Background: an optimization exercise with open tools, aiming at small area, a short achievable clock period and few clock cycles per item. Do not read the settings as production practice. Where RTL was checked, it was by simulation tests only, not by an equivalence proof against the original. Not every run is shown, and edits may drop behaviour that the tests do not exercise. The RTL of runs 1 to 6 was laid out without a check of its function.

==> flow/design.v, too long to show whole: its modules and the start of the top module <==
// module PipeIntMul: 4296 lines
// module mul_fa: 3 lines
// module mul_ha: 3 lines
// module mul_aoi: 3 lines
// module mul_oai: 3 lines
// module mul_nand: 3 lines
// module mul_nor: 3 lines
module PipeIntMul(
  input  [31:0] intA,
  input  [31:0] intB,
  output [63:0] longP,
  input         val_op,
  output        commit,
  output        oprand_rdy,
  input         clk,
  input         reset
);
  // ...
==> flow/flow/run.sh <==
#!/bin/bash
set -euo pipefail
MARGIN=$(cat flow/margin.txt 2>/dev/null || echo 5)
bash standard.sh SETUP_SLACK_MARGIN="$MARGIN" TNS_END_PERCENT=100 finish > flow_make.log 2>&1
==> flow/flow/margin.txt <==
6
==> flow/standard.sh <==
#!/bin/bash
# synth_recipe.tcl (not shown) runs the flow's synth.tcl, then flattens the netlist and writes it again
# the make line also repeats each setting of config.mk as NAME=value (left out here)
make -C /OpenROAD-flow-scripts/flow DESIGN_CONFIG=/design/flow/config.mk WORK_HOME=/design/flow/orfs CLKGATE_MAP_FILE= SYNTH_SCRIPT=/design/flow/synth_recipe.tcl "${@:-finish}"
==> flow/config.mk <==
export PLATFORM = sky130hd
export DESIGN_NAME = PipeIntMul
export DESIGN_NICKNAME = PipeIntMul
export VERILOG_FILES = /design/flow/design.v
export SDC_FILE = /design/flow/constraint.sdc
export NUM_CORES = 4
export LEC_CHECK = 0
export CAP_MARGIN = 20
export CORE_MARGIN = 2
export CORE_UTILIZATION = 40
export SLEW_MARGIN = 20
export SYNTH_HIERARCHICAL = 1
export SYNTH_MINIMUM_KEEP_SIZE = 0
==> flow/constraint.sdc <==
create_clock -name core_clock -period 9.0 [get_ports {clk}]
set_input_delay 1.8000 -clock core_clock [delete_from_list [all_inputs] [get_ports {clk}]]
set_output_delay 1.8000 -clock core_clock [all_outputs]
set_load 0.01 [all_outputs]
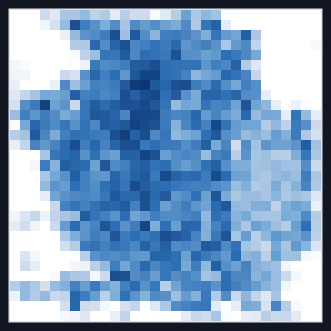
Figure 1: run 1, cell area per tile.
(1 px per um) The die is cut into 31 by 31 equal tiles; white is low, dark blue is high, 0 to 100% covered.
- nearly empty tiles: 18%
- mean over tiles: 45%
- emptiest ninth of the die: top right
- densest ninth of the die: middle
- tiles over 75% full: 16%

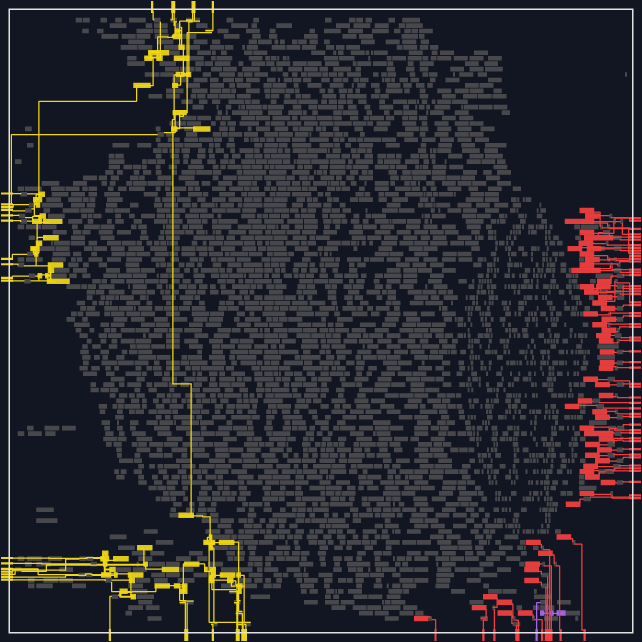
Figure 2: run 1, wires at chosen ports, followed through buffers.
(2 px per um)
- red: `longP` (bits 64; direction output; edge 52 right, 12 bottom; end cells 64; buffers 64; wire 1,070 um)
- purple: `reset` (bits 1; direction input; edge bottom; end cells 4; buffers 1; wire 31.6 um)
- yellow: `intB` (bits 32; direction input; edge 17 left, 9 bottom, 6 top; end cells 78; buffers 32; wire 2,060 um)

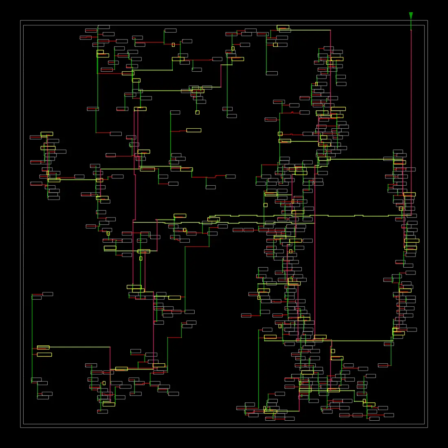
Figure 3: run 1, clock routing.
clock sink count: 426
post-route clock skew: 0.02512 ns
Seq cells: 426
cts bufs inserted: 49

==> out/qor.yml, run 1 <==
drt:
  drtIter0Drc: 3248
  drt-pass1-iter-count: 8
  vias_per_cell: 5.923
  wl_per_cell_um: 32.36
  ant_nets: 0
  wl_mm: 150.0
  num_vias: 27470
  route.detailed.drc: 0
critical_path:
  worst-path-max-fanout: 9
  cp_slowest_cell: "fa_2"
  rr_worst_depth: 7
  slowest_delay_ns: 0.54
  crit_required_ns: 9.57
  start_kind: "register"
  r2r_setup_slack_ns: 5.88
  critical_path_class: "reg -> reg"
  crit_top_cell: "fa_1"
  endpoint_kind: "register"
  crit_arrival_ns: 3.68
  crit_chain: "buf_12 -> a22oi_2 -> xnor2_1 -> fa_1 -> fa_1 -> fa_1 -> fa_2"
layout:
  nets: 3980
  stdcell_count: 4637
  largest_reg_flops: 174
  fin_area_mm2: 0.04528
  area_delta_synth_final_pct: 20.06
  drive_gt1_frac: 0.3918
clocking:
  cts_tree: "done"
  root_buffer: "clkbuf_16"
  holdBufCountCts: 0
  path_clk_slew_ns: 0.06
  clock_path_buffers: 3
  h-tree-depth: 2
die:
  initial_core_util: 0.4041
  die_area_mm2: 0.09676
  die_w_um: 311.1
  coreArea_mm2: 0.09333
  rows: 112
  die_y_um: 311.1
  pin_count: 133
timing:
  tns_ns: 0
  fin_crit_sh: 0.3463
  max_freq_mhz: 320.9
  rsz0062_at_grt: "yes"
  tightest_slew_ns: 0.6326
  hold_viol: 0
  final_max_slew_viol_count: 0
  fin_crit_ns: 3.116
  setup_viol: 0
  slew_headroom: 0.5770
place:
  placed_area_mm2: 0.03861
  numPlacedInstances: 4335
  io_buffers: 131
  gp_congestion: 0.9337
  dp_hpwl_mm: 77.20
yosys:
  synth_area_leaders: "fa_1 27%, dfxtp_1 23%, a22oi_2 16%"
  synth_cells: 3102
  synthDistinctLibCells: 23
  yosys.area.top_type: "fa_1"
  synth_common_cells: "551 x xnor2_1, 503 x fa_1, 496 x a22oi_2"
  synth_ff_type: "dfxtp_1"
  synth_edf_count: 0
  avgSynthCellArea_um2: 12.16
  async_reset_ff_frac: 0
  synth.most_common_cell: "xnor2_1"
  syn-cell-area_mm2: 0.03771
  synth_seq_area_share: 0.2261
  yosys_warnings: 7
  synth-seq-cells: 426
  yosysTopAreaCellShare: 0.2670
global_routing:
  grt_max_degree: 49
  grt_use_total: 0.2813
  grt_pass1_vias: 27510
  grt_antenna_before_repair: 4
  grt_first_pass_wirelength_mm: 197.5
  globalRouteOverflowTotal: 0
outcome:
  status: "finished clean"
min_path:
  whs_path_depth: 0
  min_path_type: "reg -> reg"
run:
  drv_cap: 0
-- run 1: through the flow --
step,utilization,hold slack [ns],worst slack [ns]
after floorplan,-,0.3096,6.023
after global placement,0.4137,0.3107,5.424
after detailed placement,0.4137,0.3121,5.353
after CTS,0.4650,0.3240,5.944
after global routing,0.4852,0.3357,5.861
final,0.4852,0.3232,5.884
-- run 1: final cells by class --
cell class	count	area, um2
antenna	1	2.502
sequential	426	8730
timing repair buffer	425	6185
fill	8291	48050
tap	1254	1569
inverter	32	120.1
clock buffer	59	1314
multi-input combinational	2414	27020
clock inverter	26	341.6
-- run 1: layer usage --
metal | wire [um] | track usage | vias up
li1 | - | - | 10950
met1 | 54500 | 0.3606 | 13630
met2 | 62700 | 0.4228 | 2209
met3 | 20680 | 0.08564 | 663
met4 | 11910 | 0.1554 | 14
met5 | 253 | 0 | -
-- run 1: critical path, delay by kind of cell, from the launching register on --
| family | cells | cell delay, ns |
|---|---|---|
| xor+xnor | 1 | 0.25 |
| fa+ha+maj | 4 | 1.98 |
| buf+inv | 1 | 0.23 |
| flops | 1 | 0.45 |
| compound gates | 1 | 0.11 |
-- run 1: cell usage in the layout (no fill, tap or decap), drive strengths merged --
cell and instances:
xnor2 551, fa 503, a22oi 496, dfxtp 426, buf 277, nand2 179, a21oi 168, o21ai 162
nor2 106, clkbuf 98, clkdlybuf4s50 66, conb 64, ha 62, xor2 56, clkdlybuf4s15 35, inv 33
and2 32, nand2b 15, nand3b 15, clkinv 15, bufbuf 8, bufinv 6, nor2b 5, clkinvlp 4
diode 1
-- run 1: repair_timing --
action                                  in CTS  in global routing
cloned                                      36                 30
buffers inserted                            74                 76
endpoints found under the setup margin     196                 96
pin swaps                                   44                 44
resized for setup                          507                153
-- run 1: cells by family (layout without fill, tap and decap cells) --
family,Yosys count,in the layout,share of synthesized area
xor+xnor,607,607,0.1410
buf+inv,324,542,0.08012
fa+ha+maj,565,565,0.2876
other cells,2,65,0.0001991
simple gates,352,352,0.03998
flops,426,426,0.2261
compound gates,826,826,0.2251
Figure 4. Sequential cells grouped by signal name (run 1).
(2 px per um) Other sequential cells in the stronger grey, the rest of the logic in the fainter grey.
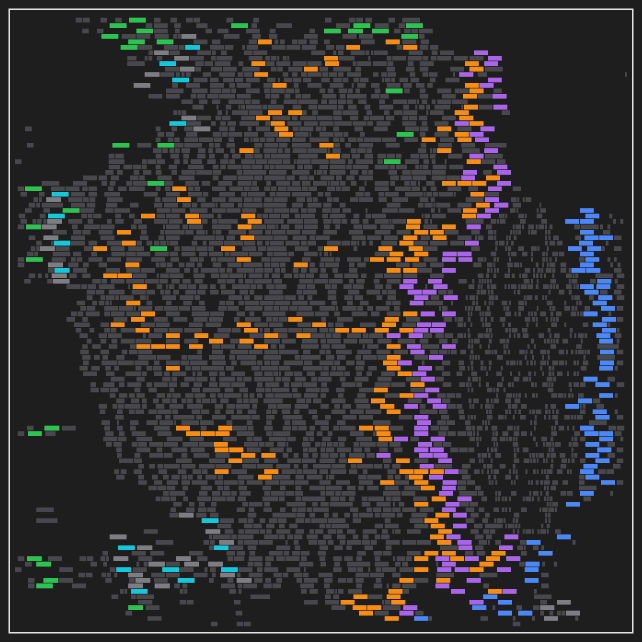

## Run 2: large edit since run 1, in outline
flow/design.v: 4314 -> 5925 lines; modules unchanged: 0
  PipeIntMul: edited, 4296 -> 5925 lines
  removed: mul_fa, mul_ha, mul_aoi, mul_oai, mul_nand, mul_nor
==> flow/run.sh (new file) <==
#!/bin/bash
# synth_recipe.tcl (not shown) runs the flow's synth.tcl, then flattens the netlist and writes it again
# the make line also repeats each setting of config.mk as NAME=value (left out here)
make -C /OpenROAD-flow-scripts/flow DESIGN_CONFIG=/design/flow/config.mk WORK_HOME=/design/flow/orfs CLKGATE_MAP_FILE= SYNTH_SCRIPT=/design/flow/synth_recipe.tcl finish
--- a/flow/config.mk
+++ b/flow/config.mk
@@ -10,4 +10,2 @@
 export CORE_UTILIZATION = 40
 export SLEW_MARGIN = 20
-export SYNTH_HIERARCHICAL = 1
-export SYNTH_MINIMUM_KEEP_SIZE = 0
removed: flow/flow/run.sh
removed: flow/flow/margin.txt
removed: flow/standard.sh
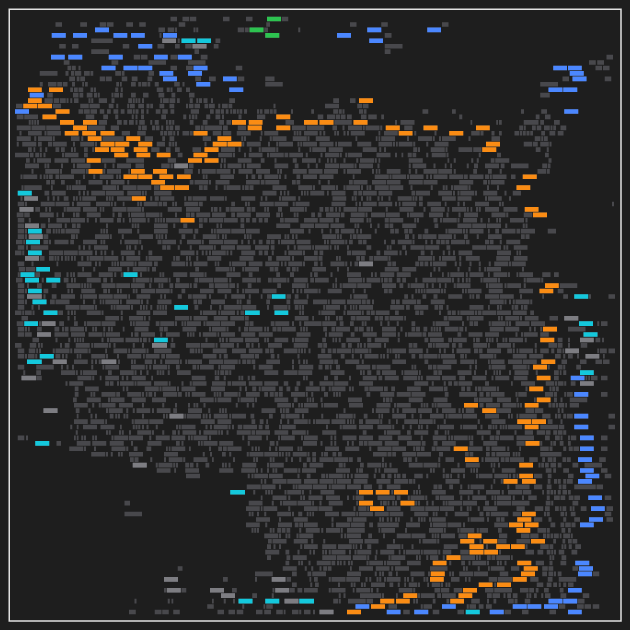
Figure 5: run 2, sequential cells grouped by signal name.
(2 px per um) Other sequential cells in the stronger grey, the rest of the logic in the fainter grey.
- orange: `m_r` (sequential cells 125; where widely spread)
- cyan: `bn_r` (sequential cells 32)
- blue: `p_r` (sequential cells 64; where widely spread)
- green: `val_r` (sequential cells 3)
- not coloured: 32

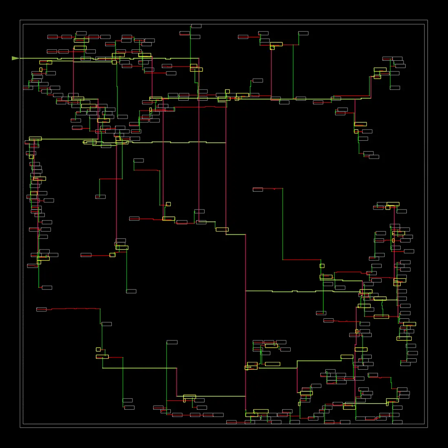
Figure 6: run 2, clock routing.
CLK BUF: 48

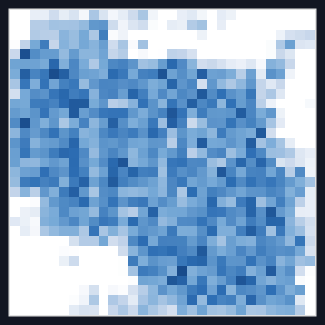
Figure 7: run 2, cell area per tile.
(1 px per um) The die is cut into 31 by 31 equal tiles; white is low, dark blue is high, 0 to 100% covered.
- fullest tile: 89%
- tiles over 75% full: 7.2%
- emptiest ninth of the die: bottom left

==> run 2 against run 1 <==
  * Cell count grew 9.6%
  * Still clean on timing, DRC and antenna
  * Utilization shrank 3.9 points
==> out/qor.yml, run 2 <==
outcome:
  status: "finished clean"  # unchanged
yosys:
  yosysTopAreaCellShare: 0.4969  # was 0.2670
  syn-cell-area_mm2: 0.03626  # was 0.03771 mm2
  synth_common_cells: "944 x inv_1, 900 x fa_1, 604 x nor2_1"  # was 551 x xnor2_1, 503 x fa_1, 496 x a22oi_2
  synth-seq-cells: 256  # was 426
  synth_cells: 3849  # was 3,102
  synthDistinctLibCells: 57  # was 23
  synth_seq_area_share: 0.1414  # was 0.2261
  synth_ff_type: "dfxtp_1"  # unchanged
  avgSynthCellArea_um2: 9.420  # was 12.16 um2
  yosys.area.top_type: "fa_1"  # unchanged
  synth.most_common_cell: "inv_1"  # was xnor2_1
  synth_edf_count: 0  # unchanged
  yosys_warnings: 1  # was 7
  async_reset_ff_frac: 0  # unchanged
  synth_area_leaders: "fa_1 50%, dfxtp_1 14%, inv_1 9.8%"  # was fa_1 27%, dfxtp_1 23%, a22oi_2 16%
clocking:
  insertion_delay_ns: 0.61  # was 0.64 ns
  post_cts_resized: 0  # was 507
  root_buffer: "clkbuf_16"  # unchanged
  h-tree-depth: 2  # unchanged
  path_clk_slew_ns: 0.06  # about the same
  holdBufCountCts: 0  # unchanged
  cts_tree: "done"  # unchanged
  numClockSinks: 256  # was 426
  clock_path_buffers: 3  # unchanged
  post_cts_buffers: 0  # was 74
  numCtsBuffers: 38  # was 49
die:
  die_y_um: 305.1  # was 311.1 um
  rows: 110  # was 112
  initial_core_util: 0.4034  # was 0.4041
  pin_count: 133  # unchanged
  coreArea_mm2: 0.08987  # was 0.09333 mm2
  die_w_um: 305.1  # was 311.1 um
  die_area_mm2: 0.09306  # was 0.09676 mm2
run:
  drv_cap: 0  # unchanged
drt:
  drtIter0Drc: 2106  # was 3,248
  drt-pass1-iter-count: 5  # was 8
  ant_nets: 0  # unchanged
  wl_per_cell_um: 22.32  # was 32.36 um
  wl_mm: 113.4  # was 150.0 mm
  route.detailed.drc: 0  # unchanged
  vias_per_cell: 5.084  # was 5.923
  num_vias: 25830  # was 27,470
timing:
  max_freq_mhz: 183.5  # was 320.9 MHz
  tns_ns: 0  # unchanged
  hold_viol: 0  # unchanged
  rsz0062_at_grt: "no"  # was yes
  final_max_slew_viol_count: 0  # unchanged
  slew_headroom: 0.3264  # was 0.5770
  hold-worst-slack_ns: 0.3237  # was 0.3232 ns
  setup_viol: 0  # unchanged
  tightest_slew_ns: 1.010  # was 0.6326 ns
  fin_crit_ns: 5.451  # was 3.116 ns
  fin_crit_sh: 0.6056  # was 0.3463
  finalClockSkew_ns: 0.03232  # was 0.02512 ns
layout:
  final_common_cell: "inv_1"  # was xnor2_1
  nets: 4934  # was 3,980
  fin_area_mm2: 0.04011  # was 0.04528 mm2
  drive_gt1_frac: 0.1532  # was 0.3918
  num-fill-cells: 8712  # was 8,291
  area_delta_synth_final_pct: 10.62  # was 20.06%
  final_cell_mix: "944 x inv_1, 900 x fa_1, 604 x nor2_1"  # was 503 x xnor2_1, 496 x a22oi_2, 398 x fa_1
  largest_reg_flops: 125  # was 174
critical_path:
  critical_path_class: "reg -> reg"  # unchanged
  crit_arrival_ns: 5.91  # was 3.68 ns
  rr_worst_depth: 14  # was 7
  start_kind: "register"  # unchanged
  crit_required_ns: 9.46  # was 9.57 ns
  worst-path-max-fanout: 22  # was 9
  r2r_setup_slack_ns: 3.55  # was 5.88 ns
  endpoint_kind: "register"  # unchanged
min_path:
  min_path_type: "reg -> reg"  # unchanged
  whs_path_depth: 0  # unchanged
global_routing:
  grt_use_total: 0.2528  # was 0.2813
  grt_antenna_before_repair: 1  # was 4
  grt_pass1_vias: 28730  # was 27,510
  globalRouteOverflowTotal: 0  # unchanged
  grt_first_pass_wirelength_mm: 174.8  # was 197.5 mm
  grt_max_degree: 33  # was 49
place:
  placed_area_mm2: 0.03873  # was 0.03861 mm2
  dp_hpwl_mm: 76.72  # was 77.20 mm
  io_buffers: 131  # unchanged
  gp_congestion: 0.8515  # was 0.9337
==> run 2: cell types whose count changed in the layout (fill, tap and decap cells not counted), moves of 99 or more <==
cell and delta:
inv_1 +912, fa_1 +502, or2_2 +455, nor2_1 +498, xnor2_1 -467, a22oi_2 -496, fa_2 -105, nand2_1 -126
buf_12 -107, a21oi_2 -167, dfxtp_1 -99, o21ai_1 -137
==> run 2: cell families after synthesis <==
logic type	Yosys count	synth area share
xor gates and xnor gates	57	0.01377
AOI/OAI and AO/OA	204	0.03748
other	1	0.0001034
adders and majority gates	993	0.5290
and+or+nand+nor	1183	0.1582
DFF	256	0.1414
buffers and inverters	1154	0.1198
muxes	1	0.0002761
==> run 2: cell type report <==
class | count | area, um2 | area share
inverter | 944 | 3543 | 0.08835
tap | 1176 | 1471 | 0.03669
antenna | 1 | 2.502 | 0.00006239
clock buffer | 48 | 1050 | 0.02617
clock inverter | 22 | 322.8 | 0.008049
multi-input combinational | 2439 | 26790 | 0.6680
sequential | 256 | 5135 | 0.1280
timing repair buffer | 195 | 1792 | 0.04467
==> run 2: critical path, stage by stage, from the launching register on <==
cell and delay (ns):
dfxtp_1 0.77, buf_4 0.49, nor2_1 0.13, fa_1 0.55
fa_1 0.54, inv_1 0.06, fa_1 0.41, fa_1 0.50
inv_1 0.06, fa_1 0.41, inv_1 0.08, fa_1 0.44
fa_1 0.54, inv_1 0.04, ha_1 0.28
==> run 2: per-stage QoR <==
step | setup WS, ns | cells | util
global placement | 3.686 | 5010 | 0.4309
floorplan | 4.086 | 3849 | -
detailed placement | 3.615 | 5010 | 0.4309
finish | 3.549 | 5081 | 0.4462
CTS | 3.585 | 5080 | 0.4462
global route | 3.392 | 5080 | 0.4462
==> run 2: metal layers <==
layer / global-route usage / share of wire / vias to the layer above
met1: 0.3287 / 0.39 / 13330
met5: 0 / 0 / -
met2: 0.4121 / 0.47 / 1253
met4: 0.1081 / 0.046 / 0
met3: 0.04965 / 0.092 / 296
li1: - / - / 10960
Figure 8. Cells coloured by class (run 2).
(1 px per um) Fill, decap, tap and diode cells in grey.
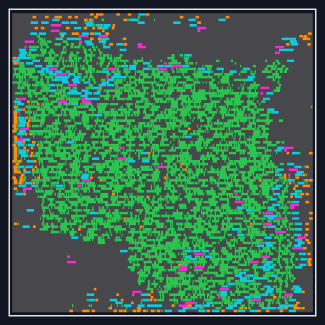

## Run 3: large edit since run 2, in outline
flow/design.v: 5925 -> 5001 lines; modules unchanged: 0
  PipeIntMul: edited, 5925 -> 4995 lines
  mul_fa: new, 3 lines
  mul_ha: new, 3 lines
==> module mul_fa as of run 3 <==
module mul_fa(input a, input b, input c, output s, output co);
  assign {co, s} = a + b + c;
endmodule
==> module mul_ha as of run 3 <==
module mul_ha(input a, input b, output s, output co);
  assign {co, s} = a + b;
endmodule
--- a/flow/config.mk
+++ b/flow/config.mk
@@ -10,2 +10,4 @@
 export CORE_UTILIZATION = 40
 export SLEW_MARGIN = 20
+export SYNTH_HIERARCHICAL = 1
+export SYNTH_MINIMUM_KEEP_SIZE = 0
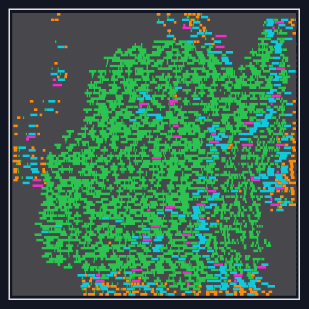
Figure 9: run 3, cells coloured by class.
(1 px per um) Fill, decap, tap and diode cells in grey.
- cyan: sequential cells (cells 256)
- green: remaining logic cells (cells 2,594)
- orange: remaining buffers and delay cells (cells 195)
- magenta: clock drivers and dummy loads (cells 55)

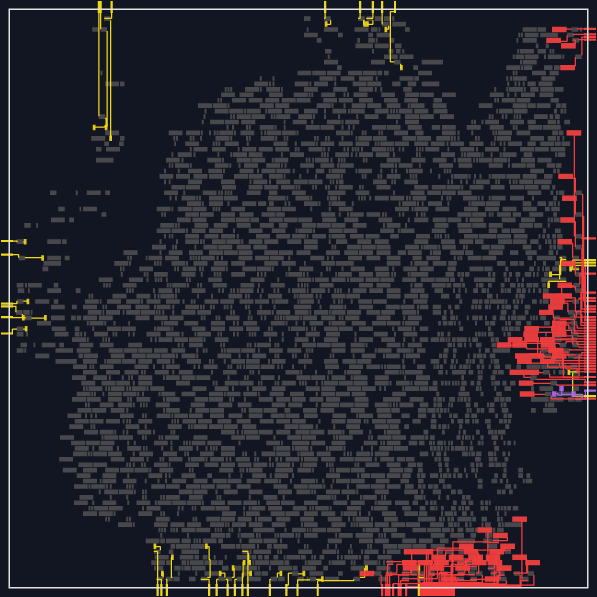
Figure 10: run 3, wires at chosen ports, followed through buffers.
(2 px per um)
- red: `longP` (bits 64; direction output; edge 37 right, 27 bottom; end cells 64; buffers 64; wire 2,030 um)
- yellow: `intB` (bits 32; direction input; edge 14 bottom, 8 top, 6 left, 4 right; end cells 32; buffers 32; wire 623 um)
- purple: `reset` (bits 1; direction input; edge right; end cells 3; buffers 1; wire 30.9 um)

==> run 3 against run 2 <==
  * Non-clock buffer count did not move
  * Final area fell by 11%
  * First-iteration DRC count rose by 14%
  * Area after synthesis fell by 11%
  * Via count fell by 7.0%
  * Critical path type unchanged
==> out/qor.yml, run 3 <==
critical_path:
  endpoint_kind: "register"  # unchanged
  crit_top_cell: "fa_1"  # unchanged
  rr_worst_depth: 10  # was 14
  path_depth: 10  # was 14
  crit_required_ns: 9.49  # was 9.46 ns
  critical_path_class: "reg -> reg"  # unchanged
  start_kind: "register"  # unchanged
  slowest_delay_ns: 0.70  # was 0.77 ns
  worst-path-max-fanout: 19  # was 22
  crit_chain: "buf_4 -> nor2_1 -> fa_1 -> fa_1 -> fa_1 -> fa_1 -> fa_1 -> fa_1 -> fa_1 -> fa_1"  # was buf_4 -> nor2_1 -> fa_1 -> fa_1 -> inv_1 -> fa_1 -> fa_1 -> inv_1 -> fa_1 -> inv_1 -> fa_1 -> fa_1 -> inv_1 -> ha_1
clocking:
  cts_tree: "done"  # unchanged
  holdBufCountCts: 0  # unchanged
  clock_path_buffers: 3  # unchanged
  root_buffer: "clkbuf_16"  # unchanged
  h-tree-depth: 1  # was 2
  numCtsBuffers: 30  # was 38
  numClockSinks: 256  # unchanged
drt:
  wl_per_cell_um: 26.75  # was 22.32 um
  ant_nets: 0  # unchanged
  wl_mm: 111.3  # was 113.4 mm
  vias_per_cell: 5.774  # was 5.084
  route.detailed.drc: 0  # unchanged
  drt-pass1-iter-count: 6  # was 5
  drtIter0Drc: 2405  # was 2,106
outcome:
  status: "finished clean"  # unchanged
global_routing:
  grt_max_degree: 33  # unchanged
  grt_antenna_before_repair: 3  # was 1
  grt_util_met2: 0.4328  # was 0.4121
  top_usage_layer: "met2"  # unchanged
  use_met1: 0.3658  # was 0.3287
  grt_first_pass_wirelength_mm: 168.3  # was 174.8 mm
yosys:
  synth.most_common_cell: "nor2_1"  # was inv_1
  synthDistinctLibCells: 70  # was 57
  synth-seq-cells: 256  # unchanged
  synth_common_cells: "1,069 x nor2_1, 900 x fa_1, 256 x dfxtp_1"  # was 944 x inv_1, 900 x fa_1, 604 x nor2_1
  async_reset_ff_frac: 0  # unchanged
  synth_seq_area_share: 0.1582  # was 0.1414
  synth_area_leaders: "fa_1 56%, dfxtp_1 16%, nor2_1 12%"  # was fa_1 50%, dfxtp_1 14%, inv_1 9.8%
  yosysTopAreaCellShare: 0.5563  # was 0.4969
  synth_cells: 3077  # was 3,849
timing:
  hold_viol: 0  # unchanged
  tightest_slew_ns: 1.063  # was 1.010 ns
  fin_crit_ns: 5.218  # was 5.451 ns
  tns_ns: 0  # unchanged
  setup_viol: 0  # unchanged
  finalClockSkew_ns: 0.02233  # was 0.03232 ns
die:
  initial_core_util: 0.4034  # about the same
  pin_count: 133  # unchanged
  die_area_mm2: 0.08327  # was 0.09306 mm2
  die_y_um: 288.6  # was 305.1 um
  die_w_um: 288.6  # was 305.1 um
place:
  gp_congestion: 0.9456  # was 0.8515
  dp_hpwl_mm: 74.79  # was 76.72 mm
layout:
  drive_gt1_frac: 0.04516  # was 0.1532
  seq_area_mm2: 0.005125  # was 0.005135 mm2
  nets: 4137  # was 4,934
  final_util: 0.4446  # was 0.4462
  multi_input_area_mm2: 0.02607  # was 0.02679 mm2
  antenna_cells: 0  # was 1
  area_delta_synth_final_pct: 10.19  # was 10.62%
min_path:
  whs_path_depth: 0  # unchanged
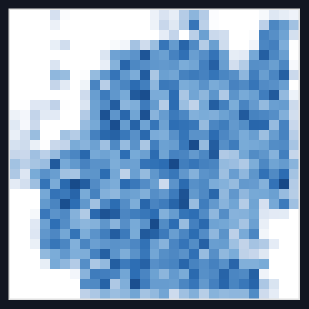
Figure 11: run 3, cell area per tile.
(1 px per um) The die is cut into 29 by 29 equal tiles; white is low, dark blue is high, 0 to 100% covered.
- fullest tile: 90%
- nearly empty tiles: 21%
- tiles over 75% full: 9.3%
- emptiest ninth of the die: top left
- mean over tiles: 41%

==> run 3: cells by family (layout without fill, tap and decap cells) <==
group | Yosys count | after routing | synth area share
AOI/OAI and AO/OA | 227 | 227 | 0.04713
adders and majority gates | 993 | 993 | 0.5922
muxes | 3 | 3 | 0.0009657
DFF | 256 | 256 | 0.1582
other | 1 | 1 | 0.0001158
xor gates and xnor gates | 55 | 55 | 0.01487
buffers and inverters | 314 | 337 | 0.03678
and+or+nand+nor | 1228 | 1228 | 0.1497
==> run 3: area by class of cell <==
cell class                      instances  area share
Clock buffer                           36     0.02279
Clock inverter                         19    0.006590
Inverter                               87    0.009150
Multi-Input combinational cell       2507      0.7305
Sequential cell                       256      0.1436
Tap cell                             1060     0.03716
Timing Repair Buffer                  195     0.05020
==> run 3: per-stage QoR <==
step | cell area (um2) | hold WS (ns) | instances
6_report | 35690 | 0.3336 | 4160
5_1_grt | 35690 | 0.3416 | 4160
4_1_cts | 35690 | 0.3375 | 4160
3_5_place_dp | 34640 | 0.3235 | 4105
3_3_place_gp | 34640 | 0.3129 | 4105
2_1_floorplan | 32390 | 0.3096 | 3077
==> run 3: routing by layer <==
metal / wire, um / vias to the layer above / share of wire
li1: - / 9476 / -
met1: 42440 / 12560 / 0.38
met2: 50900 / 1660 / 0.46
met3: 13510 / 323 / 0.12
met4: 4376 / 6 / 0.039
met5: 40 / - / 0.00036
==> run 3: worst register-to-register path, delay by kind of cell, from the launching register on <==
family / cells / cell delay [ns]
flip-flops: 1 / 0.70
buffers and inverters: 1 / 0.47
AND/OR/NAND/NOR: 1 / 0.12
adder cells (fa/ha/maj): 8 / 3.83
Figure 12. Sequential cells grouped by signal name (run 3).
(2 px per um) Other sequential cells in the stronger grey, the rest of the logic in the fainter grey.
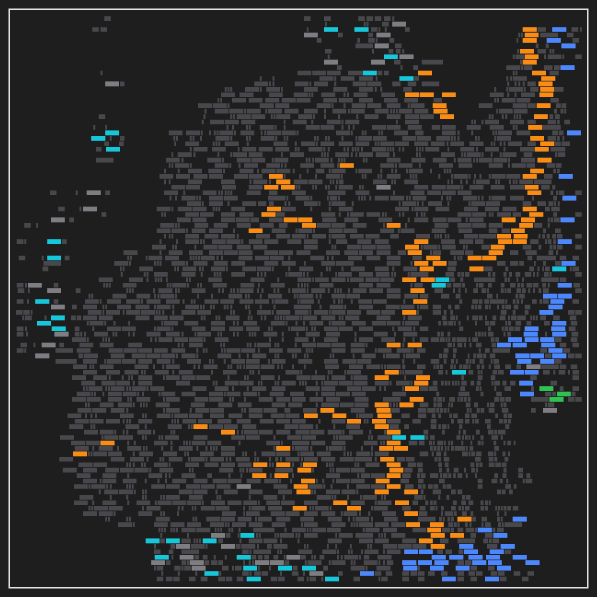

--- run 4 (diff from run 3) ---
--- a/flow/config.mk
+++ b/flow/config.mk
@@ -9,5 +9,7 @@
 export CORE_MARGIN = 2
 export CORE_UTILIZATION = 40
+export SETUP_SLACK_MARGIN = 5
 export SLEW_MARGIN = 20
 export SYNTH_HIERARCHICAL = 1
 export SYNTH_MINIMUM_KEEP_SIZE = 0
+export TNS_END_PERCENT = 100
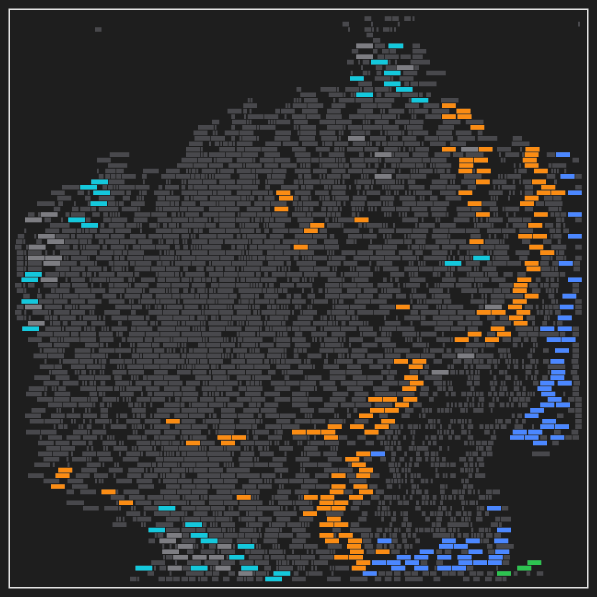
Figure 13: run 4, sequential cells grouped by signal name.
(2 px per um) Other sequential cells in the stronger grey, the rest of the logic in the fainter grey.
- green: `val_r` (sequential cells 3)
- orange: `m_r` (sequential cells 125)
- blue: `p_r` (sequential cells 64)
- cyan: `bn_r` (sequential cells 32; where widely spread)
- not coloured: 32

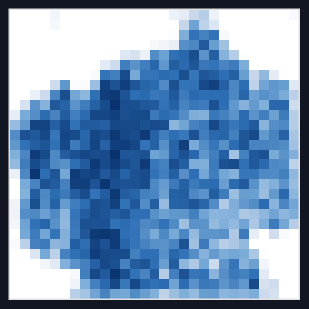
Figure 14: run 4, cell area per tile.
(1 px per um) The die is cut into 29 by 29 equal tiles; white is low, dark blue is high, 0 to 100% covered.
- mean over tiles: 50%
- tiles over 75% full: 28%
- nearly empty tiles: 22%
- fullest tile: 99%
- emptiest ninth of the die: top left

==> run 4 against run 3 <==
  * First-iteration DRC count grew 35%
  * Count of clock-buffer cells in the layout is 6 higher
  * Area after synthesis stayed put
  * Register-to-register slack gained 0.59 ns
  * Global-route usage increased by 4.7 points
  * Largest cell class unchanged
==> out/qor.yml, run 4 <==
drt:
  vias_per_cell: 6.029  # was 5.774
  ant_nets: 0  # unchanged
  route.detailed.drc: 0  # unchanged
  drt-pass1-iter-count: 7  # was 6
  wl_mm: 135.7  # was 111.3 mm
  wl_per_cell_um: 30.24  # was 26.75 um
  num_vias: 27060  # was 24,020
yosys:
  synth_common_cells: "1,069 x nor2_1, 900 x fa_1, 256 x dfxtp_1"  # unchanged
  synth-seq-cells: 256  # unchanged
  yosysTopAreaCellShare: 0.5563  # unchanged
  synth.most_common_cell: "nor2_1"  # unchanged
  avgSynthCellArea_um2: 10.53  # unchanged
  async_reset_ff_frac: 0  # unchanged
  synth_cells: 3077  # unchanged
  synth_seq_area_share: 0.1582  # unchanged
layout:
  drive_gt1_frac: 0.3305  # was 0.04516
  multi_input_area_mm2: 0.02802  # was 0.02607 mm2
  num-fill-cells: 6606  # was 7,560
  final_common_cell: "nor2_1"  # unchanged
  nets: 4454  # was 4,137
clocking:
  holdBufCountCts: 0  # unchanged
  cts_tree: "done"  # unchanged
  numClockSinks: 256  # unchanged
  numCtsBuffers: 31  # was 30
  path_clk_slew_ns: 0.08  # was 0.06 ns
  h-tree-depth: 1  # unchanged
  insertion_delay_ns: 0.66  # was 0.61 ns
place:
  dp_slack_ns: 3.947  # was 3.885 ns
  dp_hpwl_mm: 73.46  # was 74.79 mm
  gp_congestion: 0.9016  # was 0.9456
  numPlacedInstances: 4080  # was 4,105
  placed_area_mm2: 0.03486  # was 0.03464 mm2
  io_buffers: 131  # unchanged
critical_path:
  endpoint_kind: "register"  # unchanged
  crit_chain: "bufbuf_16 -> nor2_1 -> fa_1 -> fa_2 -> fa_2 -> fa_2 -> fa_1 -> fa_2 -> fa_1 -> ha_2"  # was buf_4 -> nor2_1 -> fa_1 -> fa_1 -> fa_1 -> fa_1 -> fa_1 -> fa_1 -> fa_1 -> fa_1
  r2r_setup_slack_ns: 4.37  # was 3.78 ns
  start_kind: "register"  # unchanged
  worst-path-max-fanout: 7  # was 19
  crit_required_ns: 9.54  # was 9.49 ns
  path_depth: 10  # unchanged
timing:
  max_freq_mhz: 216.0  # was 191.7 MHz
  finalClockSkew_ns: 0.05559  # was 0.02233 ns
  rsz0062_at_grt: "yes"  # was no
  setup_slack_ns: 4.370  # was 3.782 ns
  slew_headroom: 0.5729  # was 0.2904
die:
  rows: 104  # unchanged
  die_area_mm2: 0.08327  # unchanged
  coreArea_mm2: 0.08029  # unchanged
global_routing:
  grt_first_pass_wirelength_mm: 191.0  # was 168.3 mm
  grt_pass1_vias: 28700  # was 26,460
  globalRouteOverflowTotal: 0  # unchanged
  grt_use_total: 0.3204  # was 0.2735
  grt_antenna_before_repair: 12  # was 3
min_path:
  whs_path_depth: 0  # unchanged
outcome:
  status: "finished clean"  # unchanged
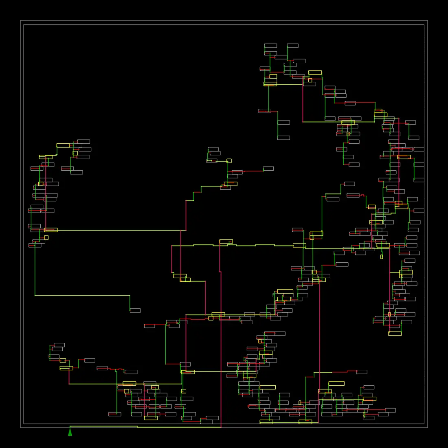
Figure 15: run 4, clock routing.
CLK BUF: 42
Seq cells: 256

==> run 4: per-stage QoR <==
step | hold WS [ns] | utilization
final | 0.3278 | 0.5373
after CTS | 0.3280 | 0.5200
after global routing | 0.3298 | 0.5371
after detailed placement | 0.3135 | 0.4342
after global placement | 0.3125 | 0.4342
after floorplan | 0.3096 | -
==> run 4: metal layers <==
layer,wire length [um],global-route usage,vias to the layer above
met5,270,0.0005682,-
met1,45730,0.3827,13590
met3,21770,0.1515,825
met2,56190,0.4641,2455
li1,-,-,10180
met4,11770,0.2053,14
==> run 4: kinds of logic after synthesis <==
family | synth area share
XOR/XNOR | 0.01487
flip-flops | 0.1582
other | 0.0001158
adder cells (fa/ha/maj) | 0.5922
multiplexers | 0.0009657
buffers and inverters | 0.03678
AO/OA/AOI/OAI | 0.04713
AND/OR/NAND/NOR | 0.1497
==> run 4: worst register-to-register path: cells and delay by family, from the launching register on <==
| family | cells | cell delay (ns) |
|---|---|---|
| buffers and inverters | 1 | 0.32 |
| adders and majority gates | 8 | 3.49 |
| DFF | 1 | 0.39 |
| and+or+nand+nor | 1 | 0.31 |
==> run 4: timing repair <==
item	4_1_cts	5_1_grt
setup endpoints to repair	78	76
pin swaps	175	196
gates resized for setup	597	214
buffers inserted	231	65
cloned	40	5
==> run 4: area by class of cell <==
cell class	count	area share
diodes	9	0.0005221
clock buffers	42	0.02010
clock inverters	16	0.004815
inverters	87	0.007570
multi-input cells	2507	0.6494
flip-flops and latches	256	0.1235
well taps	1060	0.03075
repair buffers	511	0.1633
Figure 16. Cells coloured by class (run 4).
(1 px per um) Fill, decap, tap and diode cells in grey.
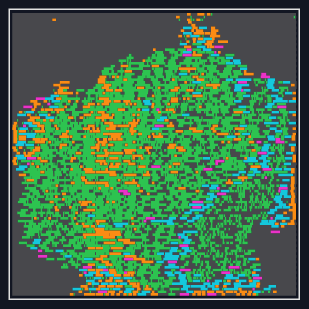

## Run 5: large edit since run 4, in outline
flow/design.v: 5001 -> 4503 lines; modules unchanged: 2
  PipeIntMul: edited, 4995 -> 4497 lines
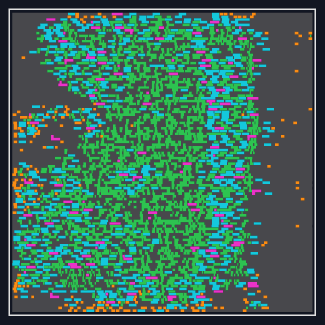
Figure 17: run 5, cells coloured by class.
(1 px per um) Fill, decap, tap and diode cells in grey.
- orange: remaining buffers and delay cells (cells 197)
- magenta: clock drivers and dummy loads (cells 126)
- green: remaining logic cells (cells 2,189)
- cyan: sequential cells (cells 616)

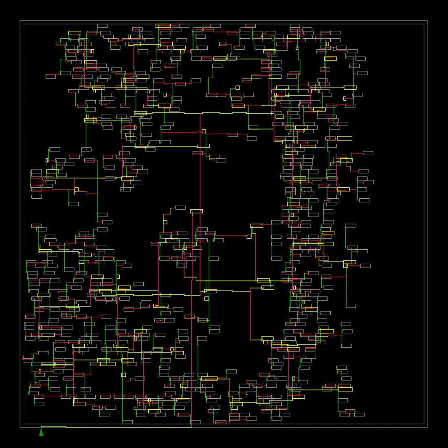
Figure 18: run 5, clock routing.
cts bufs inserted: 70
post-route clock skew: 0.03633 ns
Seq cells: 616
clk latency of the worst-skew pair: 0.63 ns

==> run 5 against run 4 <==
  * Area after synthesis increased by 12%
  * Via count down 7.9%
  * Synthesized cell count grew 0.58%
  * Global-route usage down 7.3 points
  * Clock skew down 0.019 ns
  * First-iteration DRC count down 16%
  * Critical path depth increased by 1
  * Maximum frequency is 25% higher
  * Count of clock-buffer cells in the layout grew 46
  * Die area rose by 11%
  * Critical path type unchanged
  * Critical endpoint is now p_r[62]
==> out/qor.yml, run 5 <==
outcome:
  status: "finished clean"  # unchanged
timing:
  hold_viol: 0  # unchanged
  fin_crit_sh: 0.4132  # was 0.5145
  slew_headroom: 0.2580  # was 0.5729
  tns_ns: 0  # unchanged
  setup_viol: 0  # unchanged
  tightest_slew_ns: 1.113  # was 0.6391 ns
  fin_crit_ns: 3.719  # was 4.630 ns
  max_freq_mhz: 268.9  # was 216.0 MHz
  setup_slack_ns: 5.281  # was 4.370 ns
  final_max_slew_viol_count: 0  # unchanged
  rsz0062_at_grt: "no"  # was yes
  hold-worst-slack_ns: 0.3264  # was 0.3278 ns
place:
  io_buffers: 131  # unchanged
  gp_congestion: 0.8512  # was 0.9016
  dp_hpwl_mm: 69.76  # was 73.46 mm
  dp_slack_ns: 5.085  # was 3.947 ns
  numPlacedInstances: 4178  # was 4,080
critical_path:
  r2r_setup_slack_ns: 5.28  # was 4.37 ns
  slowest_delay_ns: 0.56  # was 0.55 ns
  crit_arrival_ns: 4.28  # was 5.17 ns
  crit_chain: "ha_1 -> a21oi_1 -> a32oi_2 -> a31oi_2 -> o21ai_4 -> a41oi_2 -> a221o_1 -> o22a_4 -> o31ai_4 -> a221oi_2 -> xnor2_1"  # was bufbuf_16 -> nor2_1 -> fa_1 -> fa_2 -> fa_2 -> fa_2 -> fa_1 -> fa_2 -> fa_1 -> ha_2
  rr_worst_depth: 11  # was 10
  critical_path_class: "reg -> reg"  # unchanged
  start_kind: "register"  # unchanged
  worst-path-max-fanout: 5  # was 7
  cp_slowest_cell: "a31oi_2"  # was fa_1
  endpoint_kind: "register"  # unchanged
  crit_required_ns: 9.56  # was 9.54 ns
yosys:
  synthDistinctLibCells: 59  # was 70
  synth_common_cells: "616 x dfxtp_1, 571 x xnor2_1, 497 x a22oi_1"  # was 1,069 x nor2_1, 900 x fa_1, 256 x dfxtp_1
  yosys_warnings: 7  # unchanged
  avgSynthCellArea_um2: 11.68  # was 10.53 um2
  async_reset_ff_frac: 0  # unchanged
  synth-seq-cells: 616  # was 256
  yosys.area.top_type: "dfxtp_1"  # was fa_1
  synth_edf_count: 0  # unchanged
  synth.most_common_cell: "dfxtp_1"  # was nor2_1
  syn-cell-area_mm2: 0.03615  # was 0.03239 mm2
  synth_cells: 3095  # was 3,077
  synth_area_leaders: "dfxtp_1 34%, fa_1 27%, xnor2_1 14%"  # was fa_1 56%, dfxtp_1 16%, nor2_1 12%
  yosysTopAreaCellShare: 0.3411  # was 0.5563
  synth_ff_type: "dfxtp_1"  # unchanged
  synth_seq_area_share: 0.3411  # was 0.1582
clocking:
  numClockSinks: 616  # was 256
  post_cts_resized: 0  # was 597
  cts_tree: "done"  # unchanged
  root_buffer: "clkbuf_16"  # unchanged
  holdBufCountCts: 0  # unchanged
  path_clk_slew_ns: 0.06  # was 0.08 ns
  clock_path_buffers: 3  # unchanged
  post_cts_buffers: 0  # was 231
  h-tree-depth: 3  # was 1
die:
  initial_core_util: 0.4028  # was 0.4034
  die_area_mm2: 0.09279  # was 0.08327 mm2
  die_y_um: 304.6  # was 288.6 um
  pin_count: 133  # unchanged
  coreArea_mm2: 0.08974  # was 0.08029 mm2
  die_w_um: 304.6  # was 288.6 um
  rows: 110  # was 104
layout:
  drive_gt1_frac: 0.07705  # was 0.3305
  final_common_cell: "xnor2_1"  # was nor2_1
  final_cell_mix: "571 x xnor2_1, 568 x dfxtp_1, 497 x a22oi_1"  # was 881 x nor2_1, 492 x fa_1, 408 x fa_2
  area_delta_synth_final_pct: 12.82  # was 33.18%
  nets: 3730  # was 4,454
  stdcell_count: 4305  # was 4,488
  largest_reg_flops: 341  # was 125
global_routing:
  grt_use_total: 0.2478  # was 0.3204
  grt_pass1_vias: 26560  # was 28,700
  grt_antenna_before_repair: 7  # was 12
  globalRouteOverflowTotal: 0  # unchanged
  grt_max_degree: 49  # was 33
  grt_first_pass_wirelength_mm: 171.9  # was 191.0 mm
drt:
  num_vias: 24920  # was 27,060
  ant_nets: 0  # unchanged
  route.detailed.drc: 0  # unchanged
  drt-pass1-iter-count: 6  # was 7
  wl_per_cell_um: 26.90  # was 30.24 um
  drtIter0Drc: 2742  # was 3,247
  vias_per_cell: 5.788  # was 6.029
  wl_mm: 115.8  # was 135.7 mm
run:
  drv_cap: 0  # unchanged
min_path:
  min_path_type: "reg -> reg"  # unchanged
  whs_path_depth: 0  # unchanged
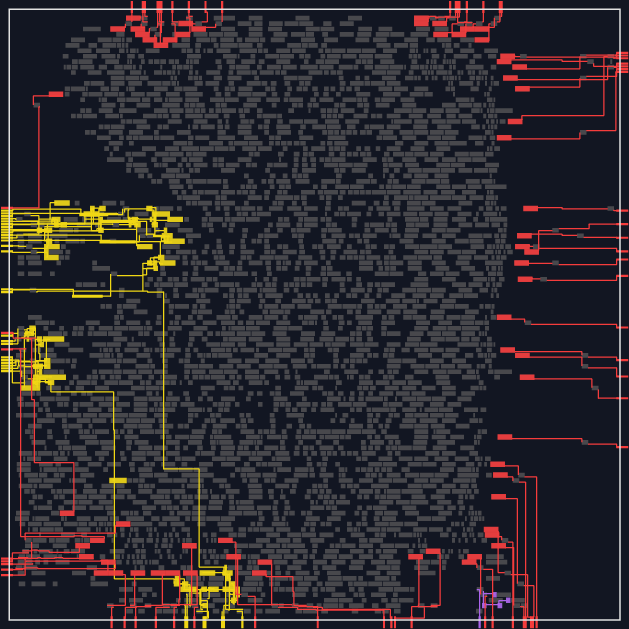
Figure 19: run 5, wires at chosen ports, followed through buffers.
(2 px per um)
- purple: `reset` (bits 1; direction input; edge bottom; end cells 4; buffers 1; wire 44.4 um)
- yellow: `intB` (bits 32; direction input; edge 25 left, 7 bottom; end cells 85; buffers 32; wire 1,990 um)
- red: `longP` (bits 64; direction output; edge 20 bottom, 18 top, 18 right, 8 left; end cells 64; buffers 64; wire 2,840 um)

-- run 5: cell types whose count changed in the layout (fill, tap and decap cells not counted), sizes merged, moves of 19 or more --
cell and delta:
a22oi +495, and2 +31, buf -290, bufbuf -19
clkbuf +41, dfxtp +360, fa -420, inv -59
nand2 +31, nor2 -1037, xnor2 +533
-- run 5: worst max-delay path: cells and delay by family, from the launching register on --
kind | cells | cell delay, ns
fa+ha+maj | 1 | 0.34
compound gates | 9 | 2.86
xor+xnor | 1 | 0.14
flops | 1 | 0.30
-- run 5: per-stage QoR --
stage	util	cell area (um2)
floorplan	-	36210
global placement	0.4279	38400
detailed placement	0.4279	38400
CTS	0.4544	40770
global route	0.4544	40780
finish	0.4545	40780
-- run 5: cells by family (layout without fill, tap and decap cells) --
group	count (synthesis)	count (layout)	share of synthesized area
other cells	1	18	0.0001037
mux	2	2	0.0005538
flops	616	616	0.3411
xor+xnor	604	604	0.1463
fa+ha+maj	589	589	0.3035
compound gates	704	704	0.1402
buf+inv	340	357	0.03565
simple gates	239	239	0.03243
-- run 5: area by class of cell --
| type | count | area, um2 |
|---|---|---|
| fillers | 8282 | 48950 |
| multi-input cells | 2155 | 22600 |
| flip-flops and latches | 616 | 12400 |
| clock buffers | 88 | 1923 |
| repair buffers | 197 | 1807 |
| well taps | 1176 | 1471 |
| clock inverters | 38 | 451.7 |
| inverters | 34 | 127.6 |
| diodes | 1 | 2.502 |
-- run 5: metal layers --
layer  vias to the layer above  track usage  routed length [um]
met5                         -            0                  73
met4                        10      0.08922                3877
met3                       329      0.07635               12520
met2                      1499       0.3885               52600
met1                     12640       0.3230               46720
li1                      10440            -                   -
Figure 20. Sequential cells grouped by signal name (run 5).
(2 px per um) Other sequential cells in the stronger grey, the rest of the logic in the fainter grey.
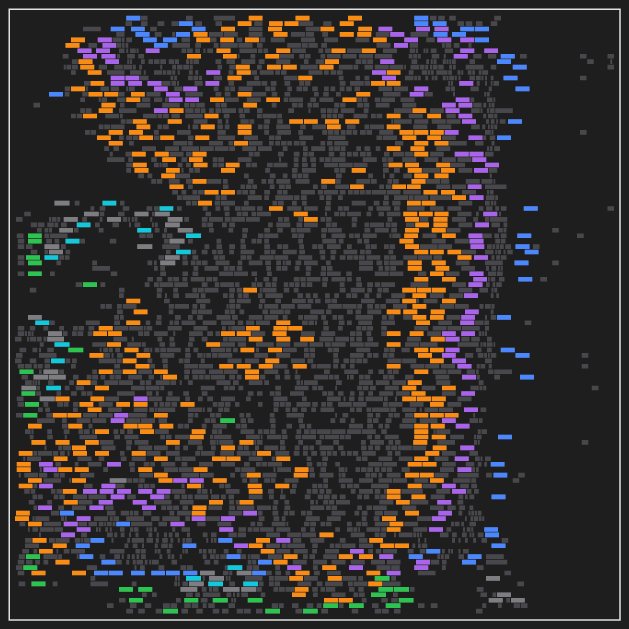

## Run 6: large edit since run 5, in outline
flow/design.v: 4503 -> 4152 lines; modules unchanged: 2
  PipeIntMul: edited, 4497 -> 4146 lines
==> flow/flow/run.sh (new file) <==
#!/bin/bash
# Own layout flow: the standard ORFS flow (standard.sh, with its synthesis
# unchanged) with two knobs set on the make command line:
#  - SETUP_SLACK_MARGIN: timing repair aims this many ns below the clock period
#    (flow/margin.txt), so the achieved period is pushed down;
set -euo pipefail
MARGIN=$(cat flow/margin.txt 2>/dev/null || echo 5)
bash standard.sh SETUP_SLACK_MARGIN="$MARGIN" TNS_END_PERCENT=100 \
  BUFFER_PORTS_ARGS="-buffer_cell sky130_fd_sc_hd__buf_1" finish > flow_make.log 2>&1
==> flow/flow/margin.txt (new file) <==
5
==> flow/standard.sh (new file) <==
#!/bin/bash
# synth_recipe.tcl (not shown) runs the flow's synth.tcl, then flattens the netlist and writes it again
# the make line also repeats each setting of config.mk as NAME=value (left out here)
make -C /OpenROAD-flow-scripts/flow DESIGN_CONFIG=/design/flow/config.mk WORK_HOME=/design/flow/orfs CLKGATE_MAP_FILE= SYNTH_SCRIPT=/design/flow/synth_recipe.tcl "${@:-finish}"
--- a/flow/config.mk
+++ b/flow/config.mk
@@ -8,8 +8,7 @@
 export CAP_MARGIN = 20
 export CORE_MARGIN = 2
-export CORE_UTILIZATION = 40
-export SETUP_SLACK_MARGIN = 5
+export CORE_UTILIZATION = 60
+export CTS_BUF_LIST = sky130_fd_sc_hd__clkbuf_4 sky130_fd_sc_hd__clkbuf_8
 export SLEW_MARGIN = 20
 export SYNTH_HIERARCHICAL = 1
 export SYNTH_MINIMUM_KEEP_SIZE = 0
-export TNS_END_PERCENT = 100
removed: flow/run.sh
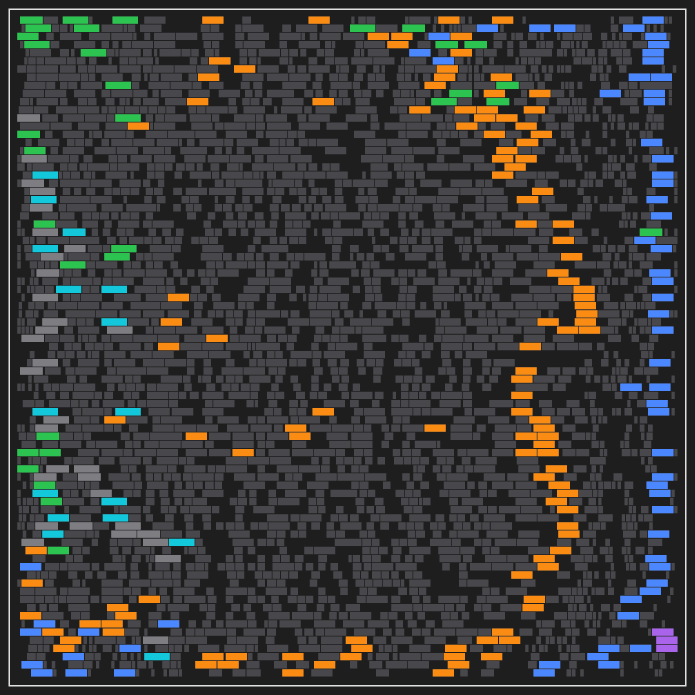
Figure 21: run 6, sequential cells grouped by signal name.
(3 px per um) Other sequential cells in the stronger grey, the rest of the logic in the fainter grey.
- purple: `val_r` (sequential cells 3)
- orange: `m0_r` (sequential cells 120; where widely spread)
- cyan: `one0_r` (sequential cells 16)
- blue: `p_r` (sequential cells 64; where widely spread)
- green: `a0_r` (sequential cells 32; where widely spread)
- not coloured: 32

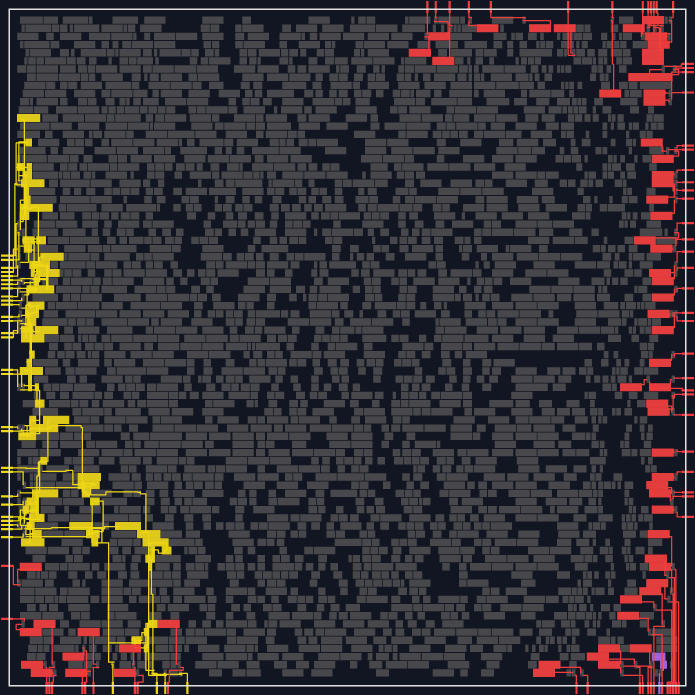
Figure 22: run 6, wires at chosen ports, followed through buffers.
(3 px per um)
- purple: `reset` (bits 1; direction input; edge bottom; end cells 3; buffers 1; wire 11.2 um)
- red: `longP` (bits 64; direction output; edge 27 right, 22 bottom, 13 top, 2 left; end cells 64; buffers 64; wire 959 um)
- yellow: `intB` (bits 32; direction input; edge 28 left, 4 bottom; end cells 83; buffers 32; wire 1,220 um)

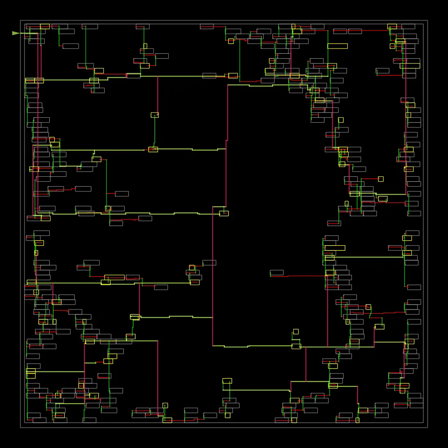
Figure 23: run 6, clock routing.
cts bufs inserted: 50
clk latency of the worst-skew pair: 0.68 ns

==> run 6 against run 5 <==
  * Non-clock buffer count up 92
  * Critical path depth down 2
  * Wire length down 5.1%
  * Maximum frequency down 7.3%
  * Synthesized cell count down 10%
  * Flip-flop and latch count down 349
  * Die area down 45%
  * Still clean on timing, DRC and antenna
  * Worst setup slack worse by 0.29 ns
  * Cell count down 19%
  * Area after synthesis down 19%
==> out/qor.yml, run 6 <==
outcome:
  status: "finished clean"  # unchanged
die:
  die_y_um: 225.0  # was 304.6 um
  pin_count: 133  # unchanged
  rows: 81  # was 110
  die_area_mm2: 0.05064  # was 0.09279 mm2
  initial_core_util: 0.6039  # was 0.4028
  die_w_um: 225.0  # was 304.6 um
  coreArea_mm2: 0.04855  # was 0.08974 mm2
timing:
  rsz0062_at_grt: "no"  # unchanged
  fin_crit_sh: 0.4458  # was 0.4132
  fin_crit_ns: 4.012  # was 3.719 ns
  finalClockSkew_ns: 0.03858  # was 0.03633 ns
  setup_viol: 0  # unchanged
  slew_headroom: 0.5098  # was 0.2580
  tns_ns: 0  # unchanged
  final_max_slew_viol_count: 0  # unchanged
  max_freq_mhz: 249.2  # was 268.9 MHz
  setup_slack_ns: 4.988  # was 5.281 ns
global_routing:
  grt_antenna_before_repair: 1  # was 7
  grt_first_pass_wirelength_mm: 150.9  # was 171.9 mm
  grt_use_total: 0.4027  # was 0.2478
  grt_pass1_vias: 24890  # was 26,560
  globalRouteOverflowTotal: 0  # unchanged
  grt_max_degree: 68  # was 49
drt:
  vias_per_cell: 7.052  # was 5.788
  wl_per_cell_um: 31.48  # was 26.90 um
  route.detailed.drc: 0  # unchanged
  drtIter0Drc: 3987  # was 2,742
  wl_mm: 109.9  # was 115.8 mm
  ant_nets: 0  # unchanged
  num_vias: 24630  # was 24,920
layout:
  nets: 3474  # was 3,730
  area_delta_synth_final_pct: 13.95  # was 12.82%
  drive_gt1_frac: 0.1216  # was 0.07705
  num-fill-cells: 3734  # was 8,282
  largest_reg_flops: 120  # was 341
  final_common_cell: "xnor2_1"  # unchanged
  stdcell_count: 3492  # was 4,305
critical_path:
  r2r_setup_slack_ns: 4.99  # was 5.28 ns
  worst-path-max-fanout: 17  # was 5
  cp_slowest_cell: "dfxtp_4"  # was a31oi_2
  crit_chain: "buf_16 -> a22oi_1 -> xnor2_1 -> fa_1 -> fa_1 -> fa_1 -> fa_1 -> fa_1 -> fa_1"  # was ha_1 -> a21oi_1 -> a32oi_2 -> a31oi_2 -> o21ai_4 -> a41oi_2 -> a221o_1 -> o22a_4 -> o31ai_4 -> a221oi_2 -> xnor2_1
  crit_arrival_ns: 4.56  # was 4.28 ns
  critical_path_class: "reg -> reg"  # unchanged
  crit_required_ns: 9.55  # was 9.56 ns
  start_kind: "register"  # unchanged
  slowest_delay_ns: 0.61  # was 0.56 ns
  crit_top_cell: "fa_1"
  rr_worst_depth: 9  # was 11
  endpoint_kind: "register"  # unchanged
yosys:
  yosysTopAreaCellShare: 0.3360  # was 0.3411
  avgSynthCellArea_um2: 10.55  # was 11.68 um2
  async_reset_ff_frac: 0  # unchanged
  synth_common_cells: "561 x xnor2_1, 496 x a22oi_1, 492 x fa_1"  # was 616 x dfxtp_1, 571 x xnor2_1, 497 x a22oi_1
  synth.most_common_cell: "xnor2_1"  # was dfxtp_1
  yosys_warnings: 7  # unchanged
  synth-seq-cells: 267  # was 616
  synth_compound_area_frac: 0.1730  # was 0.1402
  synth_edf_count: 0  # unchanged
  synth_area_leaders: "fa_1 34%, dfxtp_1 18%, xnor2_1 17%"  # was dfxtp_1 34%, fa_1 27%, xnor2_1 14%
  yosys.area.top_type: "fa_1"  # was dfxtp_1
  synthAdderAreaFrac: 0.3723  # was 0.3035
  synthDistinctLibCells: 64  # was 59
  synth_top_family_by_area: "adder cells"  # unchanged
  synth_seq_area_share: 0.1823  # was 0.3411
  syn-cell-area_mm2: 0.02932  # was 0.03615 mm2
  synth-simple-area-share: 0.04908  # was 0.03243
clocking:
  numClockSinks: 267  # was 616
  holdBufCountCts: 0  # unchanged
  root_buffer: "clkbuf_8"  # was clkbuf_16
  path_clk_slew_ns: 0.07  # was 0.06 ns
  clock_path_buffers: 3  # unchanged
  cts_tree: "done"  # unchanged
place:
  dp_hpwl_mm: 62.50  # was 69.76 mm
  numPlacedInstances: 3295  # was 4,178
  io_buffers: 131  # unchanged
min_path:
  min_path_type: "reg -> reg"  # unchanged
-- run 6: changes by cell type after synthesis, sizes merged, moves of 8 or more --
cell / previous run / this run
nor2: 32 / 41
a21o: 29 / 16
nand4: 11 / 21
dfxtp: 616 / 267
fa: 480 / 492
xnor2: 571 / 562
a211oi: 0 / 9
ha: 109 / 85
a21oi: 69 / 61
-- run 6: worst max-delay path, delay by kind of cell, from the launching register on --
family	cells	cell delay, ns
xor+xnor	1	0.25
buf+inv	1	0.24
compound gates	1	0.11
fa+ha+maj	6	2.67
flops	1	0.61
-- run 6: final cells by class --
type,count,area [um2],area share
clock buffers,71,895.9,0.02682
flip-flops and latches,267,5529,0.1655
well taps,622,778.2,0.02330
multi-input cells,2186,22840,0.6836
diodes,1,2.502,0.00007491
clock inverters,20,222.7,0.006667
inverters,36,135.1,0.004045
repair buffers,289,3005,0.08997
-- run 6: kinds of logic after synthesis --
kind of cell | after synthesis
AO/OA/AOI/OAI | 709
other | 1
multiplexers | 1
buffers and inverters | 342
adder cells (fa/ha/maj) | 577
AND/OR/NAND/NOR | 284
flip-flops | 267
XOR/XNOR | 598
-- run 6: timing repair --
item,4_1_cts,5_1_grt
setup buffers,10,84
resized for setup,80,164
pin swaps,0,11
gates cloned,0,11
setup endpoints to repair,58,38
-- run 6: stage by stage --
stage | hold WS [ns] | area (um2) | util
global route | 0.4614 | 33400 | 0.6881
floorplan | 0.3290 | 29400 | -
CTS | 0.4496 | 31510 | 0.6491
finish | 0.4438 | 33400 | 0.6881
detailed placement | 0.4340 | 29960 | 0.6172
global placement | 0.4289 | 29960 | 0.6172
-- run 6: layer usage --
| metal | wire length, um | vias to the layer above | GRT usage | share of wire |
|---|---|---|---|---|
| met3 | 19180 | 598 | 0.1752 | 0.17 |
| met5 | 38 | - | 0 | 0.00035 |
| met2 | 44690 | 2280 | 0.5779 | 0.41 |
| met4 | 6528 | 4 | 0.1884 | 0.059 |
| li1 | - | 9661 | - | - |
| met1 | 39480 | 12080 | 0.5242 | 0.36 |
Figure 24. Cells coloured by class (run 6).
(1.5 px per um) Fill, decap, tap and diode cells in grey.
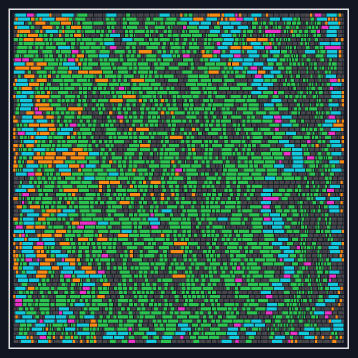

==> run 7: too many edits to list; what changed since run 6 <==
flow/design.v: 4152 -> 4504 lines; modules unchanged: 2
  PipeIntMul: edited, 4146 -> 4486 lines
  mul_aoi: new, 3 lines
  mul_oai: new, 3 lines
  mul_nand: new, 3 lines
  mul_nor: new, 3 lines
==> module mul_nor as of run 7 <==
module mul_nor(input a, input b, output y);
  assign y = ~(a | b);
endmodule
==> module mul_nand as of run 7 <==
module mul_nand(input a, input b, output y);
  assign y = ~(a & b);
endmodule
==> module mul_aoi as of run 7 <==
module mul_aoi(input a, input b, input c, output y);
  assign y = ~(a | (b & c));
endmodule
==> module mul_oai as of run 7 <==
module mul_oai(input a, input b, input c, output y);
  assign y = ~(a & (b | c));
endmodule
==> flow/flow/margin.txt (replaced) <==
5.4
--- a/flow/config.mk
+++ b/flow/config.mk
@@ -7,6 +7,8 @@
 export LEC_CHECK = 0
 export CAP_MARGIN = 20
+export CELL_PAD_IN_SITES_DETAIL_PLACEMENT = 1
+export CELL_PAD_IN_SITES_GLOBAL_PLACEMENT = 1
 export CORE_MARGIN = 2
-export CORE_UTILIZATION = 60
+export CORE_UTILIZATION = 45
 export CTS_BUF_LIST = sky130_fd_sc_hd__clkbuf_4 sky130_fd_sc_hd__clkbuf_8
 export SLEW_MARGIN = 20
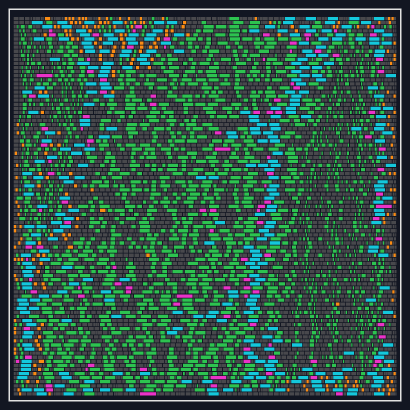
Figure 25: run 7, cells coloured by class.
(1.5 px per um) Fill, decap, tap and diode cells in grey.
- magenta: clock drivers and dummy loads (cells 111)
- orange: remaining buffers and delay cells (cells 221)
- cyan: sequential cells (cells 331)
- green: remaining logic cells (cells 2,067)

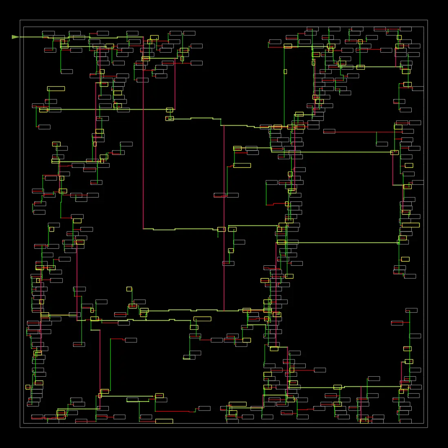
Figure 26: run 7, clock routing.
Seq cells: 331
post-route clock skew: 0.04743 ns
clk latency of the worst-skew pair: 0.71 ns
CLK BUF: 92

==> run 7 against run 6 <==
  * Still clean
  * Cell count up 2.7%
  * Via count increased by 10%
  * Maximum frequency increased by 9.3%
  * First-iteration DRC count rose by 74%
  * Non-clock buffer count is 68 lower
  * Global-route usage fell by 0.60 points
  * Critical path depth shrank 2
  * Wire length is 25% higher
  * Critical endpoint is now m0_r[113]
  * Highest routed layer unchanged
==> out/qor.yml, run 7 <==
critical_path:
  critical_path_class: "reg -> reg"  # unchanged
  endpoint_kind: "register"  # unchanged
  worst-path-max-fanout: 32  # was 17
  crit_required_ns: 9.55  # about the same
  r2r_setup_slack_ns: 5.33  # was 4.99 ns
  start_kind: "register"  # unchanged
  crit_arrival_ns: 4.22  # was 4.56 ns
  rr_worst_depth: 7  # was 9
die:
  initial_core_util: 0.4568  # was 0.6039
  pin_count: 133  # unchanged
  die_y_um: 260.1  # was 225.0 um
  rows: 93  # was 81
  coreArea_mm2: 0.06458  # was 0.04855 mm2
  die_area_mm2: 0.06763  # was 0.05064 mm2
  die_w_um: 260.1  # was 225.0 um
layout:
  nets: 3280  # was 3,474
  largest_reg_flops: 151  # was 120
  final_common_cell: "a222oi_1"  # was xnor2_1
  fin_area_mm2: 0.03136  # was 0.03340 mm2
  area_delta_synth_final_pct: 6.294  # was 13.95%
  drive_gt1_frac: 0.1714  # was 0.1216
  final_cell_mix: "496 x a222oi_1, 448 x fa_1, 307 x dfxtp_1"  # was 560 x xnor2_1, 490 x a22oi_1, 482 x fa_1
outcome:
  status: "finished clean"  # unchanged
yosys:
  synth_area_leaders: "fa_1 30%, dfxtp_1 22%, a222oi_1 17%"  # was fa_1 34%, dfxtp_1 18%, xnor2_1 17%
  synth_seq_area_share: 0.2246  # was 0.1823
  synth_ff_type: "dfxtp_1"  # unchanged
  synth.most_common_cell: "a222oi_1"  # was xnor2_1
  synth_common_cells: "496 x a222oi_1, 448 x fa_1, 331 x dfxtp_1"  # was 561 x xnor2_1, 496 x a22oi_1, 492 x fa_1
  yosysTopAreaCellShare: 0.3040  # was 0.3360
  synth_cells: 2665  # was 2,779
  synth_edf_count: 0  # unchanged
  async_reset_ff_frac: 0  # unchanged
  synthDistinctLibCells: 21  # was 64
  syn-cell-area_mm2: 0.02950  # was 0.02932 mm2
  yosys.area.top_type: "fa_1"  # unchanged
  avgSynthCellArea_um2: 11.07  # was 10.55 um2
  yosys_warnings: 7  # unchanged
  synth-seq-cells: 331  # was 267
global_routing:
  grt_first_pass_wirelength_mm: 195.8  # was 150.9 mm
  grt_max_degree: 35  # was 68
  grt_use_total: 0.3968  # was 0.4027
  grt_pass1_vias: 29050  # was 24,890
  grt_antenna_before_repair: 6  # was 1
  globalRouteOverflowTotal: 0  # unchanged
timing:
  tns_ns: 0  # unchanged
  hold_viol: 0  # unchanged
  fin_crit_sh: 0.4078  # was 0.4458
  slew_headroom: 0.3900  # was 0.5098
  setup_viol: 0  # unchanged
  fin_crit_ns: 3.670  # was 4.012 ns
  rsz0062_at_grt: "yes"  # was no
  tightest_slew_ns: 0.9150  # was 0.7353 ns
  max_freq_mhz: 272.5  # was 249.2 MHz
  final_max_slew_viol_count: 0  # unchanged
place:
  io_buffers: 131  # unchanged
  gp_congestion: 0.9975  # was 0.9792
  dp_hpwl_mm: 90.70  # was 62.50 mm
  placed_area_mm2: 0.02987  # was 0.02996 mm2
clocking:
  numCtsBuffers: 60  # was 50
  root_buffer: "clkbuf_8"  # unchanged
  cts_tree: "done"  # unchanged
  clock_path_buffers: 3  # unchanged
  h-tree-depth: 2  # unchanged
  numClockSinks: 331  # was 267
  path_clk_slew_ns: 0.06  # was 0.07 ns
drt:
  route.detailed.drc: 0  # unchanged
  ant_nets: 0  # unchanged
  drtIter0Drc: 6931  # was 3,987
  num_vias: 27160  # was 24,630
  drt-pass1-iter-count: 19  # was 8
  wl_per_cell_um: 38.31  # was 31.48 um
  vias_per_cell: 7.573  # was 7.052
  wl_mm: 137.4  # was 109.9 mm
run:
  drv_cap: 0  # unchanged
min_path:
  whs_path_depth: 1  # unchanged
  min_path_type: "reg -> reg"  # unchanged
Testbench counts for the RTL of run 7, summed over its fixed seeds: cycles 816, items 800.
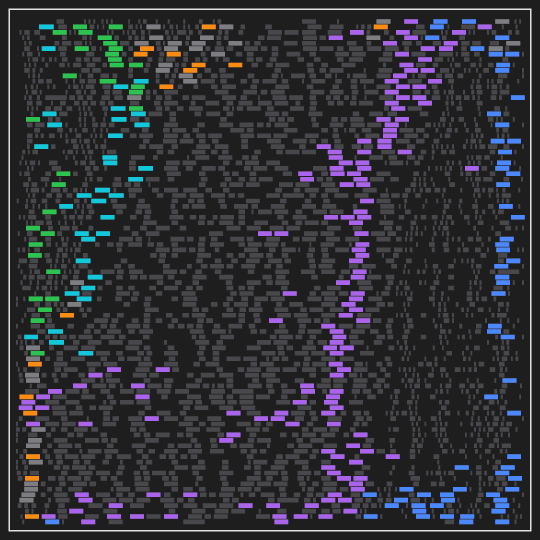
Figure 27: run 7, sequential cells grouped by signal name.
(2 px per um) Other sequential cells in the stronger grey, the rest of the logic in the fainter grey.
- green: `a0_r` (sequential cells 31)
- orange: `s20_r` (sequential cells 16)
- cyan: `t0_r` (sequential cells 34)
- blue: `p_r` (sequential cells 64; where a vertical strip on the right)
- purple: `m0_r` (sequential cells 151)
- not coloured: 35

==> run 7: timing repair <==
item / 4_1_cts / 5_1_grt
buffers inserted: 0 / 0
gates resized for setup: 14 / 17
endpoints found under the setup margin: 13 / 15
pin swaps: 0 / 5
==> run 7: logic make-up (layout without fill, tap and decap cells) <==
group | count (synthesis) | in the layout | synth area share
compound gates | 967 | 967 | 0.2801
fa+ha+maj | 532 | 532 | 0.3396
simple gates | 414 | 414 | 0.05700
flops | 331 | 331 | 0.2246
buf+inv | 327 | 367 | 0.07116
xor+xnor | 92 | 92 | 0.02731
other cells | 2 | 29 | 0.0002545
==> run 7: through the flow <==
| stage | setup slack, ns | std cells | hold slack, ns | utilization |
|---|---|---|---|---|
| final | 5.330 | 3587 | 0.3647 | 0.4856 |
| after global routing | 5.360 | 3586 | 0.3849 | 0.4856 |
| after CTS | 5.386 | 3585 | 0.3674 | 0.4849 |
| after detailed placement | 5.171 | 3474 | 0.3507 | 0.4625 |
| after global placement | 5.226 | 3474 | 0.3473 | 0.4625 |
| after floorplan | 5.712 | 2690 | 0.3379 | - |
==> run 7: critical path, stage by stage (launching register included) <==
cell and delay, ns:
dfxtp_1 0.31, buf_4 0.52, a222oi_1 0.28, fa_1 0.51
fa_1 0.46, fa_1 0.45, fa_1 0.51, fa_1 0.48
==> run 7: layout make-up <==
class	instances	area, um2
antenna	2	5.005
clock buffer	92	1166
clock inverter	19	265.3
fill	6998	33220
inverter	35	131.4
multi-input combinational	2032	20880
sequential	331	6659
tap	855	1070
timing repair buffer	221	1182
==> run 7: routing by layer <==
layer  vias to the layer above  wire length (um)  share of wire  track usage
met5                         -               194         0.0014      0.01425
li1                      10350                 -              -            -
met3                       729             20880           0.15       0.1757
met1                     13500             47300           0.34       0.4646
met4                        10              9818          0.071       0.2259
met2                      2576             59220           0.43       0.6037

==> notes/layouts.md <==
Pictures saved along the way, in no particular order.

Wires at chosen ports, followed through buffers.
(2 px per um)
(a)
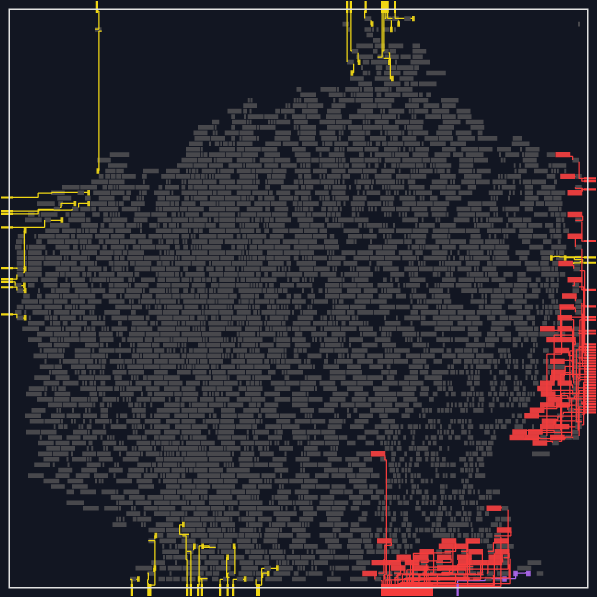
(b)
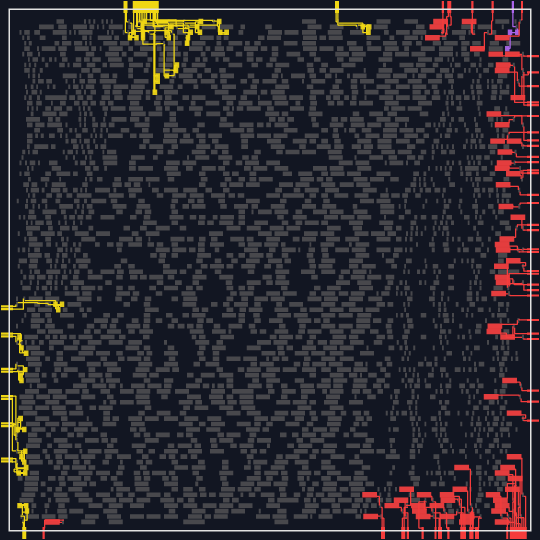
(c)
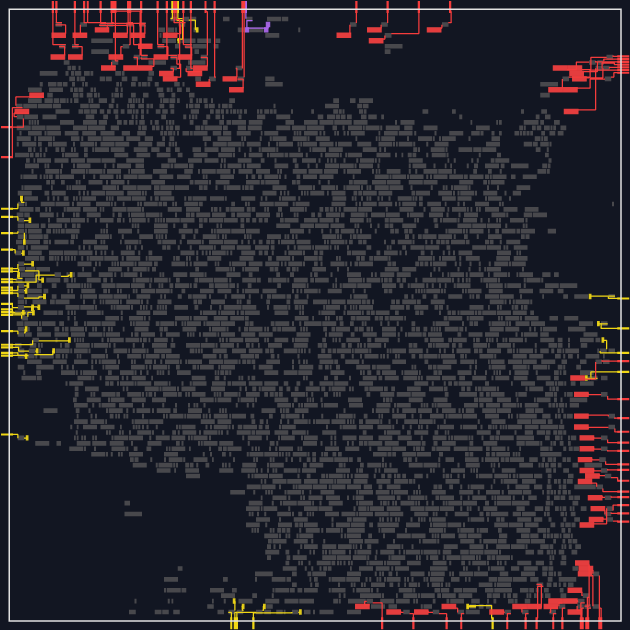
(a) -> run 4
(b) -> run 7
(c) -> run 2


==> layout pictures side by side <==
Cell area per tile.
Plate I
(1 px per um) The die is cut into 30 by 30 equal tiles; white is low, dark blue is high, 0 to 100% covered.
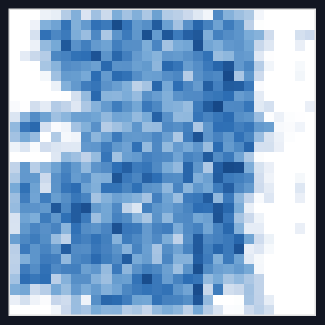
Plate II
(1.5 px per um) The die is cut into 26 by 26 equal tiles; white is low, dark blue is high, 0 to 100% covered.
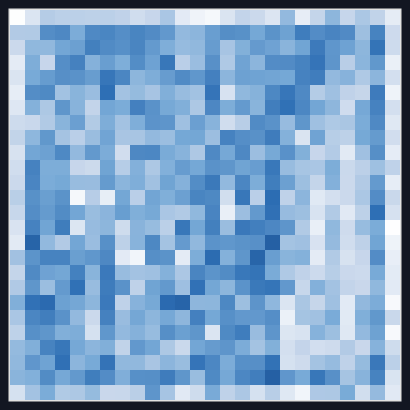
Plate III
(1.5 px per um) The die is cut into 23 by 23 equal tiles; white is low, dark blue is high, 0 to 100% covered.
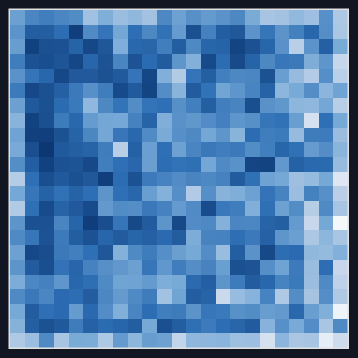
Run 7 is Plate II.
Run 5 is Plate I.
Run 6 is Plate III.
- highest utilization: Plate III
- largest die: Plate I

## port drivers added, routing unchanged
The flow's constraints put no driver on any port. The routed layouts listed below were extracted and timed again, unchanged, in two steps.
Step 1: set_driving_cell puts a clkbuf_16 on clk and a buf_2 on each other input, an assumption about the parent block.
Step 2 times the ports against the registers' clock, not the clock port: input delays grow and output delays shrink by t, the midpoint of the rising clock arrivals with the driver on.
Three values: ideal, step 1, step 2; two values: the first two.
| run | t, ns | slack for setup (ns) | hold WS [ns] | latest minus earliest clock arrival (ns) | worst slew at a driven data input, ns |
|---|---|---|---|---|---|
| run 1 | 0.701 | 5.884 / 5.884 / 5.884 | 0.323 / 0.323 / 0.323 | 0.026 / 0.026 | 0.08 |
| run 2 | 0.658 | 3.549 / 3.549 / 3.549 | 0.324 / 0.324 / 0.324 | 0.034 / 0.034 | 0.04 |
| run 3 | 0.661 | 3.782 / 3.782 / 3.782 | 0.334 / 0.334 / 0.334 | 0.022 / 0.023 | 0.05 |
| run 4 | 0.694 | 4.370 / 4.370 / 4.370 | 0.328 / 0.328 / 0.328 | 0.055 / 0.056 | 0.04 |
| run 5 | 0.680 | 5.281 / 5.281 / 5.281 | 0.326 / 0.326 / 0.326 | 0.044 / 0.044 | 0.08 |
| run 6 | 0.718 | 4.988 / 4.988 / 4.988 | 0.444 / 0.444 / 0.444 | 0.039 / 0.039 | 0.04 |
| run 7 | 0.752 | 5.330 / 5.330 / 5.223 | 0.365 / 0.365 / 0.365 | 0.048 / 0.047 | 0.05 |
After both steps every run listed still meets setup and hold. For run 7, which loses most, drivers alone change the setup slack by 0.000 ns; drivers and shift together by -0.107 ns.
